Background: an optimization exercise with open tools, aiming at small area, a short achievable clock period and few clock cycles. Do not read the settings as production practice. Where RTL was checked, it was by simulation tests only, not by an equivalence proof against the original. Some runs may be left out. An edit can pass the tests and still lose a function that they never use. Only the layout flow was run in runs 2 to 9; the RTL was not checked for function there.

==> run_1/layer_met1.png <==
Supply wires on this layer in gray.
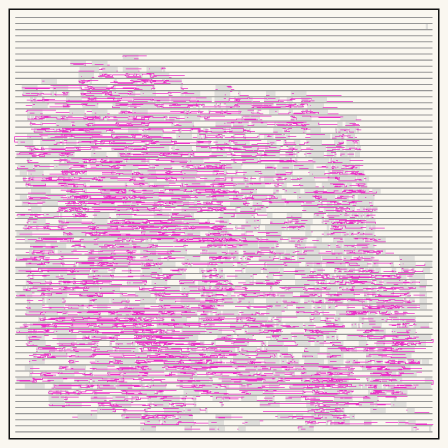
==> run_1/layer_met2.png <==
Bar = 50 um.
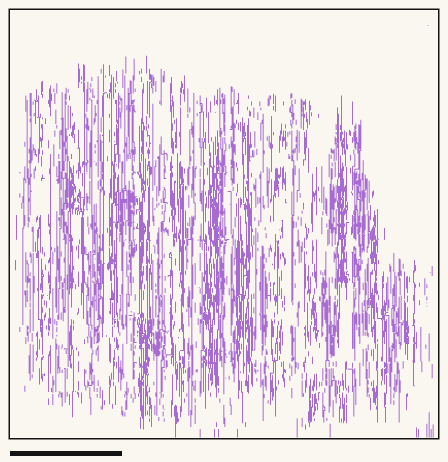
==> run_1/layer_met3.png <==
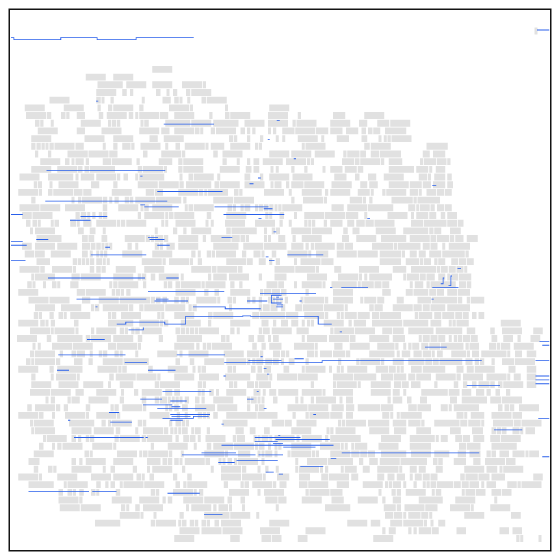
==> run_1/layer_met4.png <==
Bar = 50 um. Supply wires on this layer in gray.
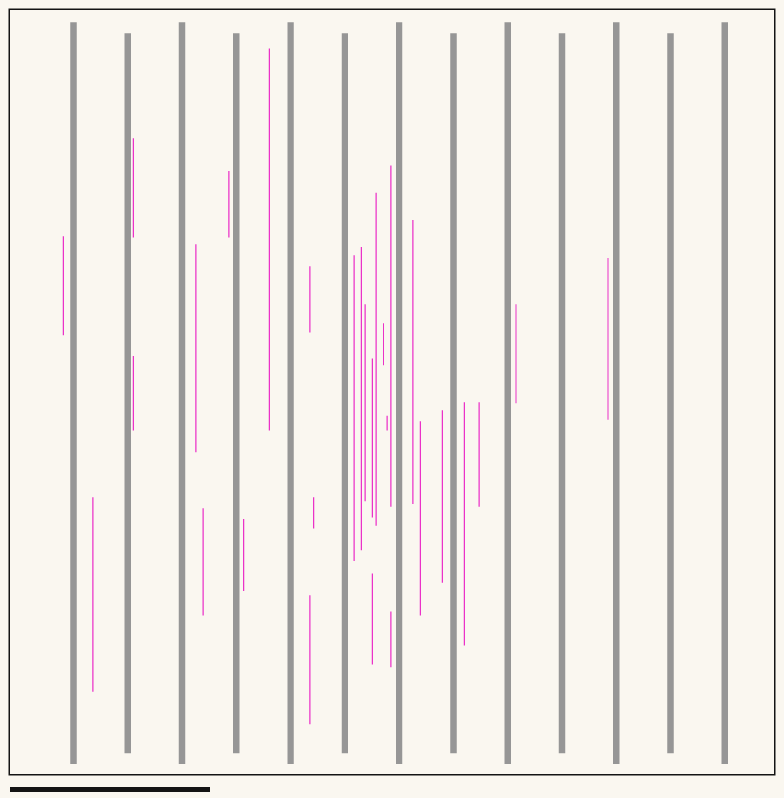
==> flow/design.v <==
module LASER(CLK, RST, X, Y, C1X, C1Y, C2X, C2Y, DONE);
input CLK, RST;
input [3:0] X, Y;
output reg DONE;
output [3:0] C1X, C1Y, C2X, C2Y;
reg rq;
reg [3:0] xq, yq;
reg [5:0] t;
reg [2:0] ph;
reg [15:0] m0;
reg [15:0] m2;
reg [15:0] m3;
reg [15:0] m4;
reg [15:0] m5;
reg [15:0] m6;
reg [15:0] m7;
reg [15:0] m8;
reg [15:0] m9;
reg [15:0] m10;
reg [15:0] m11;
reg [15:0] m12;
reg [15:0] m13;
reg [15:0] m14;
reg [4:0] sc0, sc1, sc2, sc3, sc4, sc5, sc6;
reg [2:0] srow;
reg [4:0] b1s, b2s;
reg [2:0] b1x, b1r, b2x, b2r;
wire we    = ~rq & (t >= 6'd1) & (t <= 6'd40);
wire keep  = ~rq & (t >= 6'd1) & (t <= 6'd55);
wire pass2 = (t >= 6'd49);
wire upd   = ~rq & (t >= 6'd42) & (t <= 6'd57);
wire upd2  = (t >= 6'd50);
wire [3:0] prow = yq - {ph, 1'b0} - 4'd2;
wire [15:0] pdec = we ? (16'd1 << prow) : 16'd0;
always @(posedge CLK) begin
  rq <= RST;
  xq <= X;
  yq <= Y;
  if (rq) begin t <= 6'd0; ph <= 3'd0; end
  else begin t <= (t == 6'd58) ? 6'd0 : t + 6'd1; ph <= ph + 3'd1; end
end
always @(posedge CLK) m0 <= (keep ? {m0[1:0], m0[15:2]} : 16'd0) | ((xq == 4'd0) ? pdec : 16'd0);
always @(posedge CLK) m2 <= (keep ? {m2[1:0], m2[15:2]} : 16'd0) | ((xq == 4'd2) ? pdec : 16'd0);
always @(posedge CLK) m3 <= (keep ? {m3[1:0], m3[15:2]} : 16'd0) | ((xq == 4'd3) ? pdec : 16'd0);
always @(posedge CLK) m4 <= (keep ? {m4[1:0], m4[15:2]} : 16'd0) | ((xq == 4'd4) ? pdec : 16'd0);
always @(posedge CLK) m5 <= (keep ? {m5[1:0], m5[15:2]} : 16'd0) | ((xq == 4'd5) ? pdec : 16'd0);
always @(posedge CLK) m6 <= (keep ? {m6[1:0], m6[15:2]} : 16'd0) | ((xq == 4'd6) ? pdec : 16'd0);
always @(posedge CLK) m7 <= (keep ? {m7[1:0], m7[15:2]} : 16'd0) | ((xq == 4'd7) ? pdec : 16'd0);
always @(posedge CLK) m8 <= (keep ? {m8[1:0], m8[15:2]} : 16'd0) | ((xq == 4'd8) ? pdec : 16'd0);
always @(posedge CLK) m9 <= (keep ? {m9[1:0], m9[15:2]} : 16'd0) | ((xq == 4'd9) ? pdec : 16'd0);
always @(posedge CLK) m10 <= (keep ? {m10[1:0], m10[15:2]} : 16'd0) | ((xq == 4'd10) ? pdec : 16'd0);
always @(posedge CLK) m11 <= (keep ? {m11[1:0], m11[15:2]} : 16'd0) | ((xq == 4'd11) ? pdec : 16'd0);
always @(posedge CLK) m12 <= (keep ? {m12[1:0], m12[15:2]} : 16'd0) | ((xq == 4'd12) ? pdec : 16'd0);
always @(posedge CLK) m13 <= (keep ? {m13[1:0], m13[15:2]} : 16'd0) | ((xq == 4'd13) ? pdec : 16'd0);
always @(posedge CLK) m14 <= (keep ? {m14[1:0], m14[15:2]} : 16'd0) | ((xq == 4'd14) ? pdec : 16'd0);
localparam [7:0] K1_0_0 = 8'b11111111, K2_0_0 = 8'b00000101;
wire w0_0 = m0[0] & (pass2 ? K2_0_0[ph] : K1_0_0[ph]);
localparam [7:0] K1_0_1 = 8'b11111111, K2_0_1 = 8'b10000000;
wire w0_1 = m0[1] & (pass2 ? K2_0_1[ph] : K1_0_1[ph]);
localparam [7:0] K1_0_2 = 8'b01111111, K2_0_2 = 8'b00000010;
wire w0_2 = m0[2] & (pass2 ? K2_0_2[ph] : K1_0_2[ph]);
localparam [7:0] K1_0_3 = 8'b01111111, K2_0_3 = 8'b01000000;
wire w0_3 = m0[3] & (pass2 ? K2_0_3[ph] : K1_0_3[ph]);
localparam [7:0] K1_0_4 = 8'b00111111, K2_0_4 = 8'b00000001;
wire w0_4 = m0[4] & (pass2 ? K2_0_4[ph] : K1_0_4[ph]);
localparam [7:0] K1_2_0 = 8'b11111111, K2_2_0 = 8'b10001000;
wire w2_0 = m2[0] & (pass2 ? K2_2_0[ph] : K1_2_0[ph]);
localparam [7:0] K1_2_1 = 8'b11111111, K2_2_1 = 8'b01010000;
wire w2_1 = m2[1] & (pass2 ? K2_2_1[ph] : K1_2_1[ph]);
localparam [7:0] K1_2_2 = 8'b01111111, K2_2_2 = 8'b01000100;
wire w2_2 = m2[2] & (pass2 ? K2_2_2[ph] : K1_2_2[ph]);
localparam [7:0] K1_2_3 = 8'b01111111, K2_2_3 = 8'b00101000;
wire w2_3 = m2[3] & (pass2 ? K2_2_3[ph] : K1_2_3[ph]);
localparam [7:0] K1_2_4 = 8'b00111111, K2_2_4 = 8'b00100010;
wire w2_4 = m2[4] & (pass2 ? K2_2_4[ph] : K1_2_4[ph]);
localparam [7:0] K1_3_0 = 8'b11111111, K2_3_0 = 8'b10001000;
wire w3_0 = m3[0] & (pass2 ? K2_3_0[ph] : K1_3_0[ph]);
localparam [7:0] K1_3_1 = 8'b11111111, K2_3_1 = 8'b01010000;
wire w3_1 = m3[1] & (pass2 ? K2_3_1[ph] : K1_3_1[ph]);
localparam [7:0] K1_3_2 = 8'b01111111, K2_3_2 = 8'b01000100;
wire w3_2 = m3[2] & (pass2 ? K2_3_2[ph] : K1_3_2[ph]);
localparam [7:0] K1_3_3 = 8'b01111111, K2_3_3 = 8'b00101000;
wire w3_3 = m3[3] & (pass2 ? K2_3_3[ph] : K1_3_3[ph]);
localparam [7:0] K1_3_4 = 8'b00111111, K2_3_4 = 8'b00100010;
wire w3_4 = m3[4] & (pass2 ? K2_3_4[ph] : K1_3_4[ph]);
localparam [7:0] K1_4_0 = 8'b11111111, K2_4_0 = 8'b00000000;
wire w4_0 = m4[0] & (pass2 ? K2_4_0[ph] : K1_4_0[ph]);
localparam [7:0] K1_4_1 = 8'b11111111, K2_4_1 = 8'b01010000;
wire w4_1 = m4[1] & (pass2 ? K2_4_1[ph] : K1_4_1[ph]);
localparam [7:0] K1_4_2 = 8'b01111111, K2_4_2 = 8'b00000000;
wire w4_2 = m4[2] & (pass2 ? K2_4_2[ph] : K1_4_2[ph]);
localparam [7:0] K1_4_3 = 8'b01111111, K2_4_3 = 8'b00101000;
wire w4_3 = m4[3] & (pass2 ? K2_4_3[ph] : K1_4_3[ph]);
localparam [7:0] K1_4_4 = 8'b00111111, K2_4_4 = 8'b00000000;
wire w4_4 = m4[4] & (pass2 ? K2_4_4[ph] : K1_4_4[ph]);
localparam [7:0] K1_5_0 = 8'b11111111, K2_5_0 = 8'b10001000;
wire w5_0 = m5[0] & (pass2 ? K2_5_0[ph] : K1_5_0[ph]);
localparam [7:0] K1_5_1 = 8'b11111111, K2_5_1 = 8'b01010000;
wire w5_1 = m5[1] & (pass2 ? K2_5_1[ph] : K1_5_1[ph]);
localparam [7:0] K1_5_2 = 8'b01111111, K2_5_2 = 8'b01000100;
wire w5_2 = m5[2] & (pass2 ? K2_5_2[ph] : K1_5_2[ph]);
localparam [7:0] K1_5_3 = 8'b01111111, K2_5_3 = 8'b00101000;
wire w5_3 = m5[3] & (pass2 ? K2_5_3[ph] : K1_5_3[ph]);
localparam [7:0] K1_5_4 = 8'b00111111, K2_5_4 = 8'b00100010;
wire w5_4 = m5[4] & (pass2 ? K2_5_4[ph] : K1_5_4[ph]);
localparam [7:0] K1_6_0 = 8'b11111111, K2_6_0 = 8'b10001000;
wire w6_0 = m6[0] & (pass2 ? K2_6_0[ph] : K1_6_0[ph]);
localparam [7:0] K1_6_1 = 8'b11111111, K2_6_1 = 8'b01010000;
wire w6_1 = m6[1] & (pass2 ? K2_6_1[ph] : K1_6_1[ph]);
localparam [7:0] K1_6_2 = 8'b01111111, K2_6_2 = 8'b01000100;
wire w6_2 = m6[2] & (pass2 ? K2_6_2[ph] : K1_6_2[ph]);
localparam [7:0] K1_6_3 = 8'b01111111, K2_6_3 = 8'b00101000;
wire w6_3 = m6[3] & (pass2 ? K2_6_3[ph] : K1_6_3[ph]);
localparam [7:0] K1_6_4 = 8'b00111111, K2_6_4 = 8'b00100010;
wire w6_4 = m6[4] & (pass2 ? K2_6_4[ph] : K1_6_4[ph]);
localparam [7:0] K1_7_0 = 8'b11111111, K2_7_0 = 8'b10001000;
wire w7_0 = m7[0] & (pass2 ? K2_7_0[ph] : K1_7_0[ph]);
localparam [7:0] K1_7_1 = 8'b11111111, K2_7_1 = 8'b10010000;
wire w7_1 = m7[1] & (pass2 ? K2_7_1[ph] : K1_7_1[ph]);
localparam [7:0] K1_7_2 = 8'b01111111, K2_7_2 = 8'b01000100;
wire w7_2 = m7[2] & (pass2 ? K2_7_2[ph] : K1_7_2[ph]);
localparam [7:0] K1_7_3 = 8'b01111111, K2_7_3 = 8'b01001000;
wire w7_3 = m7[3] & (pass2 ? K2_7_3[ph] : K1_7_3[ph]);
localparam [7:0] K1_7_4 = 8'b00111111, K2_7_4 = 8'b00100010;
wire w7_4 = m7[4] & (pass2 ? K2_7_4[ph] : K1_7_4[ph]);
localparam [7:0] K1_8_0 = 8'b11111111, K2_8_0 = 8'b00000101;
wire w8_0 = m8[0] & (pass2 ? K2_8_0[ph] : K1_8_0[ph]);
localparam [7:0] K1_8_1 = 8'b11111111, K2_8_1 = 8'b10000000;
wire w8_1 = m8[1] & (pass2 ? K2_8_1[ph] : K1_8_1[ph]);
localparam [7:0] K1_8_2 = 8'b01111111, K2_8_2 = 8'b00000010;
wire w8_2 = m8[2] & (pass2 ? K2_8_2[ph] : K1_8_2[ph]);
localparam [7:0] K1_8_3 = 8'b01111111, K2_8_3 = 8'b01000000;
wire w8_3 = m8[3] & (pass2 ? K2_8_3[ph] : K1_8_3[ph]);
localparam [7:0] K1_8_4 = 8'b00111111, K2_8_4 = 8'b00000001;
wire w8_4 = m8[4] & (pass2 ? K2_8_4[ph] : K1_8_4[ph]);
localparam [7:0] K1_9_0 = 8'b11111111, K2_9_0 = 8'b00100111;
wire w9_0 = m9[0] & (pass2 ? K2_9_0[ph] : K1_9_0[ph]);
localparam [7:0] K1_9_1 = 8'b11111111, K2_9_1 = 8'b00001000;
wire w9_1 = m9[1] & (pass2 ? K2_9_1[ph] : K1_9_1[ph]);
localparam [7:0] K1_9_2 = 8'b01111111, K2_9_2 = 8'b00010011;
wire w9_2 = m9[2] & (pass2 ? K2_9_2[ph] : K1_9_2[ph]);
localparam [7:0] K1_9_3 = 8'b01111111, K2_9_3 = 8'b00000100;
wire w9_3 = m9[3] & (pass2 ? K2_9_3[ph] : K1_9_3[ph]);
localparam [7:0] K1_9_4 = 8'b00111111, K2_9_4 = 8'b00001001;
wire w9_4 = m9[4] & (pass2 ? K2_9_4[ph] : K1_9_4[ph]);
localparam [7:0] K1_10_0 = 8'b11111111, K2_10_0 = 8'b00000000;
wire w10_0 = m10[0] & (pass2 ? K2_10_0[ph] : K1_10_0[ph]);
localparam [7:0] K1_10_1 = 8'b11111111, K2_10_1 = 8'b00101000;
wire w10_1 = m10[1] & (pass2 ? K2_10_1[ph] : K1_10_1[ph]);
localparam [7:0] K1_10_2 = 8'b01111111, K2_10_2 = 8'b00000000;
wire w10_2 = m10[2] & (pass2 ? K2_10_2[ph] : K1_10_2[ph]);
localparam [7:0] K1_10_3 = 8'b01111111, K2_10_3 = 8'b00010100;
wire w10_3 = m10[3] & (pass2 ? K2_10_3[ph] : K1_10_3[ph]);
localparam [7:0] K1_10_4 = 8'b00111111, K2_10_4 = 8'b00000000;
wire w10_4 = m10[4] & (pass2 ? K2_10_4[ph] : K1_10_4[ph]);
localparam [7:0] K1_11_0 = 8'b11111111, K2_11_0 = 8'b01010000;
wire w11_0 = m11[0] & (pass2 ? K2_11_0[ph] : K1_11_0[ph]);
localparam [7:0] K1_11_1 = 8'b11111111, K2_11_1 = 8'b00000111;
wire w11_1 = m11[1] & (pass2 ? K2_11_1[ph] : K1_11_1[ph]);
localparam [7:0] K1_11_2 = 8'b01111111, K2_11_2 = 8'b00101000;
wire w11_2 = m11[2] & (pass2 ? K2_11_2[ph] : K1_11_2[ph]);
localparam [7:0] K1_11_3 = 8'b01111111, K2_11_3 = 8'b00000011;
wire w11_3 = m11[3] & (pass2 ? K2_11_3[ph] : K1_11_3[ph]);
localparam [7:0] K1_11_4 = 8'b00111111, K2_11_4 = 8'b00010100;
wire w11_4 = m11[4] & (pass2 ? K2_11_4[ph] : K1_11_4[ph]);
localparam [7:0] K1_12_0 = 8'b11111111, K2_12_0 = 8'b00000000;
wire w12_0 = m12[0] & (pass2 ? K2_12_0[ph] : K1_12_0[ph]);
localparam [7:0] K1_12_1 = 8'b11111111, K2_12_1 = 8'b01010000;
wire w12_1 = m12[1] & (pass2 ? K2_12_1[ph] : K1_12_1[ph]);
localparam [7:0] K1_12_2 = 8'b01111111, K2_12_2 = 8'b00000000;
wire w12_2 = m12[2] & (pass2 ? K2_12_2[ph] : K1_12_2[ph]);
localparam [7:0] K1_12_3 = 8'b01111111, K2_12_3 = 8'b00101000;
wire w12_3 = m12[3] & (pass2 ? K2_12_3[ph] : K1_12_3[ph]);
localparam [7:0] K1_12_4 = 8'b00111111, K2_12_4 = 8'b00000000;
wire w12_4 = m12[4] & (pass2 ? K2_12_4[ph] : K1_12_4[ph]);
localparam [7:0] K1_13_0 = 8'b11111111, K2_13_0 = 8'b00100111;
wire w13_0 = m13[0] & (pass2 ? K2_13_0[ph] : K1_13_0[ph]);
localparam [7:0] K1_13_1 = 8'b11111111, K2_13_1 = 8'b10000000;
wire w13_1 = m13[1] & (pass2 ? K2_13_1[ph] : K1_13_1[ph]);
localparam [7:0] K1_13_2 = 8'b01111111, K2_13_2 = 8'b00010011;
wire w13_2 = m13[2] & (pass2 ? K2_13_2[ph] : K1_13_2[ph]);
localparam [7:0] K1_13_3 = 8'b01111111, K2_13_3 = 8'b01000000;
wire w13_3 = m13[3] & (pass2 ? K2_13_3[ph] : K1_13_3[ph]);
localparam [7:0] K1_13_4 = 8'b00111111, K2_13_4 = 8'b00001001;
wire w13_4 = m13[4] & (pass2 ? K2_13_4[ph] : K1_13_4[ph]);
localparam [7:0] K1_14_0 = 8'b11111111, K2_14_0 = 8'b00000000;
wire w14_0 = m14[0] & (pass2 ? K2_14_0[ph] : K1_14_0[ph]);
localparam [7:0] K1_14_1 = 8'b11111111, K2_14_1 = 8'b00101000;
wire w14_1 = m14[1] & (pass2 ? K2_14_1[ph] : K1_14_1[ph]);
localparam [7:0] K1_14_2 = 8'b01111111, K2_14_2 = 8'b00000000;
wire w14_2 = m14[2] & (pass2 ? K2_14_2[ph] : K1_14_2[ph]);
localparam [7:0] K1_14_3 = 8'b01111111, K2_14_3 = 8'b00010100;
wire w14_3 = m14[3] & (pass2 ? K2_14_3[ph] : K1_14_3[ph]);
localparam [7:0] K1_14_4 = 8'b00111111, K2_14_4 = 8'b00000000;
wire w14_4 = m14[4] & (pass2 ? K2_14_4[ph] : K1_14_4[ph]);
wire [4:0] s0 = {4'd0, w2_0} + {4'd0, w2_1} + {4'd0, w2_2} + {4'd0, w2_3} + {4'd0, w2_4} + {4'd0, w3_0} + {4'd0, w3_1} + {4'd0, w3_2} + {4'd0, w3_3} + {4'd0, w4_0} + {4'd0, w4_1} + {4'd0, w4_2} + {4'd0, w4_3} + {4'd0, w5_0} + {4'd0, w5_1} + {4'd0, w5_2} + {4'd0, w0_0} + {4'd0, w0_1} + {4'd0, w0_2} + {4'd0, w0_3};
wire [4:0] s1 = {4'd0, w4_0} + {4'd0, w4_1} + {4'd0, w4_2} + {4'd0, w4_3} + {4'd0, w4_4} + {4'd0, w5_0} + {4'd0, w5_1} + {4'd0, w5_2} + {4'd0, w5_3} + {4'd0, w6_0} + {4'd0, w6_1} + {4'd0, w6_2} + {4'd0, w6_3} + {4'd0, w7_0} + {4'd0, w7_1} + {4'd0, w7_2} + {4'd0, w0_0} + {4'd0, w0_4};
wire [4:0] s2 = {4'd0, w6_0} + {4'd0, w6_1} + {4'd0, w6_2} + {4'd0, w6_3} + {4'd0, w6_4} + {4'd0, w7_0} + {4'd0, w7_1} + {4'd0, w7_2} + {4'd0, w7_3} + {4'd0, w8_0} + {4'd0, w8_1} + {4'd0, w8_2} + {4'd0, w8_3} + {4'd0, w9_0} + {4'd0, w9_1} + {4'd0, w9_2} + {4'd0, w0_0} + {4'd0, w0_1} + {4'd0, w0_2} + {4'd0, w0_3} + {4'd0, w0_4};
wire [4:0] s3 = {4'd0, w8_0} + {4'd0, w8_1} + {4'd0, w8_2} + {4'd0, w8_3} + {4'd0, w8_4} + {4'd0, w9_0} + {4'd0, w9_1} + {4'd0, w9_2} + {4'd0, w9_3} + {4'd0, w10_0} + {4'd0, w10_1} + {4'd0, w10_2} + {4'd0, w10_3} + {4'd0, w11_0} + {4'd0, w11_1} + {4'd0, w11_2} + {4'd0, w0_0} + {4'd0, w0_1} + {4'd0, w0_2} + {4'd0, w0_3} + {4'd0, w0_4};
wire [4:0] s4 = {4'd0, w10_0} + {4'd0, w10_1} + {4'd0, w10_2} + {4'd0, w10_3} + {4'd0, w10_4} + {4'd0, w11_0} + {4'd0, w11_1} + {4'd0, w11_2} + {4'd0, w11_3} + {4'd0, w12_0} + {4'd0, w12_1} + {4'd0, w12_2} + {4'd0, w12_3} + {4'd0, w13_0} + {4'd0, w13_1} + {4'd0, w13_2} + {4'd0, w0_0} + {4'd0, w0_1} + {4'd0, w0_2} + {4'd0, w0_3} + {4'd0, w0_4};
wire [4:0] s5 = {4'd0, w12_0} + {4'd0, w12_1} + {4'd0, w12_2} + {4'd0, w12_3} + {4'd0, w12_4} + {4'd0, w13_0} + {4'd0, w13_1} + {4'd0, w13_2} + {4'd0, w13_3} + {4'd0, w14_0} + {4'd0, w14_1} + {4'd0, w14_2} + {4'd0, w14_3} + {4'd0, w0_0} + {4'd0, w0_4};
wire [4:0] s6 = {4'd0, w14_0} + {4'd0, w14_1} + {4'd0, w14_2} + {4'd0, w14_3} + {4'd0, w14_4} + {4'd0, w0_0} + {4'd0, w0_1} + {4'd0, w0_2} + {4'd0, w0_3};
always @(posedge CLK) begin
  sc0 <= s0; sc1 <= s1; sc2 <= s2; sc3 <= s3; sc4 <= s4; sc5 <= s5; sc6 <= s6;
  srow <= ph;
end
wire        ga  = sc0 >= sc1;
wire [4:0]  sa  = ga ? sc0 : sc1;
wire [2:0]  xa  = ga ? 3'd1 : 3'd2;
wire        gb  = sc2 >= sc3;
wire [4:0]  sb  = gb ? sc2 : sc3;
wire [2:0]  xb  = gb ? 3'd3 : 3'd4;
wire        gc  = sc4 >= sc5;
wire [4:0]  scc = gc ? sc4 : sc5;
wire [2:0]  xc  = gc ? 3'd5 : 3'd6;
wire        ge  = sa >= sb;
wire [4:0]  se  = ge ? sa : sb;
wire [2:0]  xe  = ge ? xa : xb;
wire        gf  = scc >= sc6;
wire [4:0]  sf  = gf ? scc : sc6;
wire [2:0]  xf  = gf ? xc : 3'd7;
wire        gg  = se >= sf;
wire [4:0]  sg  = gg ? se : sf;
wire [2:0]  xg  = gg ? xe : xf;
wire [4:0]  bs  = upd2 ? b2s : b1s;
wire [2:0]  br  = upd2 ? b2r : b1r;
wire        win = (sg > bs) | ((sg == bs) & (srow < br));
always @(posedge CLK) begin
  if (rq | (t == 6'd0)) begin
    b1s <= 5'd0; b1x <= 3'd0; b1r <= 3'd0;
    b2s <= 5'd0; b2x <= 3'd0; b2r <= 3'd0;
  end else if (upd & win) begin
    if (upd2) begin b2s <= sg; b2x <= xg; b2r <= srow; end
    else      begin b1s <= sg; b1x <= xg; b1r <= srow; end
  end
  DONE <= ~rq & (t == 6'd57);
end
assign C1X = {b1x, 1'b0};
assign C1Y = {b1r, 1'b0};
assign C2X = {b2x, 1'b0};
assign C2Y = {b2r, 1'b0};
endmodule
==> flow/run.sh <==
#!/bin/bash
# synth_recipe.tcl (not shown) runs the flow's synth.tcl, then flattens the netlist and writes it again
# the make line also repeats each setting of config.mk as NAME=value (left out here)
make -C /OpenROAD-flow-scripts/flow DESIGN_CONFIG=/design/flow/config.mk WORK_HOME=/design/flow/orfs CLKGATE_MAP_FILE= SYNTH_SCRIPT=/design/flow/synth_recipe.tcl finish
==> flow/config.mk <==
export PLATFORM = sky130hd
export DESIGN_NAME = LASER
export DESIGN_NICKNAME = LASER
export VERILOG_FILES = /design/flow/design.v
export SDC_FILE = /design/flow/constraint.sdc
export NUM_CORES = 4
export LEC_CHECK = 0
export CAP_MARGIN = 20
export CORE_MARGIN = 2
export CORE_UTILIZATION = 40
export SLEW_MARGIN = 20
==> flow/constraint.sdc <==
create_clock -name core_clock -period 6.0 [get_ports {CLK}]
set_input_delay 1.2000 -clock core_clock [delete_from_list [all_inputs] [get_ports {CLK}]]
set_output_delay 1.2000 -clock core_clock [all_outputs]
set_load 0.01 [all_outputs]
==> metrics.md, run 1 <==
| Metric | Value |
|---|---|
| Slew at the pin with the worst max-slew slack | 1.17 ns |
| IO buf count | 22 |
| Post-layout util | 0.492 |
| Initial Utilization | 0.406 |
| Drc violations | 0 |
| Post-cts sizing count | 45 |
| Dominant cells by area after synthesis | dfxtp_1 (43%), fa_1 (12%), o21ai_0 (8.1%) |
| Diode count | 0 |
| # setup viols final | 10 |
| Global Route Usage Sum | 0.191 |
| Gr ovfl total | 0 |
| Synth Register Bits | ~300 |
| Post-synth top flop | dfxtp_1 |
| Placed instance count | 1985 |
| Syn avg cell area | 9.25 um^2 |
| CP peak stage delay | 0.41 ns |
| Slew Viols, Final | 0 |
| NumNets Final | 1766 |
| Worst hold path type | reg -> reg |
| Tmin final | 6.05 ns |
| Fillers | 3227 |
| Largest family of logic cells by synthesized area | adder cells |
| Global-route wire length before repair | 54.6 mm |
| RSZ-0062 raised after global routing | true |
| Longest Clk Path Bufs | 3 |
| Footprint of the multi-input gates | 7600 um^2 |
| Vias in the first global route | 10200 |
| Final Wtd Congestion | 0.901 |
| Post-synthesis mux area share | 0.0315 |
| Setup TNS | -0.310 ns |
| Layout cells sized above 1 | 0.154 |
| CP Buf/Inv Count | 6 |
| CP Launch Type | flop |
| Simple-Gate Fraction of Synth Area | 0.122 |
| Drt total wl | between 30 and 40 mm |
| Register area share after synthesis | 0.431 |
| Largest net degree at the start of global routing | 225 |
| Largest area contributor in the netlist | dfxtp_1 |
| Post-synthesis adder-cell area fraction | 0.195 |
| Htree depth | 2 |
| Synth Area in Compound Gates | 0.144 |
| Vias per Instance | 4.99 |
| Critical path's top delay family | compound AO/OA/AOI/OAI gates |
| Fmax | ~170 MHz |
| Placed Area | 15100 um^2 |
| Clock root buffer | clkbuf_16 |
| Synth top area share | 0.431 |
| FFs & Latches | about 300 |
| Post-synth ARST share | 0 |
| Layout non-clock buf frac | 0.0573 |
| Setup ws final | -0.0500 ns |
| Multi-In Gates | 981 |
| Core region area | 34500 um^2 |
| Final Hold Viols | 0 |
| Post-synthesis cell count | 1512 |
| Share of cell area taken by multi-input logic gates | 0.448 |
| Crit-path max FO | 4 |
| EDFF count, synth | 0 |
| Register area | 6040 um^2 |
| Clock net sink count | 301 |
| Detailed Routing Iterations Pass 1 | 6 |
| Inverters, non-clock | 154 |
| IO Pins | 27 |
| Clock buffers | 49 |
| Critical path class | reg -> reg |
| Worst slack, placed | -0.262 ns |
| XOR/XNOR Fraction of Synth Area | 0.0119 |
| Starting DRT DRC Count | 670 |
| DRT antenna net count | 0 |
| Commonest non-fill, non-tap cell in the layout | dfxtp_1 |
| Clock transition at path regs | roughly 0.060 ns |
| Latest clock arrival within the worst-skew pair | 0.53 ns |
| Max_cap viols | 0 |
| Status | finished with violations |
| Crit-path slowest cell | o21ai_0 |
| Clock-cell share of area | 0.0703 |
| Synth Warn # | 1 |
| Relative slew slack | 0.220 |
| Clock skew | around 0.017 ns |
| Yosys cell types | 52 |
| Nonclk buf count | 116 |
| Failed Checks | negative setup slack |
| Largest area class, layout | multi-input combinational cells |
| Reg2Reg Setup Slack | -0.05 ns |
| Area of the die | 36500 um^2 |
| Top cells by count, synth | dfxtp_1 (301), nand2_1 (274), o21ai_0 (225) |
| Most frequent cells in the layout | dfxtp_1 (290), nand2_1 (273), o21ai_0 (211) |
| Non-Filler Instances | 2068 |
| Crit share post-route | 1.01 |
| Most numerous cell in the Yosys netlist | dfxtp_1 |
| Die height | 191 um |
| Via count | 10300 |
| Netlist Area Pre-Place | roughly 14000 um^2 |
| Initial antenna violation count | 0 |
| TritonCTS Buffers | 34 |
| Setup Fix Bufs, Post-CTS | 13 |
| Worst Setup End Kind | flop |
| Worst path arrival time | approximately 6.5 ns |
| Post-CTS Hold Buffers | 0 |
| Wire per inst | ~17 um |
| Final instance area | 17000 um^2 |
| TritonCTS clock tree | yes |
| Detailed Place HPWL | 24.4 mm |
| Row count | a little under 70 |
| Synth-to-layout area growth | 21.2% |
| Worst hold slack | 0.414 ns |
| Fraction of area in registers | 0.356 |
| Tap Count | ~460 |
| Die width | 191 um |
| Req. time, crit path | 6.41 ns |
Testbench counts for the RTL of run 1, summed over its fixed seeds: cycles 15,096.
Notes on layer_met1.png above:
main direction = horizontal
nets with wire on the layer = 1682
wire length on this layer = 15600 um

Notes on layer_met2.png above:
longest straight run = 103 um
nets with wire on the layer = 1426
main direction = vertical
share of all routed wire = 48%
wire length on this layer = 16500 um

Notes on layer_met3.png above:
longest straight run = 56.4 um
wire length on this layer = 1280 um
share of all routed wire = 3.7%

Notes on layer_met4.png above:
longest straight run = 95.2 um
nets with wire on the layer = 22
main direction = vertical
wire length on this layer = 1150 um
share of all routed wire = 3.3%

run 1: per-layer routing:
layer / share of wire / GRT usage / vias up
met5: 0 / 0 / -
met4: 0.033 / 0.0754 / 0
met3: 0.037 / 0.0259 / 65
met2: 0.48 / 0.321 / 204
met1: 0.45 / 0.249 / 4984
li1: - / - / 5069
run 1: sequential cells by signal, indices dropped and copies added (netlist names), 6 cells and up:
register,flops
m11,16
m0,16
m13,16
m8,16
m3,16
m7,16
m4,16
m10,16
m12,16
m6,16
m2,16
m9,16
m14,16
m5,16
t,6
run 1: final timing paths:
kind / from / endpoint / cells after the start
worst max-delay path: sc3[3]$_DFF_P_ / b1r[0]$_SDFFE_PP0P_ / 30
worst min-delay path: m11[5]$_DFF_P_ / m11[3]$_DFF_P_ / 2
worst max register to register: sc3[3]$_DFF_P_ / b1r[0]$_SDFFE_PP0P_ / 30
worst min register to register: m11[5]$_DFF_P_ / m11[3]$_DFF_P_ / 2
==> run 2: changes to the inputs <==
--- a/flow/design.v
+++ b/flow/design.v
@@ -23,6 +23,2 @@
 reg [15:0] m14;
-reg [4:0] sc0, sc1, sc2, sc3, sc4, sc5, sc6;
-reg [2:0] srow;
-reg [4:0] b1s, b2s;
-reg [2:0] b1x, b1r, b2x, b2r;
 wire we    = ~rq & (t >= 6'd1) & (t <= 6'd40);
@@ -30,4 +26,2 @@
 wire pass2 = (t >= 6'd49);
-wire upd   = ~rq & (t >= 6'd42) & (t <= 6'd57);
-wire upd2  = (t >= 6'd50);
 wire [3:0] prow = yq - {ph, 1'b0} - 4'd2;
@@ -39,3 +33,3 @@
   if (rq) begin t <= 6'd0; ph <= 3'd0; end
-  else begin t <= (t == 6'd58) ? 6'd0 : t + 6'd1; ph <= ph + 3'd1; end
+  else begin t <= (t == 6'd60) ? 6'd0 : t + 6'd1; ph <= ph + 3'd1; end
 end
@@ -195,34 +189,80 @@
 wire w14_4 = m14[4] & (pass2 ? K2_14_4[ph] : K1_14_4[ph]);
-wire [4:0] s0 = {4'd0, w2_0} + {4'd0, w2_1} + {4'd0, w2_2} + {4'd0, w2_3} + {4'd0, w2_4} + {4'd0, w3_0} + {4'd0, w3_1} + {4'd0, w3_2} + {4'd0, w3_3} + {4'd0, w4_0} + {4'd0, w4_1} + {4'd0, w4_2} + {4'd0, w4_3} + {4'd0, w5_0} + {4'd0, w5_1} + {4'd0, w5_2} + {4'd0, w0_0} + {4'd0, w0_1} + {4'd0, w0_2} + {4'd0, w0_3};
-wire [4:0] s1 = {4'd0, w4_0} + {4'd0, w4_1} + {4'd0, w4_2} + {4'd0, w4_3} + {4'd0, w4_4} + {4'd0, w5_0} + {4'd0, w5_1} + {4'd0, w5_2} + {4'd0, w5_3} + {4'd0, w6_0} + {4'd0, w6_1} + {4'd0, w6_2} + {4'd0, w6_3} + {4'd0, w7_0} + {4'd0, w7_1} + {4'd0, w7_2} + {4'd0, w0_0} + {4'd0, w0_4};
-wire [4:0] s2 = {4'd0, w6_0} + {4'd0, w6_1} + {4'd0, w6_2} + {4'd0, w6_3} + {4'd0, w6_4} + {4'd0, w7_0} + {4'd0, w7_1} + {4'd0, w7_2} + {4'd0, w7_3} + {4'd0, w8_0} + {4'd0, w8_1} + {4'd0, w8_2} + {4'd0, w8_3} + {4'd0, w9_0} + {4'd0, w9_1} + {4'd0, w9_2} + {4'd0, w0_0} + {4'd0, w0_1} + {4'd0, w0_2} + {4'd0, w0_3} + {4'd0, w0_4};
-wire [4:0] s3 = {4'd0, w8_0} + {4'd0, w8_1} + {4'd0, w8_2} + {4'd0, w8_3} + {4'd0, w8_4} + {4'd0, w9_0} + {4'd0, w9_1} + {4'd0, w9_2} + {4'd0, w9_3} + {4'd0, w10_0} + {4'd0, w10_1} + {4'd0, w10_2} + {4'd0, w10_3} + {4'd0, w11_0} + {4'd0, w11_1} + {4'd0, w11_2} + {4'd0, w0_0} + {4'd0, w0_1} + {4'd0, w0_2} + {4'd0, w0_3} + {4'd0, w0_4};
-wire [4:0] s4 = {4'd0, w10_0} + {4'd0, w10_1} + {4'd0, w10_2} + {4'd0, w10_3} + {4'd0, w10_4} + {4'd0, w11_0} + {4'd0, w11_1} + {4'd0, w11_2} + {4'd0, w11_3} + {4'd0, w12_0} + {4'd0, w12_1} + {4'd0, w12_2} + {4'd0, w12_3} + {4'd0, w13_0} + {4'd0, w13_1} + {4'd0, w13_2} + {4'd0, w0_0} + {4'd0, w0_1} + {4'd0, w0_2} + {4'd0, w0_3} + {4'd0, w0_4};
-wire [4:0] s5 = {4'd0, w12_0} + {4'd0, w12_1} + {4'd0, w12_2} + {4'd0, w12_3} + {4'd0, w12_4} + {4'd0, w13_0} + {4'd0, w13_1} + {4'd0, w13_2} + {4'd0, w13_3} + {4'd0, w14_0} + {4'd0, w14_1} + {4'd0, w14_2} + {4'd0, w14_3} + {4'd0, w0_0} + {4'd0, w0_4};
-wire [4:0] s6 = {4'd0, w14_0} + {4'd0, w14_1} + {4'd0, w14_2} + {4'd0, w14_3} + {4'd0, w14_4} + {4'd0, w0_0} + {4'd0, w0_1} + {4'd0, w0_2} + {4'd0, w0_3};
-always @(posedge CLK) begin
-  sc0 <= s0; sc1 <= s1; sc2 <= s2; sc3 <= s3; sc4 <= s4; sc5 <= s5; sc6 <= s6;
-  srow <= ph;
-end
-wire        ga  = sc0 >= sc1;
-wire [4:0]  sa  = ga ? sc0 : sc1;
-wire [2:0]  xa  = ga ? 3'd1 : 3'd2;
-wire        gb  = sc2 >= sc3;
-wire [4:0]  sb  = gb ? sc2 : sc3;
-wire [2:0]  xb  = gb ? 3'd3 : 3'd4;
-wire        gc  = sc4 >= sc5;
-wire [4:0]  scc = gc ? sc4 : sc5;
-wire [2:0]  xc  = gc ? 3'd5 : 3'd6;
-wire        ge  = sa >= sb;
-wire [4:0]  se  = ge ? sa : sb;
-wire [2:0]  xe  = ge ? xa : xb;
-wire        gf  = scc >= sc6;
-wire [4:0]  sf  = gf ? scc : sc6;
-wire [2:0]  xf  = gf ? xc : 3'd7;
-wire        gg  = se >= sf;
-wire [4:0]  sg  = gg ? se : sf;
-wire [2:0]  xg  = gg ? xe : xf;
-wire [4:0]  bs  = upd2 ? b2s : b1s;
-wire [2:0]  br  = upd2 ? b2r : b1r;
-wire        win = (sg > bs) | ((sg == bs) & (srow < br));
+reg [2:0] p0_4;   
+reg p0_0, p0_r4;
+reg [2:0] p2_4; reg p2_b4;
+reg [1:0] p3_3; reg p3_b3;
+reg [2:0] p4_4; reg p4_b4;
+reg [1:0] p5_3; reg p5_b3;
+reg [2:0] p6_4; reg p6_b4;
+reg [1:0] p7_3; reg p7_b3;
+reg [2:0] p8_4; reg p8_b4;
+reg [1:0] p9_3; reg p9_b3;
+reg [2:0] p10_4; reg p10_b4;
+reg [1:0] p11_3; reg p11_b3;
+reg [2:0] p12_4; reg p12_b4;
+reg [1:0] p13_3; reg p13_b3;
+reg [2:0] p14_4; reg p14_b4;
+always @(posedge CLK) begin
+  p0_4 <= {2'd0, w0_0} + {2'd0, w0_1} + {2'd0, w0_2} + {2'd0, w0_3};
+  p0_0 <= w0_0; p0_r4 <= w0_4;
+  p2_4 <= {2'd0, w2_0} + {2'd0, w2_1} + {2'd0, w2_2} + {2'd0, w2_3}; p2_b4 <= w2_4;
+  p3_3 <= {1'd0, w3_0} + {1'd0, w3_1} + {1'd0, w3_2}; p3_b3 <= w3_3;
+  p4_4 <= {2'd0, w4_0} + {2'd0, w4_1} + {2'd0, w4_2} + {2'd0, w4_3}; p4_b4 <= w4_4;
+  p5_3 <= {1'd0, w5_0} + {1'd0, w5_1} + {1'd0, w5_2}; p5_b3 <= w5_3;
+  p6_4 <= {2'd0, w6_0} + {2'd0, w6_1} + {2'd0, w6_2} + {2'd0, w6_3}; p6_b4 <= w6_4;
+  p7_3 <= {1'd0, w7_0} + {1'd0, w7_1} + {1'd0, w7_2}; p7_b3 <= w7_3;
+  p8_4 <= {2'd0, w8_0} + {2'd0, w8_1} + {2'd0, w8_2} + {2'd0, w8_3}; p8_b4 <= w8_4;
+  p9_3 <= {1'd0, w9_0} + {1'd0, w9_1} + {1'd0, w9_2}; p9_b3 <= w9_3;
+  p10_4 <= {2'd0, w10_0} + {2'd0, w10_1} + {2'd0, w10_2} + {2'd0, w10_3}; p10_b4 <= w10_4;
+  p11_3 <= {1'd0, w11_0} + {1'd0, w11_1} + {1'd0, w11_2}; p11_b3 <= w11_3;
+  p12_4 <= {2'd0, w12_0} + {2'd0, w12_1} + {2'd0, w12_2} + {2'd0, w12_3}; p12_b4 <= w12_4;
+  p13_3 <= {1'd0, w13_0} + {1'd0, w13_1} + {1'd0, w13_2}; p13_b3 <= w13_3;
+  p14_4 <= {2'd0, w14_0} + {2'd0, w14_1} + {2'd0, w14_2} + {2'd0, w14_3}; p14_b4 <= w14_4;
+end
+reg [4:0] sc0, sc1, sc2, sc3, sc4, sc5, sc6;
+always @(posedge CLK) begin
+  sc0 <= {2'd0, p2_4} + {4'd0, p2_b4} + {3'd0, p3_3} + {4'd0, p3_b3} + {2'd0, p4_4} + {3'd0, p5_3} + {2'd0, p0_4};
+  sc1 <= {2'd0, p4_4} + {4'd0, p4_b4} + {3'd0, p5_3} + {4'd0, p5_b3} + {2'd0, p6_4} + {3'd0, p7_3} + {4'd0, p0_0} + {4'd0, p0_r4};
+  sc2 <= {2'd0, p6_4} + {4'd0, p6_b4} + {3'd0, p7_3} + {4'd0, p7_b3} + {2'd0, p8_4} + {3'd0, p9_3} + {2'd0, p0_4} + {4'd0, p0_r4};
+  sc3 <= {2'd0, p8_4} + {4'd0, p8_b4} + {3'd0, p9_3} + {4'd0, p9_b3} + {2'd0, p10_4} + {3'd0, p11_3} + {2'd0, p0_4} + {4'd0, p0_r4};
+  sc4 <= {2'd0, p10_4} + {4'd0, p10_b4} + {3'd0, p11_3} + {4'd0, p11_b3} + {2'd0, p12_4} + {3'd0, p13_3} + {2'd0, p0_4} + {4'd0, p0_r4};
+  sc5 <= {2'd0, p12_4} + {4'd0, p12_b4} + {3'd0, p13_3} + {4'd0, p13_b3} + {2'd0, p14_4} + {4'd0, p0_0} + {4'd0, p0_r4};
+  sc6 <= {2'd0, p14_4} + {4'd0, p14_b4} + {2'd0, p0_4};
+end
+wire [4:0] s [0:6];
+assign s[0] = sc0;
+assign s[1] = sc1;
+assign s[2] = sc2;
+assign s[3] = sc3;
+assign s[4] = sc4;
+assign s[5] = sc5;
+assign s[6] = sc6;
+reg [6:0] al [0:5];
+reg [4:0] mx;
+integer i, b;
+always @(*) begin
+  al[5] = 7'h7f;
+  for (b = 4; b >= 0; b = b - 1) begin
+    mx[b] = 1'b0;
+    for (i = 0; i < 7; i = i + 1) mx[b] = mx[b] | (al[b+1][i] & s[i][b]);
+    for (i = 0; i < 7; i = i + 1) al[b][i] = al[b+1][i] & (s[i][b] | ~mx[b]);
+  end
+end
+wire [6:0] a0 = al[0];
+wire [2:0] fx = a0[0] ? 3'd1 : a0[1] ? 3'd2 : a0[2] ? 3'd3 : a0[3] ? 3'd4 :
+                a0[4] ? 3'd5 : a0[5] ? 3'd6 : 3'd7;
+reg [4:0] rs;
+reg [2:0] rx, rr;
+reg [2:0] row1, row2;
+always @(posedge CLK) begin
+  row1 <= ph; row2 <= row1; rr <= row2;
+  rs <= mx; rx <= fx;
+end
+reg [4:0] b1s, b2s;
+reg [2:0] b1x, b1r, b2x, b2r;
+wire upd  = ~rq & (t >= 6'd44) & (t <= 6'd59);
+wire upd2 = (t >= 6'd52);
+wire [4:0] bs = upd2 ? b2s : b1s;
+wire [2:0] br = upd2 ? b2r : b1r;
+wire win = (rs > bs) | ((rs == bs) & (rr < br));
 always @(posedge CLK) begin
@@ -232,6 +272,6 @@
   end else if (upd & win) begin
-    if (upd2) begin b2s <= sg; b2x <= xg; b2r <= srow; end
-    else      begin b1s <= sg; b1x <= xg; b1r <= srow; end
+    if (upd2) begin b2s <= rs; b2x <= rx; b2r <= rr; end
+    else      begin b1s <= rs; b1x <= rx; b1r <= rr; end
   end
-  DONE <= ~rq & (t == 6'd57);
+  DONE <= ~rq & (t == 6'd59);
 end
==> run_2/clock_tree.png <==
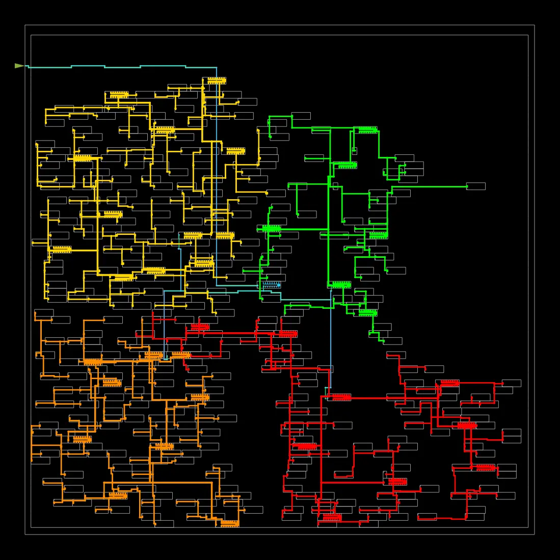
FFs & Latches: 367
TritonCTS Buffers: 37

==> run_2/layer_met4.png <==
Bar = 50 um. Supply wires on this layer in gray.
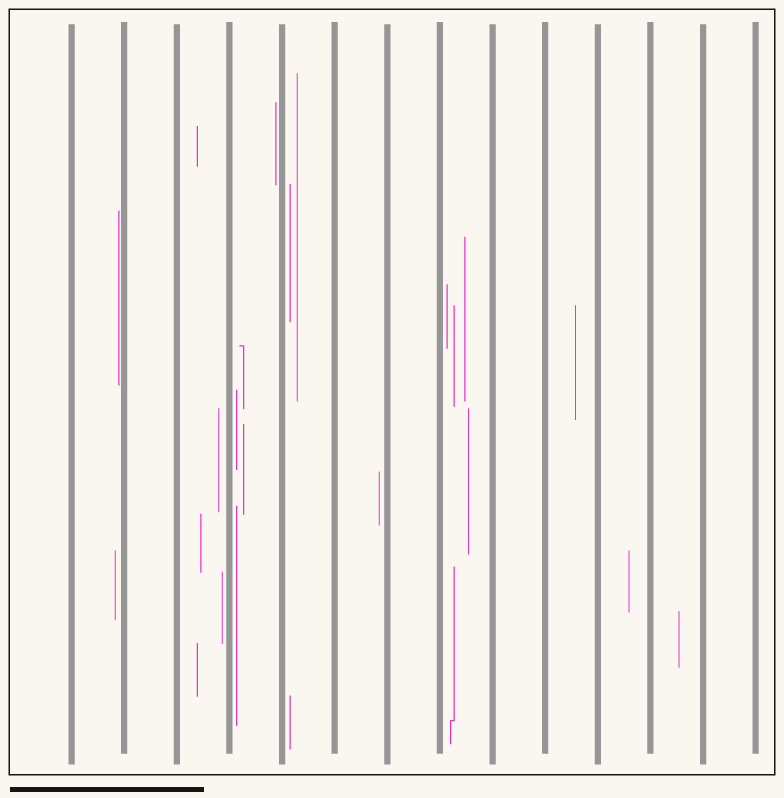
share of all routed wire = 2.0%
longest straight run = 84.3 um

==> metrics.md, run 2 <==
| Metric | Value |
|---|---|
| Status | complete, no violations |
| Area of the die | 38800 um^2 |
| Detailed Place HPWL | 23.7 mm |
| Synth Register Bits | 367 |
| Worst R2R Start | sc1[4]$_DFF_P_ |
| Worst reg-to-reg path cell count | 13 |
| Post-synth ARST share | 0 |
| # setup viols final | 0 |
| IO Pins | 27 |
| Detailed Routing Iterations Pass 1 | 7 |
| Crit-path slowest cell | nor2b_1 |
| Initial Utilization | 0.407 |
| Drt total wl | between 30 and 40 mm |
| Worst hold path type | reg -> reg |
| Dominant cells by area after synthesis | dfxtp_1 (49%), a22o_1 (12%), fa_1 (8.3%) |
| Relative slew slack | 0.339 |
| Global Route Usage Sum | 0.171 |
| Syn avg cell area | 11.0 um^2 |
| Placed Area | 15600 um^2 |
| Synth Area in Compound Gates | 0.185 |
| Fmax | 246 MHz |
| Htree depth | 2 |
| Row count | 70 |
| Post-synthesis adder-cell area fraction | 0.150 |
| Vias in the first global route | 9320 |
| Die height | around 200 um |
| Synth Warn # | 2 |
| Initial antenna violation count | 0 |
| Critical path's top delay family | simple AND/OR/NAND/NOR gates |
| Crit share post-route | 0.676 |
| Register area share after synthesis | 0.493 |
| Die width | 197 um |
| RSZ-0062 raised after global routing | false |
| Req. time, crit path | 6.42 ns |
| Vias per Instance | ~5.2 |
| Hold Path End | rr[2]$_DFF_P_ |
| Core region area | 36600 um^2 |
| Critical path class | reg -> reg |
| Commonest non-fill, non-tap cell in the layout | dfxtp_1 |
| Layout cells sized above 1 | 0.0754 |
| Clock skew | 0.0405 ns |
| Post-cts sizing count | 0 |
| Post-layout util | 0.459 |
| Tmin final | 4.06 ns |
| Starting DRT DRC Count | 556 |
| Instance count on the critical path | 13 |
| Non-Filler Instances | between 1500 and 2000 |
| Worst hold path cell count | 0 |
| HP Start | row2[2]$_DFF_P_ |
| Slew at the pin with the worst max-slew slack | 0.988 ns |
| EDFF count, synth | 0 |
| Worst Setup EP | rx[1]$_SDFF_PP0_ |
| Via count | approximately 9500 |
| Clock root buffer | clkbuf_16 |
| Global-route wire length before repair | 52.4 mm |
| Reg2Reg Setup Slack | 1.94 ns |
| CP Buf/Inv Count | 0 |
| Diode count | 0 |
| Worst path arrival time | ~4.5 ns |
| Largest family of logic cells by synthesized area | compound AO/OA/AOI/OAI gates |
| Clock transition at path regs | 0.06 ns |
| XOR/XNOR Fraction of Synth Area | 0.0141 |
| CP peak stage delay | 0.58 ns |
| Final Wtd Congestion | 0.836 |
| Worst hold slack | 0.321 ns |
| Placed instance count | 1781 |
| Final instance area | 16800 um^2 |
| Final Hold Viols | 0 |
| Wire per inst | 17.7 um |
| TritonCTS clock tree | yes |
| Longest Clk Path Bufs | 3 |
| Most frequent cells in the layout | dfxtp_1 (367), a22o_1 (198), inv_1 (101) |
| Netlist Area Pre-Place | around 15000 um^2 |
| Post-synthesis cell count | 1350 |
| Worst Setup End Kind | flop |
| Synth top area share | 0.493 |
| Largest area contributor in the netlist | dfxtp_1 |
| Synth-to-layout area growth | 12.7% |
| Drc violations | 0 |
| Crit-path max FO | 16 |
| Top cells by count, synth | dfxtp_1 (367), a22o_1 (198), inv_1 (101) |
| Setup ws final | 1.94 ns |
| Post-synth top flop | dfxtp_1 |
| Post-CTS Hold Buffers | 0 |
| Post-synthesis mux area share | 0.0189 |
| NumNets Final | 1507 |
| Gr ovfl total | 0 |
| IO buf count | 22 |
| Most numerous cell in the Yosys netlist | dfxtp_1 |
| Slew Viols, Final | 0 |
| Capturing point of the worst reg2reg path | rx[1]$_SDFF_PP0_ |
| Latest clock arrival within the worst-skew pair | ~0.54 ns |
| Simple-Gate Fraction of Synth Area | 0.0920 |
| Worst Setup SP | sc1[4]$_DFF_P_ |
| DRT antenna net count | 0 |
| Max_cap viols | 0 |
| Setup TNS | 0 ns |
| Yosys cell types | 78 |
| Worst slack, placed | 1.91 ns |
| Setup Fix Bufs, Post-CTS | 0 |
| CP Launch Type | flop |
| Clock net sink count | 367 |
| Critical path, cell by cell | or4_4 > nor3_4 > o21ai_4 > a21oi_2 > o211ai_2 > nor3_1 > nor2b_1 > o2111a_1 > o221ai_1 > o2111ai_2 > a21o_1 > nand2_1 > o311a_1 |
| Largest net degree at the start of global routing | 225 |
## run 2: cell types whose count changed in the layout (fill, tap and decap cells not counted), moves of 17 or more
cell / before / now
fa_1: 79 / 62
dfxtp_1: 290 / 367
and2_1: 10 / 28
buf_4: 84 / 16
nor2_1: 43 / 71
o21ai_0: 211 / 36
a22o_1: 28 / 198
inv_1: 146 / 101
nand2_1: 273 / 67
## run 2: final cells by class
| class | count | area [um^2] |
|---|---|---|
| Fill cell | 3389 | 19800 |
| Clock buffer | 54 | 1050 |
| Tap cell | 468 | 586 |
| Multi-Input combinational cell | 809 | 6940 |
| Sequential cell | 367 | 7350 |
| Clock inverter | 10 | 125 |
| Timing Repair Buffer | 39 | 360 |
| Inverter | 101 | 379 |
## run 2: routing by layer
| layer | global-route usage | share of wire | vias up |
|---|---|---|---|
| met5 | 0 | 0 | - |
| met4 | 0.0459 | 0.020 | 0 |
| met3 | 0.0224 | 0.037 | 58 |
| met2 | 0.287 | 0.47 | 157 |
| met1 | 0.233 | 0.47 | 4595 |
| li1 | - | - | 4721 |
==> run 3: changes to the inputs <==
--- a/flow/design.v
+++ b/flow/design.v
@@ -6,3 +6,3 @@
 reg rq;
-reg [3:0] xq, yq;
+reg [3:0] xq;
 reg [5:0] t;
@@ -23,7 +23,6 @@
 reg [15:0] m14;
-wire we    = ~rq & (t >= 6'd1) & (t <= 6'd40);
-wire keep  = ~rq & (t >= 6'd1) & (t <= 6'd55);
-wire pass2 = (t >= 6'd49);
-wire [3:0] prow = yq - {ph, 1'b0} - 4'd2;
-wire [15:0] pdec = we ? (16'd1 << prow) : 16'd0;
+reg we, keep, pass2, upd, upd2, clr;
+reg [3:0] yo;    
+wire [5:0] tn = rq ? 6'd0 : (t == 6'd60) ? 6'd0 : t + 6'd1;
+wire [15:0] pdec = we ? (16'd1 << yo) : 16'd0;
 always @(posedge CLK) begin
@@ -31,5 +30,11 @@
   xq <= X;
-  yq <= Y;
-  if (rq) begin t <= 6'd0; ph <= 3'd0; end
-  else begin t <= (t == 6'd60) ? 6'd0 : t + 6'd1; ph <= ph + 3'd1; end
+  yo <= Y - {ph, 1'b0} - 4'd4;
+  t <= tn;
+  ph <= rq ? 3'd0 : ph + 3'd1;
+  we    <= ~RST & (tn >= 6'd1) & (tn <= 6'd40);
+  keep  <= ~RST & (tn >= 6'd1) & (tn <= 6'd55);
+  pass2 <= (tn >= 6'd49);
+  upd   <= ~RST & (tn >= 6'd44) & (tn <= 6'd59);
+  upd2  <= (tn >= 6'd52);
+  clr   <= RST | (tn == 6'd0);
 end
@@ -262,4 +267,2 @@
 reg [2:0] b1x, b1r, b2x, b2r;
-wire upd  = ~rq & (t >= 6'd44) & (t <= 6'd59);
-wire upd2 = (t >= 6'd52);
 wire [4:0] bs = upd2 ? b2s : b1s;
@@ -268,3 +271,3 @@
 always @(posedge CLK) begin
-  if (rq | (t == 6'd0)) begin
+  if (clr) begin
     b1s <= 5'd0; b1x <= 3'd0; b1r <= 3'd0;
==> run_3/layer_met3.png <==
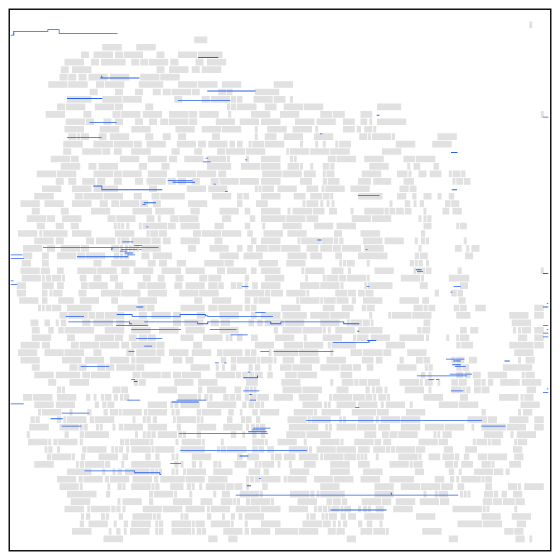
wire length on this layer = 1020 um
longest straight run = 81.0 um
share of all routed wire = 3.1%
nets with wire on the layer = 69

==> run_3/congestion.png <==
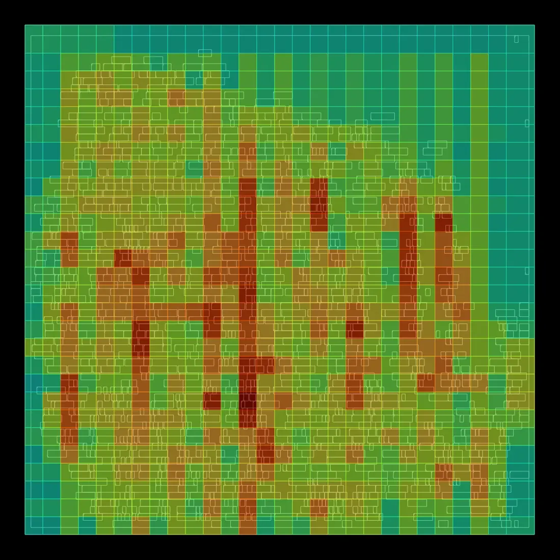
met1 GRT Util: 0.231
wire per inst: 17.5 um
Global Route Usage Sum: 0.175
post-layout util: 0.465

==> metrics.md, run 3 <==
| Metric | Value |
|---|---|
| Crit-path max FO | 11 |
| Setup ws final | 1.84 ns |
| M2 GR Usage | 0.290 |
| Placed instance count | 1825 |
| Row count | 70 |
| Drt total wl | 33.2 mm |
| Initial Utilization | 0.407 |
| Synth Register Bits | 373 |
| Critical path's top delay family | simple AND/OR/NAND/NOR gates |
| Dominant cells by area after synthesis | dfxtp_1 (50%), a22o_1 (8.9%), fa_1 (8.3%) |
| Latest clock arrival within the worst-skew pair | 0.55 ns |
| NumNets Final | 1548 |
| Wl on met1 | approximately 16 mm |
| Worst slack, placed | 1.86 ns |
| Largest area contributor in the netlist | dfxtp_1 |
| Worst hold slack | roughly 0.33 ns |
| Met3 wire length | 1.02 mm |
| Slew Viols, Final | 0 |
| Starting DRT DRC Count | 510 |
| Critical path, cell by cell | or4_4 > o21bai_4 > a211oi_2 > a21oi_1 > o22ai_1 > nor4_4 > o211a_1 > nor3_1 > buf_4 > o21ai_1 > o2111ai_1 > or3_4 > a21oi_2 > and3b_1 |
| CP Buf/Inv Count | 1 |
| Placed Area | 15600 um^2 |
| Initial antenna violation count | 0 |
| Post-synth top flop | dfxtp_1 |
| Clock root buffer | clkbuf_16 |
| Longest Clk Path Bufs | 3 |
| Yosys cell types | 69 |
| TritonCTS clock tree | yes |
| Setup TNS | 0 ns |
| Detailed Routing Iterations Pass 1 | 8 |
| Critical path class | reg -> reg |
| Core region area | around 37000 um^2 |
| Drc violations | 0 |
| Most numerous cell in the Yosys netlist | dfxtp_1 |
| Post-synth ARST share | 0 |
| Tmin final | 4.16 ns |
| Synth Area in Compound Gates | 0.172 |
| Fmax | 240 MHz |
| Synth-to-layout area growth | 14.3% |
| RSZ-0062 raised after global routing | false |
| Fillers | 3368 |
| Detailed Place HPWL | 24.0 mm |
| Clock transition at path regs | ~0.060 ns |
| Top cells by count, synth | dfxtp_1 (373), a22o_1 (152), nand2_1 (104) |
| Slew at the pin with the worst max-slew slack | 1.13 ns |
| Largest family of logic cells by synthesized area | compound AO/OA/AOI/OAI gates |
| # setup viols final | 0 |
| Post-synthesis cell count | 1382 |
| Simple-Gate Fraction of Synth Area | 0.0998 |
| Register area | around 7500 um^2 |
| Most frequent cells in the layout | dfxtp_1 (372), a22o_1 (152), nand2_1 (104) |
| Non-Filler Instances | 1894 |
| Register area share after synthesis | 0.500 |
| GR peak layer | met2 |
| Final instance area | 17100 um^2 |
| Max_cap viols | 0 |
| Area of the die | 38900 um^2 |
| Die height | slightly below 200 um |
| Setup Fix Bufs, Post-CTS | 0 |
| Req. time, crit path | between 6 and 7 ns |
| Synth top area share | 0.500 |
| Htree depth | 2 |
| Syn avg cell area | roughly 11 um^2 |
| Relative slew slack | 0.238 |
| Commonest non-fill, non-tap cell in the layout | dfxtp_1 |
| Post-CTS Hold Buffers | 0 |
| Worst path arrival time | roughly 4.6 ns |
| Largest net degree at the start of global routing | 225 |
| Status | complete, no violations |
| XOR/XNOR Fraction of Synth Area | 0.0152 |
| Met2 WL | 15.6 mm |
| Post-cts sizing count | 0 |
| Worst hold path type | reg -> reg |
| Global-route wire length before repair | 53.7 mm |
| Gr ovfl total | 0 |
| Reg2Reg Setup Slack | between 1.5 and 2 ns |
| Layout cells sized above 1 | 0.0778 |
| Crit share post-route | 0.694 |
| Clock net sink count | 373 |
| Post-synthesis adder-cell area fraction | 0.148 |
| TritonCTS Buffers | 39 |
| Netlist Area Pre-Place | ~15000 um^2 |
| Crit-path slowest cell | or4_4 |
| Clock skew | 0.0336 ns |
| DRT antenna net count | 0 |
| EDFF count, synth | 0 |
| Diode count | 0 |
| Footprint of the multi-input gates | slightly below 7000 um^2 |
| IO Pins | 27 |
| CP Launch Type | flop |
| IO buf count | 22 |
| Met3 usage | 0.0278 |
| Worst Setup End Kind | flop |
| Vias in the first global route | 9695 |
| Vias per Instance | about 5 |
| Via count | roughly 9600 |
| Highest Signal Layer | met4 |
| CP peak stage delay | 0.60 ns |
| Post-synthesis mux area share | 0.0202 |
| Synth Warn # | 2 |
| Final Hold Viols | 0 |
| Final Wtd Congestion | about 0.85 |
| Die width | 197 um |
==> run 3: cell count changes after synthesis, moves of 5 or more <==
cell / delta
a22o_1: -46
nand2_1: +37
nor2_1: -6
and2_1: +9
o21ai_0: +47
dfxtp_1: +6
clkbuf_1: -10
a32o_1: +11
or2_2: +5
nor2b_1: -11
and3_1: -5
==> run 3: kinds of logic (layout without fill, tap and decap cells) <==
group,Yosys count,after routing
xor+xnor,26,26
buf+inv,169,210
compound gates,341,341
flops,373,373
mux,30,30
simple gates,302,302
other cells,1,4
fa+ha+maj,140,140
==> run 3: final timing paths <==
path | endpoint | cells past startpoint | start
setup / recovery | rx[2]$_SDFF_PP0_ | 14 | sc5[4]$_DFF_P_
hold / removal | row2[2]$_DFF_P_ | 0 | row1[2]$_DFF_P_
setup reg to reg | rx[2]$_SDFF_PP0_ | 14 | sc5[4]$_DFF_P_
hold reg to reg | row2[2]$_DFF_P_ | 0 | row1[2]$_DFF_P_
==> run 3: layout make-up <==
class                   count  area share
inverters                 104      0.0229
repair buffers             37      0.0202
well taps                 468      0.0343
clock inverters            16      0.0188
clock buffers              53      0.0638
multi-input cells         843       0.402
flip-flops and latches    373       0.438
==> run 4: changes to the inputs <==
--- a/flow/config.mk
+++ b/flow/config.mk
@@ -10,2 +10,3 @@
 export CORE_UTILIZATION = 40
+export SETUP_SLACK_MARGIN = 3.0
 export SLEW_MARGIN = 20
==> run_4/layer_met2.png <==
Bar = 50 um.
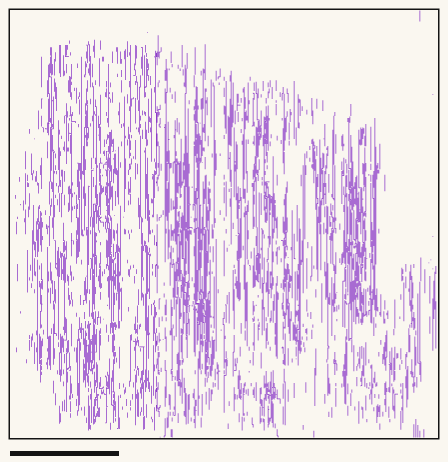
main direction = vertical
share of all routed wire = 49%
nets with wire on the layer = 1273
longest straight run = 88.4 um

==> run_4/layer_met3.png <==
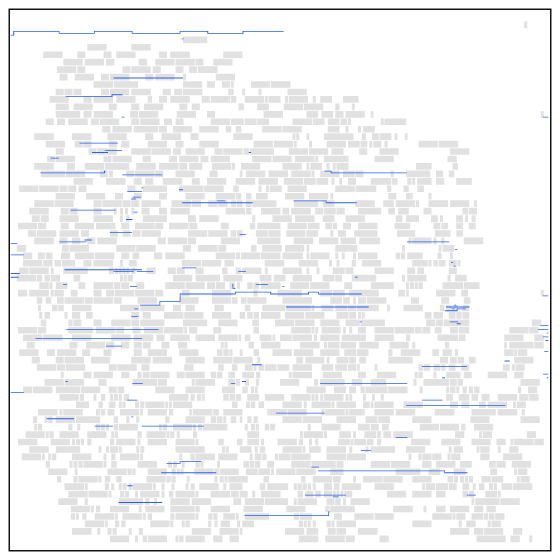
nets with wire on the layer = 54
share of all routed wire = 3.0%
main direction = horizontal
longest straight run = 46.0 um
wire length on this layer = 1010 um

==> metrics.md, run 4 <==
| Metric | Value |
|---|---|
| Status | complete, no violations |
| DRT antenna net count | 0 |
| TritonCTS clock tree | yes |
| Post-layout util | 0.477 |
| Clock net sink count | 373 |
| CP Launch Type | flop |
| Synth Warn # | 2 |
| Hold Path End | row2[0]$_DFF_P_ |
| Tmin final | 3.70 ns |
| XOR/XNOR Fraction of Synth Area | 0.0152 |
| Largest net degree at the start of global routing | 225 |
| Setup Fix Bufs, Post-CTS | 17 |
| Commonest non-fill, non-tap cell in the layout | dfxtp_1 |
| Slew Viols, Final | 0 |
| Worst slack, placed | slightly below 2 ns |
| Area of the die | 38900 um^2 |
| Final Hold Viols | 0 |
| Drc violations | 0 |
| Register area share after synthesis | 0.500 |
| Setup TNS | 0 ns |
| Met3 wire length | about 1 mm |
| Global Route Usage Sum | 0.179 |
| Row count | 70 |
| Vias in the first global route | 9952 |
| NumNets Final | about 1600 |
| Core region area | 36700 um^2 |
| Largest family of logic cells by synthesized area | compound AO/OA/AOI/OAI gates |
| Longest Clk Path Bufs | 3 |
| Worst path arrival time | 4.12 ns |
| Req. time, crit path | 6.42 ns |
| Post-synthesis cell count | 1382 |
| M2 GR Usage | 0.308 |
| Detailed Place HPWL | roughly 24 mm |
| Global-route wire length before repair | approximately 55 mm |
| CP peak stage delay | 0.58 ns |
| Via count | between 9000 and 10000 |
| Latest clock arrival within the worst-skew pair | 0.54 ns |
| HP Start | row1[0]$_DFF_P_ |
| Max_cap viols | 0 |
| Post-synthesis mux area share | 0.0202 |
| Most numerous cell in the Yosys netlist | dfxtp_1 |
| Worst hold path type | reg -> reg |
| Critical path, cell by cell | or4_4 > o21ba_4 > o21a_4 > buf_12 > a21oi_4 > o22ai_4 > nor3_4 > o21a_1 > nor3_2 > buf_4 > o221a_1 > and2_4 > or3_4 > a21oi_2 > and3b_1 |
| Synth top area share | 0.500 |
| Placed instance count | 1827 |
| # setup viols final | 0 |
| Synth Area in Compound Gates | 0.172 |
| Worst R2R Start | sc2[4]$_DFF_P_ |
| Vias per Instance | 5.09 |
| Post-CTS Hold Buffers | 0 |
| Post-synth ARST share | 0 |
| Detailed Routing Iterations Pass 1 | 4 |
| Worst Setup End Kind | flop |
| Final instance area | about 17000 um^2 |
| Capturing point of the worst reg2reg path | rx[2]$_SDFF_PP0_ |
| Slew at the pin with the worst max-slew slack | 1.06 ns |
| Post-cts sizing count | 41 |
| Dominant cells by area after synthesis | dfxtp_1 (50%), a22o_1 (8.9%), fa_1 (8.3%) |
| Worst hold slack | 0.326 ns |
| Met1 GRT Util | 0.232 |
| EDFF count, synth | 0 |
| Footprint of the multi-input gates | around 7100 um^2 |
| Setup ws final | ~2.3 ns |
| IO Pins | 27 |
| CP Buf/Inv Count | 2 |
| Met3 usage | 0.0268 |
| Fmax | approximately 270 MHz |
| Critical path class | reg -> reg |
| Worst hold path cell count | 0 |
| Synth Register Bits | ~370 |
| Clock transition at path regs | 0.06 ns |
| IO buf count | 22 |
| GR peak layer | met2 |
| Clock root buffer | clkbuf_16 |
| Gr ovfl total | 0 |
| Placed Area | 15700 um^2 |
| Met2 WL | between 15 and 20 mm |
| Top cells by count, synth | dfxtp_1 (373), a22o_1 (152), nand2_1 (104) |
| Synth-to-layout area growth | 17.1% |
| Initial Utilization | 0.407 |
| Worst reg-to-reg path cell count | 15 |
| Diode count | 0 |
| Die height | 197 um |
| Yosys cell types | 69 |
| Wl on met1 | 15.6 mm |
| TritonCTS Buffers | 40 |
| Clock skew | 0.0261 ns |
| Simple-Gate Fraction of Synth Area | 0.0998 |
| Syn avg cell area | 10.8 um^2 |
| Drt total wl | ~34 mm |
| Most frequent cells in the layout | dfxtp_1 (361), a22o_1 (152), nand2_1 (104) |
| Htree depth | 2 |
| Crit-path max FO | 5 |
| Largest area contributor in the netlist | dfxtp_1 |
| Highest Signal Layer | met4 |
| Register area | 7500 um^2 |
| Netlist Area Pre-Place | between 10000 and 15000 um^2 |
| Crit-path slowest cell | or4_4 |
| Reg2Reg Setup Slack | 2.30 ns |
| Relative slew slack | 0.288 |
| Critical path's top delay family | simple AND/OR/NAND/NOR gates |
| Final Wtd Congestion | 0.872 |
| Fillers | 3379 |
| Non-Filler Instances | roughly 1900 |
| Post-synth top flop | dfxtp_1 |
| Wire per inst | 17.5 um |
| Initial antenna violation count | 0 |
| Layout cells sized above 1 | 0.128 |
| Die width | 197 um |
| Starting DRT DRC Count | 521 |
| Crit share post-route | 0.617 |
| Post-synthesis adder-cell area fraction | 0.148 |
| RSZ-0062 raised after global routing | true |
## run 4: cell counts after synthesis
No cell type changed its count.
## run 4: cell families after synthesis
kind of cell,count (synthesis)
buf+inv,169
simple gates,302
flops,373
mux,30
other cells,1
fa+ha+maj,140
compound gates,341
xor+xnor,26
## run 4: how the worst max path moves through the flow
stage | endpoint | slack (ns) | cells past startpoint | startpoint
2_1_floorplan | rx[2]$_SDFF_PP0_ | 2.37 | 14 | sc3[4]$_DFF_P_
3_3_place_gp | rx[1]$_SDFF_PP0_ | 1.82 | 14 | sc5[4]$_DFF_P_
3_5_place_dp | rx[1]$_SDFF_PP0_ | 1.92 | 14 | sc5[4]$_DFF_P_
4_1_cts | rx[2]$_SDFF_PP0_ | 2.31 | 14 | sc2[4]$_DFF_P_
5_1_grt | rx[2]$_SDFF_PP0_ | 2.15 | 14 | sc2[4]$_DFF_P_
6_report | rx[2]$_SDFF_PP0_ | 2.30 | 15 | sc2[4]$_DFF_P_
## run 4: layout make-up
cell class / instances / share of cell area
inverter: 104 / 0.0224
clock buffer: 55 / 0.0662
tap: 468 / 0.0335
clock inverter: 16 / 0.0125
timing repair buffer: 61 / 0.0308
sequential: 373 / 0.429
multi-input combinational: 843 / 0.406
==> run 5: a larger rewrite; changed files in full <==
==> flow/design.v <==
module LASER(CLK, RST, X, Y, C1X, C1Y, C2X, C2Y, DONE);
input CLK, RST;
input [3:0] X, Y;
output reg DONE;
output [3:0] C1X, C1Y, C2X, C2Y;
reg rq;
reg [3:0] xq;
reg [5:0] t;
reg [2:0] ph;
reg [15:0] m0;
reg [15:0] m2;
reg [15:0] m3;
reg [15:0] m4;
reg [15:0] m5;
reg [15:0] m6;
reg [15:0] m7;
reg [15:0] m8;
reg [15:0] m9;
reg [15:0] m10;
reg [15:0] m11;
reg [15:0] m12;
reg [15:0] m13;
reg [15:0] m14;
reg we, keep, upd, last1, clr;
reg [3:0] yo;    
reg [24:0] mk;   
wire [5:0] tn = rq ? 6'd0 : (t == 6'd59) ? 6'd0 : t + 6'd1;
wire [2:0] phn = rq ? 3'd0 : ph + 3'd1;
wire pn = (tn >= 6'd49);
wire [15:0] pdec = we ? (16'd1 << yo) : 16'd0;
always @(posedge CLK) begin
  rq <= RST;
  xq <= X;
  yo <= Y - {ph, 1'b0} - 4'd4;
  t <= tn;
  ph <= phn;
  we     <= ~RST & (tn >= 6'd1) & (tn <= 6'd40);
  keep   <= ~RST & (tn >= 6'd1) & (tn <= 6'd55);
  upd    <= ~RST & (tn >= 6'd43) & (tn <= 6'd58);
  last1  <= (tn == 6'd50);
  clr    <= RST | (tn == 6'd0);
  mk[0] <= pn ? 8'b00000000 >> phn : 8'b00111111 >> phn;
  mk[1] <= pn ? 8'b00000001 >> phn : 8'b00111111 >> phn;
  mk[2] <= pn ? 8'b00001001 >> phn : 8'b00111111 >> phn;
  mk[3] <= pn ? 8'b00010100 >> phn : 8'b00111111 >> phn;
  mk[4] <= pn ? 8'b00100010 >> phn : 8'b00111111 >> phn;
  mk[5] <= pn ? 8'b00000000 >> phn : 8'b01111111 >> phn;
  mk[6] <= pn ? 8'b00000010 >> phn : 8'b01111111 >> phn;
  mk[7] <= pn ? 8'b00000011 >> phn : 8'b01111111 >> phn;
  mk[8] <= pn ? 8'b00000100 >> phn : 8'b01111111 >> phn;
  mk[9] <= pn ? 8'b00010011 >> phn : 8'b01111111 >> phn;
  mk[10] <= pn ? 8'b00010100 >> phn : 8'b01111111 >> phn;
  mk[11] <= pn ? 8'b00101000 >> phn : 8'b01111111 >> phn;
  mk[12] <= pn ? 8'b01000000 >> phn : 8'b01111111 >> phn;
  mk[13] <= pn ? 8'b01000100 >> phn : 8'b01111111 >> phn;
  mk[14] <= pn ? 8'b01001000 >> phn : 8'b01111111 >> phn;
  mk[15] <= pn ? 8'b00000000 >> phn : 8'b11111111 >> phn;
  mk[16] <= pn ? 8'b00000101 >> phn : 8'b11111111 >> phn;
  mk[17] <= pn ? 8'b00000111 >> phn : 8'b11111111 >> phn;
  mk[18] <= pn ? 8'b00001000 >> phn : 8'b11111111 >> phn;
  mk[19] <= pn ? 8'b00100111 >> phn : 8'b11111111 >> phn;
  mk[20] <= pn ? 8'b00101000 >> phn : 8'b11111111 >> phn;
  mk[21] <= pn ? 8'b01010000 >> phn : 8'b11111111 >> phn;
  mk[22] <= pn ? 8'b10000000 >> phn : 8'b11111111 >> phn;
  mk[23] <= pn ? 8'b10001000 >> phn : 8'b11111111 >> phn;
  mk[24] <= pn ? 8'b10010000 >> phn : 8'b11111111 >> phn;
end
always @(posedge CLK) m0 <= (keep ? {m0[1:0], m0[15:2]} : 16'd0) | ((xq == 4'd0) ? pdec : 16'd0);
always @(posedge CLK) m2 <= (keep ? {m2[1:0], m2[15:2]} : 16'd0) | ((xq == 4'd2) ? pdec : 16'd0);
always @(posedge CLK) m3 <= (keep ? {m3[1:0], m3[15:2]} : 16'd0) | ((xq == 4'd3) ? pdec : 16'd0);
always @(posedge CLK) m4 <= (keep ? {m4[1:0], m4[15:2]} : 16'd0) | ((xq == 4'd4) ? pdec : 16'd0);
always @(posedge CLK) m5 <= (keep ? {m5[1:0], m5[15:2]} : 16'd0) | ((xq == 4'd5) ? pdec : 16'd0);
always @(posedge CLK) m6 <= (keep ? {m6[1:0], m6[15:2]} : 16'd0) | ((xq == 4'd6) ? pdec : 16'd0);
always @(posedge CLK) m7 <= (keep ? {m7[1:0], m7[15:2]} : 16'd0) | ((xq == 4'd7) ? pdec : 16'd0);
always @(posedge CLK) m8 <= (keep ? {m8[1:0], m8[15:2]} : 16'd0) | ((xq == 4'd8) ? pdec : 16'd0);
always @(posedge CLK) m9 <= (keep ? {m9[1:0], m9[15:2]} : 16'd0) | ((xq == 4'd9) ? pdec : 16'd0);
always @(posedge CLK) m10 <= (keep ? {m10[1:0], m10[15:2]} : 16'd0) | ((xq == 4'd10) ? pdec : 16'd0);
always @(posedge CLK) m11 <= (keep ? {m11[1:0], m11[15:2]} : 16'd0) | ((xq == 4'd11) ? pdec : 16'd0);
always @(posedge CLK) m12 <= (keep ? {m12[1:0], m12[15:2]} : 16'd0) | ((xq == 4'd12) ? pdec : 16'd0);
always @(posedge CLK) m13 <= (keep ? {m13[1:0], m13[15:2]} : 16'd0) | ((xq == 4'd13) ? pdec : 16'd0);
always @(posedge CLK) m14 <= (keep ? {m14[1:0], m14[15:2]} : 16'd0) | ((xq == 4'd14) ? pdec : 16'd0);
wire w0_0 = m0[0] & mk[16];
wire w0_1 = m0[1] & mk[22];
wire w0_2 = m0[2] & mk[6];
wire w0_3 = m0[3] & mk[12];
wire w0_4 = m0[4] & mk[1];
wire w2_0 = m2[0] & mk[23];
wire w2_1 = m2[1] & mk[21];
wire w2_2 = m2[2] & mk[13];
wire w2_3 = m2[3] & mk[11];
wire w2_4 = m2[4] & mk[4];
wire w3_0 = m3[0] & mk[23];
wire w3_1 = m3[1] & mk[21];
wire w3_2 = m3[2] & mk[13];
wire w3_3 = m3[3] & mk[11];
wire w3_4 = m3[4] & mk[4];
wire w4_0 = m4[0] & mk[15];
wire w4_1 = m4[1] & mk[21];
wire w4_2 = m4[2] & mk[5];
wire w4_3 = m4[3] & mk[11];
wire w4_4 = m4[4] & mk[0];
wire w5_0 = m5[0] & mk[23];
wire w5_1 = m5[1] & mk[21];
wire w5_2 = m5[2] & mk[13];
wire w5_3 = m5[3] & mk[11];
wire w5_4 = m5[4] & mk[4];
wire w6_0 = m6[0] & mk[23];
wire w6_1 = m6[1] & mk[21];
wire w6_2 = m6[2] & mk[13];
wire w6_3 = m6[3] & mk[11];
wire w6_4 = m6[4] & mk[4];
wire w7_0 = m7[0] & mk[23];
wire w7_1 = m7[1] & mk[24];
wire w7_2 = m7[2] & mk[13];
wire w7_3 = m7[3] & mk[14];
wire w7_4 = m7[4] & mk[4];
wire w8_0 = m8[0] & mk[16];
wire w8_1 = m8[1] & mk[22];
wire w8_2 = m8[2] & mk[6];
wire w8_3 = m8[3] & mk[12];
wire w8_4 = m8[4] & mk[1];
wire w9_0 = m9[0] & mk[19];
wire w9_1 = m9[1] & mk[18];
wire w9_2 = m9[2] & mk[9];
wire w9_3 = m9[3] & mk[8];
wire w9_4 = m9[4] & mk[2];
wire w10_0 = m10[0] & mk[15];
wire w10_1 = m10[1] & mk[20];
wire w10_2 = m10[2] & mk[5];
wire w10_3 = m10[3] & mk[10];
wire w10_4 = m10[4] & mk[0];
wire w11_0 = m11[0] & mk[21];
wire w11_1 = m11[1] & mk[17];
wire w11_2 = m11[2] & mk[11];
wire w11_3 = m11[3] & mk[7];
wire w11_4 = m11[4] & mk[3];
wire w12_0 = m12[0] & mk[15];
wire w12_1 = m12[1] & mk[21];
wire w12_2 = m12[2] & mk[5];
wire w12_3 = m12[3] & mk[11];
wire w12_4 = m12[4] & mk[0];
wire w13_0 = m13[0] & mk[19];
wire w13_1 = m13[1] & mk[22];
wire w13_2 = m13[2] & mk[9];
wire w13_3 = m13[3] & mk[12];
wire w13_4 = m13[4] & mk[2];
wire w14_0 = m14[0] & mk[15];
wire w14_1 = m14[1] & mk[20];
wire w14_2 = m14[2] & mk[5];
wire w14_3 = m14[3] & mk[10];
wire w14_4 = m14[4] & mk[0];
reg [2:0] p0_4; reg p0_0, p0_r4;
reg [2:0] p2_4; reg p2_b4;
reg [1:0] p3_3; reg p3_b3;
reg [2:0] p4_4; reg p4_b4;
reg [1:0] p5_3; reg p5_b3;
reg [2:0] p6_4; reg p6_b4;
reg [1:0] p7_3; reg p7_b3;
reg [2:0] p8_4; reg p8_b4;
reg [1:0] p9_3; reg p9_b3;
reg [2:0] p10_4; reg p10_b4;
reg [1:0] p11_3; reg p11_b3;
reg [2:0] p12_4; reg p12_b4;
reg [1:0] p13_3; reg p13_b3;
reg [2:0] p14_4; reg p14_b4;
reg [2:0] row1, row2;
always @(posedge CLK) begin
  row1 <= ph;
  p0_4 <= {2'd0, w0_0} + {2'd0, w0_1} + {2'd0, w0_2} + {2'd0, w0_3};
  p0_0 <= w0_0; p0_r4 <= w0_4;
  p2_4 <= {2'd0, w2_0} + {2'd0, w2_1} + {2'd0, w2_2} + {2'd0, w2_3}; p2_b4 <= w2_4;
  p3_3 <= {1'd0, w3_0} + {1'd0, w3_1} + {1'd0, w3_2}; p3_b3 <= w3_3;
  p4_4 <= {2'd0, w4_0} + {2'd0, w4_1} + {2'd0, w4_2} + {2'd0, w4_3}; p4_b4 <= w4_4;
  p5_3 <= {1'd0, w5_0} + {1'd0, w5_1} + {1'd0, w5_2}; p5_b3 <= w5_3;
  p6_4 <= {2'd0, w6_0} + {2'd0, w6_1} + {2'd0, w6_2} + {2'd0, w6_3}; p6_b4 <= w6_4;
  p7_3 <= {1'd0, w7_0} + {1'd0, w7_1} + {1'd0, w7_2}; p7_b3 <= w7_3;
  p8_4 <= {2'd0, w8_0} + {2'd0, w8_1} + {2'd0, w8_2} + {2'd0, w8_3}; p8_b4 <= w8_4;
  p9_3 <= {1'd0, w9_0} + {1'd0, w9_1} + {1'd0, w9_2}; p9_b3 <= w9_3;
  p10_4 <= {2'd0, w10_0} + {2'd0, w10_1} + {2'd0, w10_2} + {2'd0, w10_3}; p10_b4 <= w10_4;
  p11_3 <= {1'd0, w11_0} + {1'd0, w11_1} + {1'd0, w11_2}; p11_b3 <= w11_3;
  p12_4 <= {2'd0, w12_0} + {2'd0, w12_1} + {2'd0, w12_2} + {2'd0, w12_3}; p12_b4 <= w12_4;
  p13_3 <= {1'd0, w13_0} + {1'd0, w13_1} + {1'd0, w13_2}; p13_b3 <= w13_3;
  p14_4 <= {2'd0, w14_0} + {2'd0, w14_1} + {2'd0, w14_2} + {2'd0, w14_3}; p14_b4 <= w14_4;
end
reg [4:0] sc [0:6];
always @(posedge CLK) begin
  row2 <= row1;
  sc[0] <= {2'd0, p2_4} + {4'd0, p2_b4} + {3'd0, p3_3} + {4'd0, p3_b3} + {2'd0, p4_4} + {3'd0, p5_3} + {2'd0, p0_4};
  sc[1] <= {2'd0, p4_4} + {4'd0, p4_b4} + {3'd0, p5_3} + {4'd0, p5_b3} + {2'd0, p6_4} + {3'd0, p7_3} + {4'd0, p0_0} + {4'd0, p0_r4};
  sc[2] <= {2'd0, p6_4} + {4'd0, p6_b4} + {3'd0, p7_3} + {4'd0, p7_b3} + {2'd0, p8_4} + {3'd0, p9_3} + {2'd0, p0_4} + {4'd0, p0_r4};
  sc[3] <= {2'd0, p8_4} + {4'd0, p8_b4} + {3'd0, p9_3} + {4'd0, p9_b3} + {2'd0, p10_4} + {3'd0, p11_3} + {2'd0, p0_4} + {4'd0, p0_r4};
  sc[4] <= {2'd0, p10_4} + {4'd0, p10_b4} + {3'd0, p11_3} + {4'd0, p11_b3} + {2'd0, p12_4} + {3'd0, p13_3} + {2'd0, p0_4} + {4'd0, p0_r4};
  sc[5] <= {2'd0, p12_4} + {4'd0, p12_b4} + {3'd0, p13_3} + {4'd0, p13_b3} + {2'd0, p14_4} + {4'd0, p0_0} + {4'd0, p0_r4};
  sc[6] <= {2'd0, p14_4} + {4'd0, p14_b4} + {2'd0, p0_4};
end
reg [4:0] bs;
reg [2:0] bx, br, b1x, b1r;
wire early = row2 < br;
function gt5(input [4:0] a, input [4:0] b);
  reg [4:0] e;
  begin
    e = a ~^ b;
    gt5 = (a[4] & ~b[4]) | (e[4] & a[3] & ~b[3]) | (e[4] & e[3] & a[2] & ~b[2]) |
          (e[4] & e[3] & e[2] & a[1] & ~b[1]) | (e[4] & e[3] & e[2] & e[1] & a[0] & ~b[0]);
  end
endfunction
wire c0_1 = gt5(sc[1], sc[0]);   
wire c0_2 = gt5(sc[2], sc[0]);   
wire c0_3 = gt5(sc[3], sc[0]);   
wire c0_4 = gt5(sc[4], sc[0]);   
wire c0_5 = gt5(sc[5], sc[0]);   
wire c0_6 = gt5(sc[6], sc[0]);   
wire c1_2 = gt5(sc[2], sc[1]);   
wire c1_3 = gt5(sc[3], sc[1]);   
wire c1_4 = gt5(sc[4], sc[1]);   
wire c1_5 = gt5(sc[5], sc[1]);   
wire c1_6 = gt5(sc[6], sc[1]);   
wire c2_3 = gt5(sc[3], sc[2]);   
wire c2_4 = gt5(sc[4], sc[2]);   
wire c2_5 = gt5(sc[5], sc[2]);   
wire c2_6 = gt5(sc[6], sc[2]);   
wire c3_4 = gt5(sc[4], sc[3]);   
wire c3_5 = gt5(sc[5], sc[3]);   
wire c3_6 = gt5(sc[6], sc[3]);   
wire c4_5 = gt5(sc[5], sc[4]);   
wire c4_6 = gt5(sc[6], sc[4]);   
wire c5_6 = gt5(sc[6], sc[5]);   
wire win0 = (gt5(sc[0], bs) | (early & (sc[0] == bs))) & ~c0_1 & ~c0_2 & ~c0_3 & ~c0_4 & ~c0_5 & ~c0_6;
wire win1 = (gt5(sc[1], bs) | (early & (sc[1] == bs))) & c0_1 & ~c1_2 & ~c1_3 & ~c1_4 & ~c1_5 & ~c1_6;
wire win2 = (gt5(sc[2], bs) | (early & (sc[2] == bs))) & c0_2 & c1_2 & ~c2_3 & ~c2_4 & ~c2_5 & ~c2_6;
wire win3 = (gt5(sc[3], bs) | (early & (sc[3] == bs))) & c0_3 & c1_3 & c2_3 & ~c3_4 & ~c3_5 & ~c3_6;
wire win4 = (gt5(sc[4], bs) | (early & (sc[4] == bs))) & c0_4 & c1_4 & c2_4 & c3_4 & ~c4_5 & ~c4_6;
wire win5 = (gt5(sc[5], bs) | (early & (sc[5] == bs))) & c0_5 & c1_5 & c2_5 & c3_5 & c4_5 & ~c5_6;
wire win6 = (gt5(sc[6], bs) | (early & (sc[6] == bs))) & c0_6 & c1_6 & c2_6 & c3_6 & c4_6 & c5_6;
wire [4:0] ws = ({5{win0}} & sc[0]) | ({5{win1}} & sc[1]) | ({5{win2}} & sc[2]) | ({5{win3}} & sc[3]) | ({5{win4}} & sc[4]) | ({5{win5}} & sc[5]) | ({5{win6}} & sc[6]);
wire rwin = win0 | win1 | win2 | win3 | win4 | win5 | win6;
wire [2:0] wx = {win3 | win4 | win5 | win6, win1 | win2 | win5 | win6, win0 | win2 | win4 | win6};
always @(posedge CLK) begin
  if (clr) begin
    bs <= 5'd0; bx <= 3'd0; br <= 3'd0; b1x <= 3'd0; b1r <= 3'd0;
  end else if (last1) begin
    b1x <= rwin ? wx : bx; b1r <= rwin ? row2 : br;
    bs <= 5'd0; bx <= 3'd0; br <= 3'd0;
  end else if (upd & rwin) begin
    bs <= ws; bx <= wx; br <= row2;
  end
  DONE <= ~rq & (t == 6'd58);
end
assign C1X = {b1x, 1'b0};
assign C1Y = {b1r, 1'b0};
assign C2X = {bx, 1'b0};
assign C2Y = {br, 1'b0};
endmodule
==> flow/config.mk <==
export PLATFORM = sky130hd
export DESIGN_NAME = LASER
export DESIGN_NICKNAME = LASER
export VERILOG_FILES = /design/flow/design.v
export SDC_FILE = /design/flow/constraint.sdc
export NUM_CORES = 4
export LEC_CHECK = 0
export CAP_MARGIN = 20
export CORE_MARGIN = 2
export CORE_UTILIZATION = 40
export SETUP_SLACK_MARGIN = 3.3
export SLEW_MARGIN = 20
==> run_5/layer_met2.png <==
Bar = 50 um.
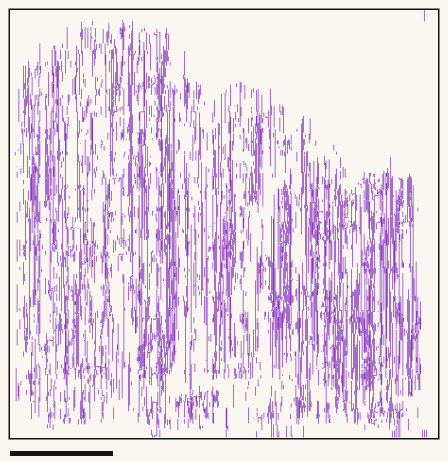
share of all routed wire = 48%
longest straight run = 99.4 um

==> run_5/layer_met4.png <==
Bar = 50 um. Supply wires on this layer in gray.
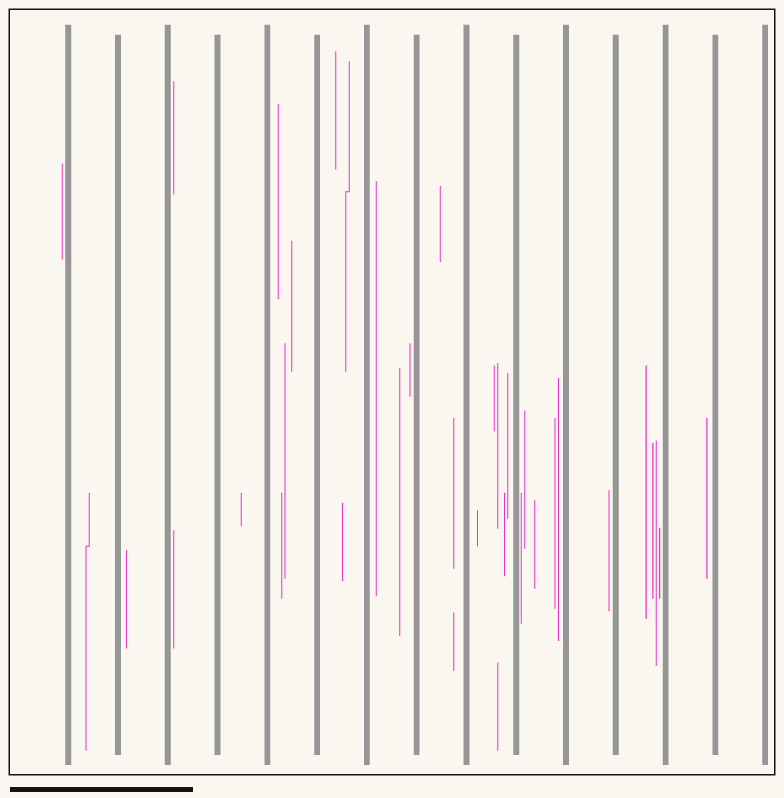
share of all routed wire = 3.2%
longest straight run = 113 um
nets with wire on the layer = 28
main direction = vertical

==> metrics.md, run 5 <==
| Metric | Value |
|---|---|
| Status | complete, no violations |
| Clock-cell share of area | 0.0661 |
| Met3 wire length | 1.64 mm |
| Setup Fix Bufs, Post-CTS | 29 |
| Longest Clk Path Bufs | 3 |
| Post-synth top flop | dfxtp_1 |
| GR peak layer | met2 |
| Layout non-clock buf frac | 0.0366 |
| Slew Viols, Final | 0 |
| Syn avg cell area | 10.1 um^2 |
| Non-Filler Instances | 2238 |
| Dominant cells by area after synthesis | dfxtp_1 (45%), a22o_1 (7.9%), fa_1 (7.4%) |
| Worst R2R Start | p0_4[0]$_DFF_P_ |
| Post-CTS Hold Buffers | 0 |
| Yosys cell types | 79 |
| Clock skew | 0.0165 ns |
| Global Route Usage Sum | 0.204 |
| Htree depth | 2 |
| Placed instance count | roughly 2100 |
| Detailed Routing Iterations Pass 1 | 5 |
| Worst Setup End Kind | flop |
| Clock buffers | 58 |
| Relative slew slack | 0.291 |
| Die height | 208 um |
| Setup ws final | 3.01 ns |
| TritonCTS clock tree | yes |
| Worst reg-to-reg path cell count | 12 |
| Wl on met1 | 19.9 mm |
| Hold Path End | row2[1]$_DFF_P_ |
| Worst hold path cell count | 0 |
| Commonest non-fill, non-tap cell in the layout | dfxtp_1 |
| Drt total wl | 44.4 mm |
| Crit share post-route | 0.498 |
| Crit-path most repeated cell | fa_1 |
| Met1 GRT Util | 0.260 |
| Core region area | 41000 um^2 |
| Top cells by count, synth | dfxtp_1 (379), a22o_1 (151), inv_1 (139) |
| Most frequent cells in the layout | dfxtp_1 (338), a22o_1 (151), nand2_1 (134) |
| EDFF count, synth | 0 |
| Max FFs per register | 34 |
| Worst path arrival time | 3.42 ns |
| Final instance area | approximately 19000 um^2 |
| Die width | 208 um |
| Max_cap viols | 0 |
| Post-cts sizing count | a little under 100 |
| Layout cells sized above 1 | 0.168 |
| Row count | 74 |
| Nonclk buf count | 79 |
| Crit-path max FO | 5 |
| # setup viols final | 0 |
| Netlist Area Pre-Place | 16700 um^2 |
| RSZ-0062 raised after global routing | true |
| Starting DRT DRC Count | 815 |
| Gr ovfl total | 0 |
| Diode count | 0 |
| CP peak stage delay | 0.54 ns |
| Clock root buffer | clkbuf_16 |
| Initial antenna violation count | 0 |
| Register area | between 7000 and 8000 um^2 |
| Final Wtd Congestion | 0.938 |
| Placed Area | 17400 um^2 |
| Req. time, crit path | 6.43 ns |
| Fillers | 3787 |
| Worst Setup EP | sc[3][4]$_DFF_P_ |
| Clock transition at path regs | 0.06 ns |
| Initial Utilization | 0.407 |
| Tap Count | 532 |
| Top Registers | sc (34), mk (23) |
| Synth Register Bits | about 380 |
| Reg2Reg Setup Slack | 3.01 ns |
| Reg with most FFs | sc |
| Largest area contributor in the netlist | dfxtp_1 |
| Multi-In Gates | about 1000 |
| CP Launch Type | flop |
| IO buf count | 22 |
| Capturing point of the worst reg2reg path | sc[3][4]$_DFF_P_ |
| Via count | between 10000 and 15000 |
| Fraction of area in registers | 0.396 |
| TritonCTS Buffers | 40 |
| HP Start | row1[1]$_DFF_P_ |
| Worst Setup SP | p0_4[0]$_DFF_P_ |
| Tmin final | 2.99 ns |
| DRT antenna net count | 0 |
| Slew at the pin with the worst max-slew slack | 1.06 ns |
| Post-synth ARST share | 0 |
| Post-layout util | 0.473 |
| Register area share after synthesis | 0.455 |
| Crit-path slowest cell | fa_1 |
| Synth-to-layout area growth | 16.3% |
| Largest area class, layout | multi-input combinational cells |
| Worst slack, placed | 2.20 ns |
| Critical path, cell by cell | fa_1 > inv_1 > fa_1 > fa_1 > inv_1 > ha_2 > inv_2 > fa_2 > inv_2 > a21o_1 > a21oi_2 > xnor2_1 |
| Drc violations | 0 |
| Synth top area share | 0.455 |
| Met2 WL | about 21 mm |
| Post-synthesis cell count | 1646 |
| Worst hold path type | reg -> reg |
| Final Hold Viols | 0 |
| Detailed Place HPWL | 31.4 mm |
| Clock net sink count | 379 |
| Footprint of the multi-input gates | roughly 8500 um^2 |
| IO Pins | 27 |
| Fmax | between 300 and 400 MHz |
| Highest Signal Layer | met4 |
| Vias per Instance | 5.40 |
| NumNets Final | about 1800 |
| Area of the die | approximately 43000 um^2 |
| Global-route wire length before repair | 69.0 mm |
| Most numerous cell in the Yosys netlist | dfxtp_1 |
| Critical path class | reg -> reg |
| Share of cell area taken by multi-input logic gates | 0.438 |
| Setup TNS | 0 ns |
| Largest net degree at the start of global routing | between 90 and 100 |
| FFs & Latches | 379 |
| Wire per inst | approximately 20 um |
| Met3 usage | 0.0302 |
| Vias in the first global route | approximately 12000 |
| M2 GR Usage | 0.346 |
| Inverters, non-clock | 146 |
| Worst hold slack | 0.326 ns |
| Synth Warn # | 2 |
| Latest clock arrival within the worst-skew pair | ~0.56 ns |
-- run 5: cell count changes in the layout (fill, tap and decap cells not counted), moves of 13 or more --
| cell | previous run | this run |
|---|---|---|
| a211oi_1 | 1 | 14 |
| dfxtp_1 | 361 | 338 |
| dfxtp_2 | 5 | 25 |
| maj3_1 | 0 | 13 |
| inv_2 | 5 | 23 |
| a222oi_1 | 0 | 14 |
| mux2i_1 | 29 | 5 |
| nand2_1 | 104 | 134 |
| inv_1 | 98 | 118 |
-- run 5: cell families (layout without fill, tap and decap cells) --
family / count (synthesis) / after routing / share of synthesized area
mux: 6 / 6 / 0.00360
fa+ha+maj: 168 / 168 / 0.151
simple gates: 390 / 390 / 0.118
xor+xnor: 39 / 39 / 0.0205
compound gates: 427 / 427 / 0.194
buf+inv: 236 / 293 / 0.0580
flops: 379 / 379 / 0.455
other cells: 1 / 4 / 0.000225
-- run 5: worst max-delay path: cells and delay by family (launching register included) --
family                   cells  cell delay (ns)
AO/OA/AOI/OAI                2             0.17
XOR/XNOR                     1             0.11
adder cells (fa/ha/maj)      5             1.99
buffers and inverters        4             0.22
flip-flops                   1             0.38
==> run 6: changes to the inputs <==
--- a/flow/config.mk
+++ b/flow/config.mk
@@ -10,3 +10,3 @@
 export CORE_UTILIZATION = 40
-export SETUP_SLACK_MARGIN = 3.3
+export SETUP_SLACK_MARGIN = 3.6
 export SLEW_MARGIN = 20
==> run_6/layer_met1.png <==
Supply wires on this layer in gray.
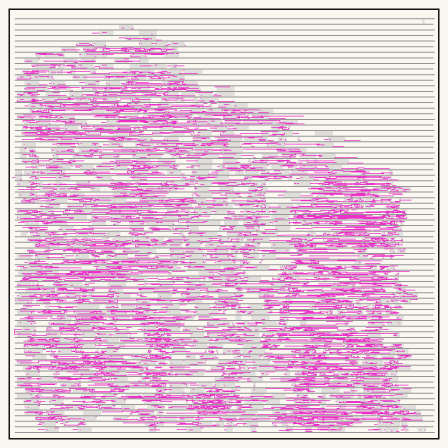
nets with wire on the layer = 1749
longest straight run = 52.9 um
share of all routed wire = 45%
wire length on this layer = 19300 um
main direction = horizontal

==> run_6/clock_tree.png <==
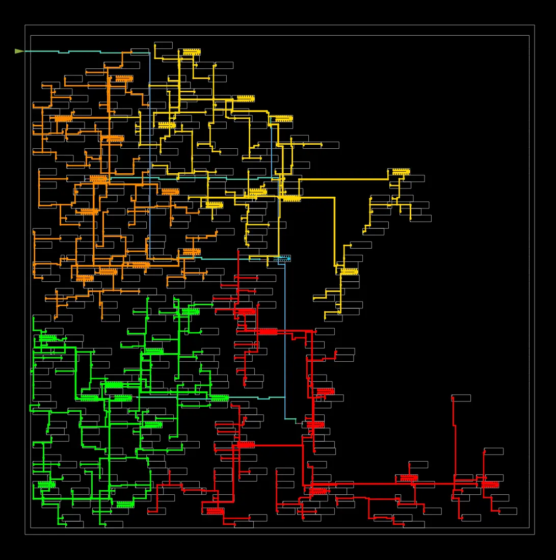
clock net sink count: 379
htree depth: 2
TritonCTS Buffers: 39

==> metrics.md, run 6 <==
| Metric | Value |
|---|---|
| Final Wtd Congestion | 0.914 |
| CP Buf/Inv Count | 4 |
| Synth top area share | 0.455 |
| Via count | 11900 |
| Largest net degree at the start of global routing | 225 |
| Worst Setup End Kind | flop |
| Clock transition at path regs | 0.06 ns |
| Core region area | 41000 um^2 |
| Met1 GRT Util | 0.251 |
| Synth Register Bits | roughly 380 |
| Starting DRT DRC Count | 748 |
| Capturing point of the worst reg2reg path | sc[3][4]$_DFF_P_ |
| Post-synth ARST share | 0 |
| Crit-path slowest cell | fa_1 |
| Worst slack, placed | 2.21 ns |
| Post-layout util | 0.474 |
| Die width | 208 um |
| Simple-Gate Fraction of Synth Area | 0.118 |
| Reg2Reg Setup Slack | 3.02 ns |
| Fmax | 335 MHz |
| Footprint of the multi-input gates | between 8000 and 9000 um^2 |
| Register area share after synthesis | 0.455 |
| Setup TNS | 0 ns |
| Global Route Usage Sum | 0.195 |
| TritonCTS clock tree | yes |
| Detailed Place HPWL | 30.0 mm |
| Post-cts sizing count | about 110 |
| Status | complete, no violations |
| Worst hold slack | 0.326 ns |
| Clock root buffer | clkbuf_16 |
| Drt total wl | 42.8 mm |
| Synth Warn # | 2 |
| Most numerous cell in the Yosys netlist | dfxtp_1 |
| Worst hold path type | reg -> reg |
| Synth Area in Compound Gates | 0.194 |
| Tap Count | 532 |
| Clock buffers | 60 |
| Post-synth top flop | dfxtp_1 |
| Critical path class | reg -> reg |
| # setup viols final | 0 |
| Register area | 7700 um^2 |
| Top cells by count, synth | dfxtp_1 (379), a22o_1 (151), inv_1 (139) |
| IO buf count | 22 |
| Initial antenna violation count | 0 |
| Post-synthesis adder-cell area fraction | 0.151 |
| Wire per inst | 19.2 um |
| Clock skew | 0.0121 ns |
| Layout cells sized above 1 | 0.174 |
| XOR/XNOR Fraction of Synth Area | 0.0205 |
| Req. time, crit path | 6.43 ns |
| Crit-path most repeated cell | inv_2 |
| Max FFs per register | 34 |
| Critical path's top delay family | adder cells |
| Placed Area | 17400 um^2 |
| Highest Signal Layer | met4 |
| Final Hold Viols | 0 |
| Met3 usage | 0.0322 |
| Met3 wire length | roughly 1.7 mm |
| Worst hold path cell count | 0 |
| Setup Fix Bufs, Post-CTS | 24 |
| Longest Clk Path Bufs | 3 |
| Dominant cells by area after synthesis | dfxtp_1 (45%), a22o_1 (7.9%), fa_1 (7.4%) |
[run 6: cell types whose count changed in the layout (fill, tap and decap cells not counted), moves of 4 or more]
| cell | previous run | this run |
|---|---|---|
| buf_4 | 45 | 35 |
| dfxtp_1 | 338 | 328 |
| clkdlybuf4s15_1 | 0 | 7 |
| clkdlybuf4s50_1 | 16 | 9 |
| dfxtp_2 | 25 | 31 |
| dfxtp_4 | 16 | 20 |
[run 6: worst max-delay path by stage]
| stage | startpoint | to | slack, ns | cells after the start |
|---|---|---|---|---|
| after floorplan | p0_4[0]$_DFF_P_ | sc[3][4]$_DFF_P_ | 3.16 | 12 |
| after global placement | sc[0][3]$_DFF_P_ | br[0]$_SDFFE_PP0P_ | 2.15 | 9 |
| after detailed placement | sc[0][3]$_DFF_P_ | br[1]$_SDFFE_PP0P_ | 2.21 | 9 |
| after CTS | br[2]$_SDFFE_PP0P_ | br[1]$_SDFFE_PP0P_ | 3.00 | 13 |
| after global routing | p0_0$_DFF_P_ | sc[1][4]$_DFF_P_ | 2.91 | 12 |
| final | p0_r4$_DFF_P_ | sc[3][4]$_DFF_P_ | 3.02 | 12 |
==> run 7: changes to the inputs <==
--- a/flow/config.mk
+++ b/flow/config.mk
@@ -9,4 +9,4 @@
 export CORE_MARGIN = 2
-export CORE_UTILIZATION = 40
-export SETUP_SLACK_MARGIN = 3.6
+export CORE_UTILIZATION = 60
+export SETUP_SLACK_MARGIN = 3.3
 export SLEW_MARGIN = 20
==> run_7/layer_met1.png <==
Supply wires on this layer in gray.
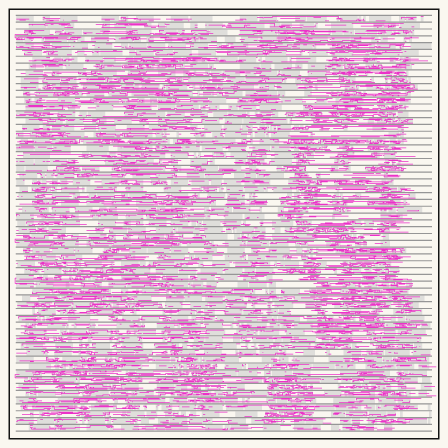
wire length on this layer = 17900 um
nets with wire on the layer = 1761

==> run_7/congestion.png <==
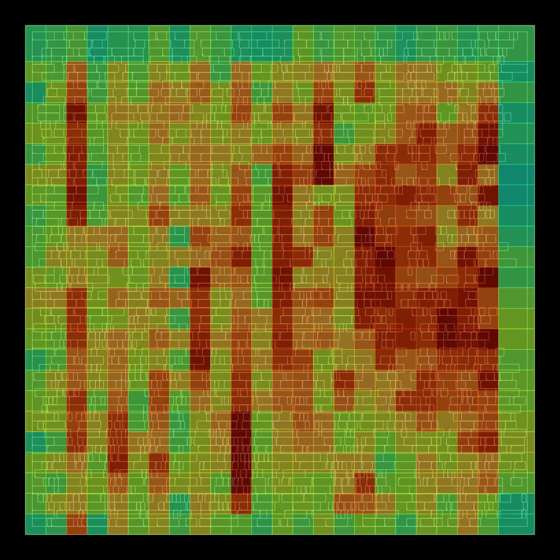
met1 GRT Util: 0.361
M2 GR Usage: 0.505

==> metrics.md, run 7 <==
| Metric | Value |
|---|---|
| Post-layout util | 0.695 |
| Netlist Area Pre-Place | around 17000 um^2 |
| Met3 usage | 0.0342 |
| Fmax | approximately 330 MHz |
| Synth Warn # | 2 |
| CP Buf/Inv Count | 4 |
| Share of cell area taken by multi-input logic gates | 0.446 |
| Largest net degree at the start of global routing | 97 |
| Row count | 61 |
| Global Route Usage Sum | 0.290 |
| Register area | 7670 um^2 |
| Top Registers | sc (34), mk (23) |
| Register area share after synthesis | 0.455 |
| Setup ws final | 2.97 ns |
| Post-synth ARST share | 0 |
| Diode count | 0 |
| Dominant cells by area after synthesis | dfxtp_1 (45%), a22o_1 (7.9%), fa_1 (7.4%) |
| Tap Count | 378 |
| Clock skew | 0.0140 ns |
| Core region area | ~28000 um^2 |
| Placed instance count | 1966 |
| Status | complete, no violations |
| TritonCTS Buffers | 39 |
| Wire per inst | 20.4 um |
| Most frequent cells in the layout | dfxtp_1 (337), a22o_1 (151), nand2_1 (132) |
| Relative slew slack | 0.254 |
| # setup viols final | 0 |
| Final instance area | approximately 19000 um^2 |
| Nonclk buf count | 73 |
| Drc violations | 0 |
| Starting DRT DRC Count | 896 |
| NumNets Final | 1833 |
| Footprint of the multi-input gates | 8550 um^2 |
| Most numerous cell in the Yosys netlist | dfxtp_1 |
| Via count | 12300 |
| Die width | approximately 170 um |
| Placed Area | 17200 um^2 |
| Synth-to-layout area growth | 14.8% |
| Initial Utilization | 0.606 |
| Worst Setup End Kind | flop |
| Worst path arrival time | 3.41 ns |
| Clock buffers | 58 |
| Vias in the first global route | 11900 |
| Vias per Instance | 5.92 |
| Slew at the pin with the worst max-slew slack | 1.11 ns |
| Crit-path slowest cell | dfxtp_4 |
| Initial antenna violation count | 0 |
| Post-synthesis cell count | 1646 |
| Yosys cell types | about 80 |
| TritonCTS clock tree | yes |
| Synth top area share | 0.455 |
| EDFF count, synth | 0 |
| Layout non-clock buf frac | 0.0346 |
-- run 7: cell counts after synthesis --
Identical to the previous run, type by type.
-- run 7: cell families after synthesis --
| group | share of synthesized area |
|---|---|
| XOR/XNOR | 0.0205 |
| AND/OR/NAND/NOR | 0.118 |
| adder cells (fa/ha/maj) | 0.151 |
| flip-flops | 0.455 |
| multiplexers | 0.00360 |
| buffers and inverters | 0.0580 |
| AO/OA/AOI/OAI | 0.194 |
| other | 0.000225 |
-- run 7: repair_timing --
| action | CTS | global route |
|---|---|---|
| buffers inserted | 26 | 16 |
| pin swaps | 40 | 20 |
| setup endpoints to repair | 44 | 49 |
| gates resized for setup | 87 | 57 |
-- run 7: path summary, 6_finish.rpt --
path	from	end	slack (ns)	depth (start not counted)
worst min-delay path	row1[0]$_DFF_P_	row2[0]$_DFF_P_	0.33	0
worst min register to register	row1[0]$_DFF_P_	row2[0]$_DFF_P_	0.33	0
worst max register to register	br[2]$_SDFFE_PP0P_	b1r[1]$_SDFFE_PP0P_	2.97	14
worst max-delay path	br[2]$_SDFFE_PP0P_	b1r[1]$_SDFFE_PP0P_	2.97	14
==> run 8: changes to the inputs <==
--- a/flow/design.v
+++ b/flow/design.v
@@ -206,33 +206,51 @@
 endfunction
-wire c0_1 = gt5(sc[1], sc[0]);   
-wire c0_2 = gt5(sc[2], sc[0]);   
-wire c0_3 = gt5(sc[3], sc[0]);   
-wire c0_4 = gt5(sc[4], sc[0]);   
-wire c0_5 = gt5(sc[5], sc[0]);   
-wire c0_6 = gt5(sc[6], sc[0]);   
-wire c1_2 = gt5(sc[2], sc[1]);   
-wire c1_3 = gt5(sc[3], sc[1]);   
-wire c1_4 = gt5(sc[4], sc[1]);   
-wire c1_5 = gt5(sc[5], sc[1]);   
-wire c1_6 = gt5(sc[6], sc[1]);   
-wire c2_3 = gt5(sc[3], sc[2]);   
-wire c2_4 = gt5(sc[4], sc[2]);   
-wire c2_5 = gt5(sc[5], sc[2]);   
-wire c2_6 = gt5(sc[6], sc[2]);   
-wire c3_4 = gt5(sc[4], sc[3]);   
-wire c3_5 = gt5(sc[5], sc[3]);   
-wire c3_6 = gt5(sc[6], sc[3]);   
-wire c4_5 = gt5(sc[5], sc[4]);   
-wire c4_6 = gt5(sc[6], sc[4]);   
-wire c5_6 = gt5(sc[6], sc[5]);   
-wire win0 = (gt5(sc[0], bs) | (early & (sc[0] == bs))) & ~c0_1 & ~c0_2 & ~c0_3 & ~c0_4 & ~c0_5 & ~c0_6;
-wire win1 = (gt5(sc[1], bs) | (early & (sc[1] == bs))) & c0_1 & ~c1_2 & ~c1_3 & ~c1_4 & ~c1_5 & ~c1_6;
-wire win2 = (gt5(sc[2], bs) | (early & (sc[2] == bs))) & c0_2 & c1_2 & ~c2_3 & ~c2_4 & ~c2_5 & ~c2_6;
-wire win3 = (gt5(sc[3], bs) | (early & (sc[3] == bs))) & c0_3 & c1_3 & c2_3 & ~c3_4 & ~c3_5 & ~c3_6;
-wire win4 = (gt5(sc[4], bs) | (early & (sc[4] == bs))) & c0_4 & c1_4 & c2_4 & c3_4 & ~c4_5 & ~c4_6;
-wire win5 = (gt5(sc[5], bs) | (early & (sc[5] == bs))) & c0_5 & c1_5 & c2_5 & c3_5 & c4_5 & ~c5_6;
-wire win6 = (gt5(sc[6], bs) | (early & (sc[6] == bs))) & c0_6 & c1_6 & c2_6 & c3_6 & c4_6 & c5_6;
-wire [4:0] ws = ({5{win0}} & sc[0]) | ({5{win1}} & sc[1]) | ({5{win2}} & sc[2]) | ({5{win3}} & sc[3]) | ({5{win4}} & sc[4]) | ({5{win5}} & sc[5]) | ({5{win6}} & sc[6]);
-wire rwin = win0 | win1 | win2 | win3 | win4 | win5 | win6;
-wire [2:0] wx = {win3 | win4 | win5 | win6, win1 | win2 | win5 | win6, win0 | win2 | win4 | win6};
+wire mx4 = sc[0][4] | sc[1][4] | sc[2][4] | sc[3][4] | sc[4][4] | sc[5][4] | sc[6][4] | bs[4];
+wire al4_0 = (sc[0][4] | ~mx4);
+wire al4_1 = (sc[1][4] | ~mx4);
+wire al4_2 = (sc[2][4] | ~mx4);
+wire al4_3 = (sc[3][4] | ~mx4);
+wire al4_4 = (sc[4][4] | ~mx4);
+wire al4_5 = (sc[5][4] | ~mx4);
+wire al4_6 = (sc[6][4] | ~mx4);
+wire al4_7 = (bs[4] | ~mx4);
+wire mx3 = (al4_0 & sc[0][3]) | (al4_1 & sc[1][3]) | (al4_2 & sc[2][3]) | (al4_3 & sc[3][3]) | (al4_4 & sc[4][3]) | (al4_5 & sc[5][3]) | (al4_6 & sc[6][3]) | (al4_7 & bs[3]);
+wire al3_0 = al4_0 & (sc[0][3] | ~mx3);
+wire al3_1 = al4_1 & (sc[1][3] | ~mx3);
+wire al3_2 = al4_2 & (sc[2][3] | ~mx3);
+wire al3_3 = al4_3 & (sc[3][3] | ~mx3);
+wire al3_4 = al4_4 & (sc[4][3] | ~mx3);
+wire al3_5 = al4_5 & (sc[5][3] | ~mx3);
+wire al3_6 = al4_6 & (sc[6][3] | ~mx3);
+wire al3_7 = al4_7 & (bs[3] | ~mx3);
+wire mx2 = (al3_0 & sc[0][2]) | (al3_1 & sc[1][2]) | (al3_2 & sc[2][2]) | (al3_3 & sc[3][2]) | (al3_4 & sc[4][2]) | (al3_5 & sc[5][2]) | (al3_6 & sc[6][2]) | (al3_7 & bs[2]);
+wire al2_0 = al3_0 & (sc[0][2] | ~mx2);
+wire al2_1 = al3_1 & (sc[1][2] | ~mx2);
+wire al2_2 = al3_2 & (sc[2][2] | ~mx2);
+wire al2_3 = al3_3 & (sc[3][2] | ~mx2);
+wire al2_4 = al3_4 & (sc[4][2] | ~mx2);
+wire al2_5 = al3_5 & (sc[5][2] | ~mx2);
+wire al2_6 = al3_6 & (sc[6][2] | ~mx2);
+wire al2_7 = al3_7 & (bs[2] | ~mx2);
+wire mx1 = (al2_0 & sc[0][1]) | (al2_1 & sc[1][1]) | (al2_2 & sc[2][1]) | (al2_3 & sc[3][1]) | (al2_4 & sc[4][1]) | (al2_5 & sc[5][1]) | (al2_6 & sc[6][1]) | (al2_7 & bs[1]);
+wire al1_0 = al2_0 & (sc[0][1] | ~mx1);
+wire al1_1 = al2_1 & (sc[1][1] | ~mx1);
+wire al1_2 = al2_2 & (sc[2][1] | ~mx1);
+wire al1_3 = al2_3 & (sc[3][1] | ~mx1);
+wire al1_4 = al2_4 & (sc[4][1] | ~mx1);
+wire al1_5 = al2_5 & (sc[5][1] | ~mx1);
+wire al1_6 = al2_6 & (sc[6][1] | ~mx1);
+wire al1_7 = al2_7 & (bs[1] | ~mx1);
+wire mx0 = (al1_0 & sc[0][0]) | (al1_1 & sc[1][0]) | (al1_2 & sc[2][0]) | (al1_3 & sc[3][0]) | (al1_4 & sc[4][0]) | (al1_5 & sc[5][0]) | (al1_6 & sc[6][0]) | (al1_7 & bs[0]);
+wire al0_0 = al1_0 & (sc[0][0] | ~mx0);
+wire al0_1 = al1_1 & (sc[1][0] | ~mx0);
+wire al0_2 = al1_2 & (sc[2][0] | ~mx0);
+wire al0_3 = al1_3 & (sc[3][0] | ~mx0);
+wire al0_4 = al1_4 & (sc[4][0] | ~mx0);
+wire al0_5 = al1_5 & (sc[5][0] | ~mx0);
+wire al0_6 = al1_6 & (sc[6][0] | ~mx0);
+wire al0_7 = al1_7 & (bs[0] | ~mx0);
+wire [4:0] ws = {mx4, mx3, mx2, mx1, mx0};
+wire rwin = (al0_0 | al0_1 | al0_2 | al0_3 | al0_4 | al0_5 | al0_6) & (~al0_7 | early);
+wire [2:0] wx = al0_0 ? 3'd1 : al0_1 ? 3'd2 : al0_2 ? 3'd3 : al0_3 ? 3'd4 :
+                al0_4 ? 3'd5 : al0_5 ? 3'd6 : 3'd7;
 always @(posedge CLK) begin
--- a/flow/config.mk
+++ b/flow/config.mk
@@ -9,3 +9,3 @@
 export CORE_MARGIN = 2
-export CORE_UTILIZATION = 60
+export CORE_UTILIZATION = 40
 export SETUP_SLACK_MARGIN = 3.3
==> run_8/layer_met4.png <==
Bar = 50 um. Supply wires on this layer in gray.
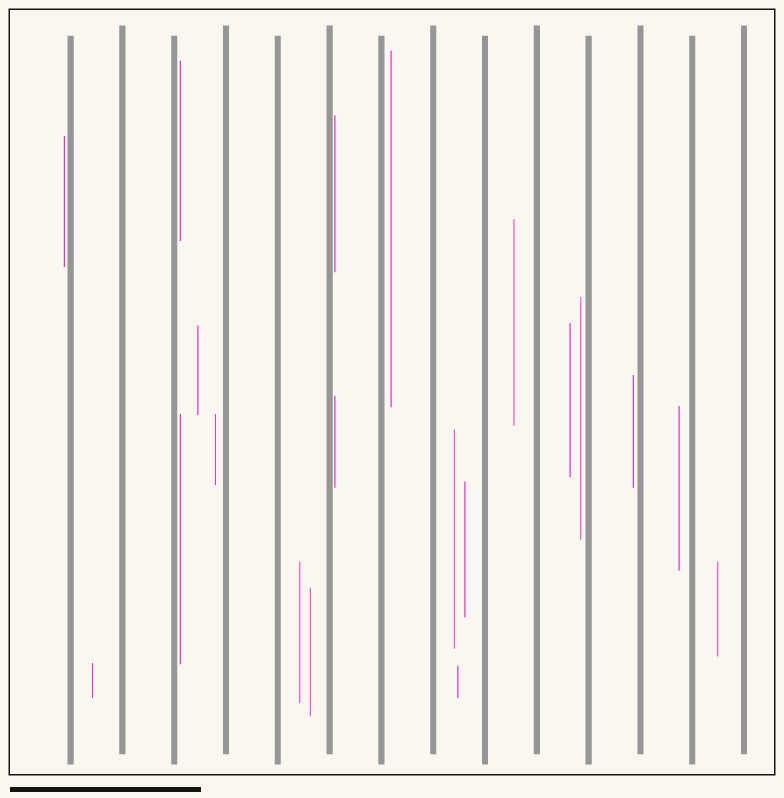
share of all routed wire = 2.2%
wire length on this layer = 779 um
main direction = vertical

==> run_8/layer_met1.png <==
Supply wires on this layer in gray.
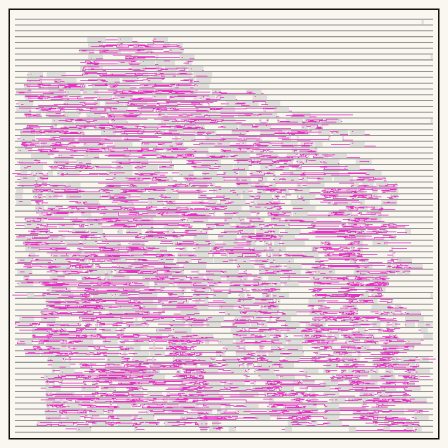
share of all routed wire = 46%
nets with wire on the layer = 1564
longest straight run = 74.1 um
wire length on this layer = 16600 um

==> metrics.md, run 8 <==
| Metric | Value |
|---|---|
| Status | complete, no violations |
| Clock skew | between 0.05 and 0.06 ns |
| DRT antenna net count | 0 |
| Simple-Gate Fraction of Synth Area | 0.107 |
| Inverters, non-clock | around 110 |
| # setup viols final | 0 |
| Final Wtd Congestion | roughly 0.85 |
| Layout non-clock buf frac | 0.0369 |
| IO buf count | 22 |
| Top cells by count, synth | dfxtp_1 (379), a22o_1 (153), nand2_1 (143) |
| Critical path class | reg -> reg |
| Largest net degree at the start of global routing | 100 |
| Worst hold path type | reg -> reg |
| Wire per inst | about 18 um |
| Crit share post-route | 0.707 |
| Max_cap viols | 0 |
| Highest Signal Layer | met4 |
| M2 GR Usage | 0.298 |
| Dominant cells by area after synthesis | dfxtp_1 (49%), a22o_1 (8.7%), fa_1 (8.1%) |
| Synth top area share | 0.493 |
| Row count | 71 |
| Vias per Instance | about 5.1 |
| Clock root buffer | clkbuf_16 |
| Top Registers | sc (34), mk (23) |
| Drt total wl | 35.8 mm |
| Synth Warn # | 2 |
| TritonCTS Buffers | 40 |
| Register area | 7620 um^2 |
| Vias in the first global route | 10400 |
| Tmin final | 4.24 ns |
| Tap Count | 511 |
| Post-cts sizing count | between 80 and 90 |
| Crit-path max FO | 7 |
| Final Hold Viols | 0 |
| Gr ovfl total | 0 |
| Area of the die | 40100 um^2 |
| Initial Utilization | 0.408 |
| Setup Fix Bufs, Post-CTS | 24 |
| Crit-path slowest cell | or4_4 |
| Detailed Place HPWL | about 25 mm |
| Core region area | between 30000 and 40000 um^2 |
| Reg with most FFs | sc |
| GR peak layer | met2 |
| CP Buf/Inv Count | 4 |
| Footprint of the multi-input gates | 7620 um^2 |
| Nonclk buf count | 73 |
| Clock net sink count | about 380 |
| Diode count | 0 |
| Fillers | 3474 |
| RSZ-0062 raised after global routing | true |
| Slew at the pin with the worst max-slew slack | 1.03 ns |
| Clock-cell share of area | 0.0706 |
| Post-synth top flop | dfxtp_1 |
| Met2 WL | 17.3 mm |
| Fraction of area in registers | 0.417 |
| Clock transition at path regs | 0.06 ns |
| Post-synthesis adder-cell area fraction | 0.138 |
| Max FFs per register | 34 |
| Starting DRT DRC Count | 469 |
| NumNets Final | 1645 |
| Slew Viols, Final | 0 |
| Post-synthesis cell count | around 1500 |
| Drc violations | 0 |
| Clock buffers | 50 |
| Reg2Reg Setup Slack | 1.76 ns |
| Synth-to-layout area growth | 18.7% |
| Layout cells sized above 1 | 0.163 |
| Syn avg cell area | 10.6 um^2 |
| Worst path arrival time | 4.72 ns |
| Met1 GRT Util | 0.237 |
| Wl on met1 | 16.6 mm |
| FFs & Latches | between 300 and 400 |
| Synth Area in Compound Gates | 0.195 |
| Met3 wire length | 1.09 mm |
| Yosys cell types | 82 |
| EDFF count, synth | 0 |
| Crit-path most repeated cell | buf_6 |
| Met3 usage | 0.0244 |
| Die width | around 200 um |
run 8: cell count changes after synthesis, moves of 14 or more:
| cell | before | now |
|---|---|---|
| inv_1 | 139 | 111 |
| ha_1 | 88 | 71 |
| nor2b_1 | 22 | 6 |
| o21ai_0 | 95 | 79 |
| a222oi_1 | 14 | 0 |
| buf_2 | 15 | 1 |
| maj3_1 | 14 | 0 |
run 8: metrics by stage:
step           hold slack, ns  area (um^2)   util  cells  setup slack [ns]
2_1_floorplan           0.310        15400      -   1454              2.01
3_3_place_gp            0.362        16100  0.427   1930              1.24
3_5_place_dp            0.349        16100  0.427   1930              1.13
4_1_cts                 0.357        17900  0.475   2020              1.79
5_1_grt                 0.363        18300  0.484   2037              1.59
6_report                0.359        18300  0.484   2037              1.76
run 8: final timing paths:
check,from,end,cells after the start
setup / recovery,sc[2][3]$_DFF_P_,bs[1]$_SDFFE_PP0P_,19
hold / removal,row1[0]$_DFF_P_,row2[0]$_DFF_P_,0
setup reg to reg,sc[2][3]$_DFF_P_,bs[1]$_SDFFE_PP0P_,19
hold reg to reg,row1[0]$_DFF_P_,row2[0]$_DFF_P_,0
## Run 9: large edit since run 8, in outline
flow/design.v: 271 -> 238 lines; modules unchanged: 0
  LASER: edited, 271 -> 238 lines
==> run_9/congestion.png <==
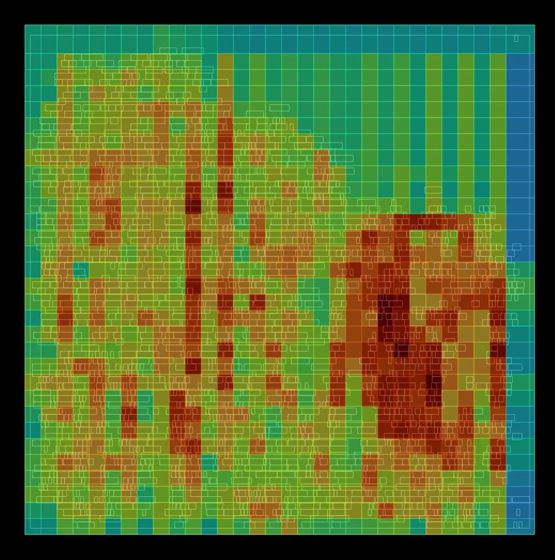
wire per inst: 20.2 um
post-layout util: 0.473

==> run_9/layer_met4.png <==
Bar = 50 um. Supply wires on this layer in gray.
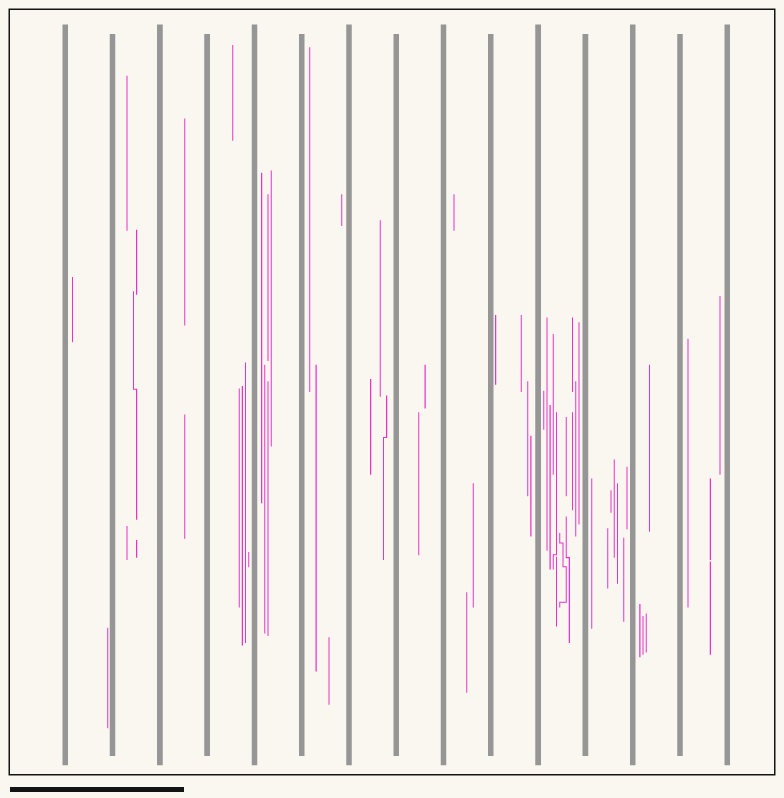
longest straight run = 98.6 um
share of all routed wire = 4.6%
nets with wire on the layer = 51

==> metrics.md, run 9 <==
| Metric | Value |
|---|---|
| Latest clock arrival within the worst-skew pair | 0.57 ns |
| CP peak stage delay | 0.49 ns |
| Met2 WL | 24.0 mm |
| Commonest non-fill, non-tap cell in the layout | dfxtp_1 |
| Synth Register Bits | 386 |
| Slew Viols, Final | 0 |
| Final Hold Viols | 0 |
| EDFF count, synth | 0 |
| Dominant cells by area after synthesis | dfxtp_1 (42%), ha_1 (8.4%), a22o_1 (7.4%) |
| Crit-path most repeated cell | buf_4 |
| RSZ-0062 raised after global routing | true |
| Longest Clk Path Bufs | 3 |
| Clock root buffer | clkbuf_16 |
| Met3 wire length | 2.62 mm |
| Slew at the pin with the worst max-slew slack | 1.08 ns |
| TritonCTS Buffers | 42 |
| Global-route wire length before repair | just under 80 mm |
| Drc violations | 0 |
| Synth Warn # | 2 |
| Die width | 219 um |
| Global Route Usage Sum | 0.213 |
| Max_cap viols | 0 |
| Vias per Instance | around 5.5 |
| Die height | 219 um |
| Worst path arrival time | ~3.6 ns |
| Detailed Routing Iterations Pass 1 | 6 |
| Post-CTS Hold Buffers | 0 |
| Clock transition at path regs | around 0.06 ns |
| Worst Setup End Kind | flop |
| Largest net degree at the start of global routing | 225 |
| Crit-path slowest cell | or4b_4 |
| Status | complete, no violations |
| Top Registers | sc (35), mk (23) |
| Initial Utilization | 0.407 |
| Critical path class | reg -> reg |
| DRT antenna net count | 0 |
| Htree depth | 2 |
| Area of the die | 48100 um^2 |
| Reg with most FFs | sc |
| Synth-to-layout area growth | 16.3% |
| HP Start | row1[1]$_DFF_P_ |
| Highest Signal Layer | met4 |
| Most numerous cell in the Yosys netlist | dfxtp_1 |
| Setup TNS | 0 ns |
| Top cells by count, synth | dfxtp_1 (386), inv_1 (170), a22o_1 (157) |
| Clock skew | 0.0291 ns |
| Final instance area | 21600 um^2 |
| Yosys cell types | 97 |
| Layout cells sized above 1 | 0.163 |
| M2 GR Usage | 0.354 |
| Core region area | 45600 um^2 |
| Placed Area | 19200 um^2 |
| Worst hold slack | around 0.35 ns |
| # setup viols final | 0 |
| GR peak layer | met2 |
| Syn avg cell area | 9.89 um^2 |
| Wl on met1 | around 22 mm |
| Met1 GRT Util | 0.268 |
| CP Buf/Inv Count | 5 |
| Worst R2R Start | first2$_DFF_P_ |
| Req. time, crit path | 6.45 ns |
| Post-synth ARST share | 0 |
| Relative slew slack | 0.281 |
| Drt total wl | just over 50 mm |
| Clock net sink count | 386 |
| Crit-path max FO | 6 |
| Row count | between 70 and 80 |
| TritonCTS clock tree | yes |
| Diode count | 0 |
| Register area share after synthesis | 0.417 |
| Met3 usage | 0.0356 |
| Crit share post-route | 0.518 |
| Instance count on the critical path | 15 |
| Worst slack, placed | 2.40 ns |
| Gr ovfl total | 0 |
| Synth top area share | 0.417 |
| NumNets Final | 2112 |
| Non-Filler Instances | 2543 |
| Final Wtd Congestion | 0.990 |
| Setup Fix Bufs, Post-CTS | 38 |
| Critical path's top delay family | compound AO/OA/AOI/OAI gates |
| Placed instance count | 2411 |
| IO buf count | 22 |
| Most frequent cells in the layout | dfxtp_1 (344), a22o_1 (157), nand2_1 (153) |
| Post-synthesis cell count | 1874 |
| Vias in the first global route | 13900 |
| Fmax | 322 MHz |
| Post-synth top flop | dfxtp_1 |
| Via count | 13900 |
| Starting DRT DRC Count | 883 |
| Initial antenna violation count | 0 |
| Detailed Place HPWL | 36.1 mm |
| Post-cts sizing count | 126 |
| Worst hold path cell count | 0 |
-- run 9: worst paths after layout --
check | to | slack, ns
max | bx[1]$_SDFFE_PP0P_ | 2.89
min | row2[1]$_DFF_P_ | 0.35
max reg2reg | bx[1]$_SDFFE_PP0P_ | 2.89
min reg2reg | row2[1]$_DFF_P_ | 0.35
-- run 9: final cells by class --
type | instances | area, um^2
fill | 4254 | 24000
multi-input combinational | 1206 | 10100
sequential | 386 | 7810
clock buffer | 66 | 1250
timing repair buffer | 97 | 900
tap | 600 | 751
inverter | 180 | 697
clock inverter | 8 | 103
-- run 9: cells by family after synthesis --
logic type               after synthesis  synth area share
buffers and inverters                285            0.0658
other                                  1          0.000202
adder cells (fa/ha/maj)              194             0.157
multiplexers                          12           0.00709
flip-flops                           386             0.417
AND/OR/NAND/NOR                      439             0.125
XOR/XNOR                              48            0.0227
AO/OA/AOI/OAI                        509             0.206

-- re-timing with driven ports --
The results above use ideal ports. As a check the final layouts listed here were re-extracted and re-timed, cells and wires unchanged. Step 1, drivers: a clkbuf_16 drives CLK and a buf_2 each remaining input, both assumed. Step 2 adds t to the input delays and takes it off the output delays; t is the mean of the earliest and latest rising clock arrival at the registers after step 1. Input paths then give back, and output paths get back, about the clock's delay inside the block. Slacks: no drivers / after step 1 / after step 2; pairs: no drivers / after step 1.
run | t, ns | setup slack, ns | clock arrival spread, ns
run 1 | 0.579 | -0.050 / -0.050 / -0.050 | 0.019 / 0.019
run 2 | 0.570 | 1.942 / 1.942 / 1.942 | 0.041 / 0.041
run 3 | 0.586 | 1.838 / 1.838 / 1.838 | 0.038 / 0.038
run 4 | 0.583 | 2.300 / 2.300 / 2.300 | 0.031 / 0.031
run 5 | 0.603 | 3.010 / 3.010 / 3.010 | 0.022 / 0.022
run 6 | 0.591 | 3.017 / 3.017 / 3.017 | 0.013 / 0.014
run 7 | 0.569 | 2.971 / 2.971 / 2.971 | 0.017 / 0.017
run 8 | 0.587 | 1.755 / 1.755 / 1.755 | 0.055 / 0.055
run 9 | 0.605 | 2.893 / 2.893 / 2.893 | 0.032 / 0.031
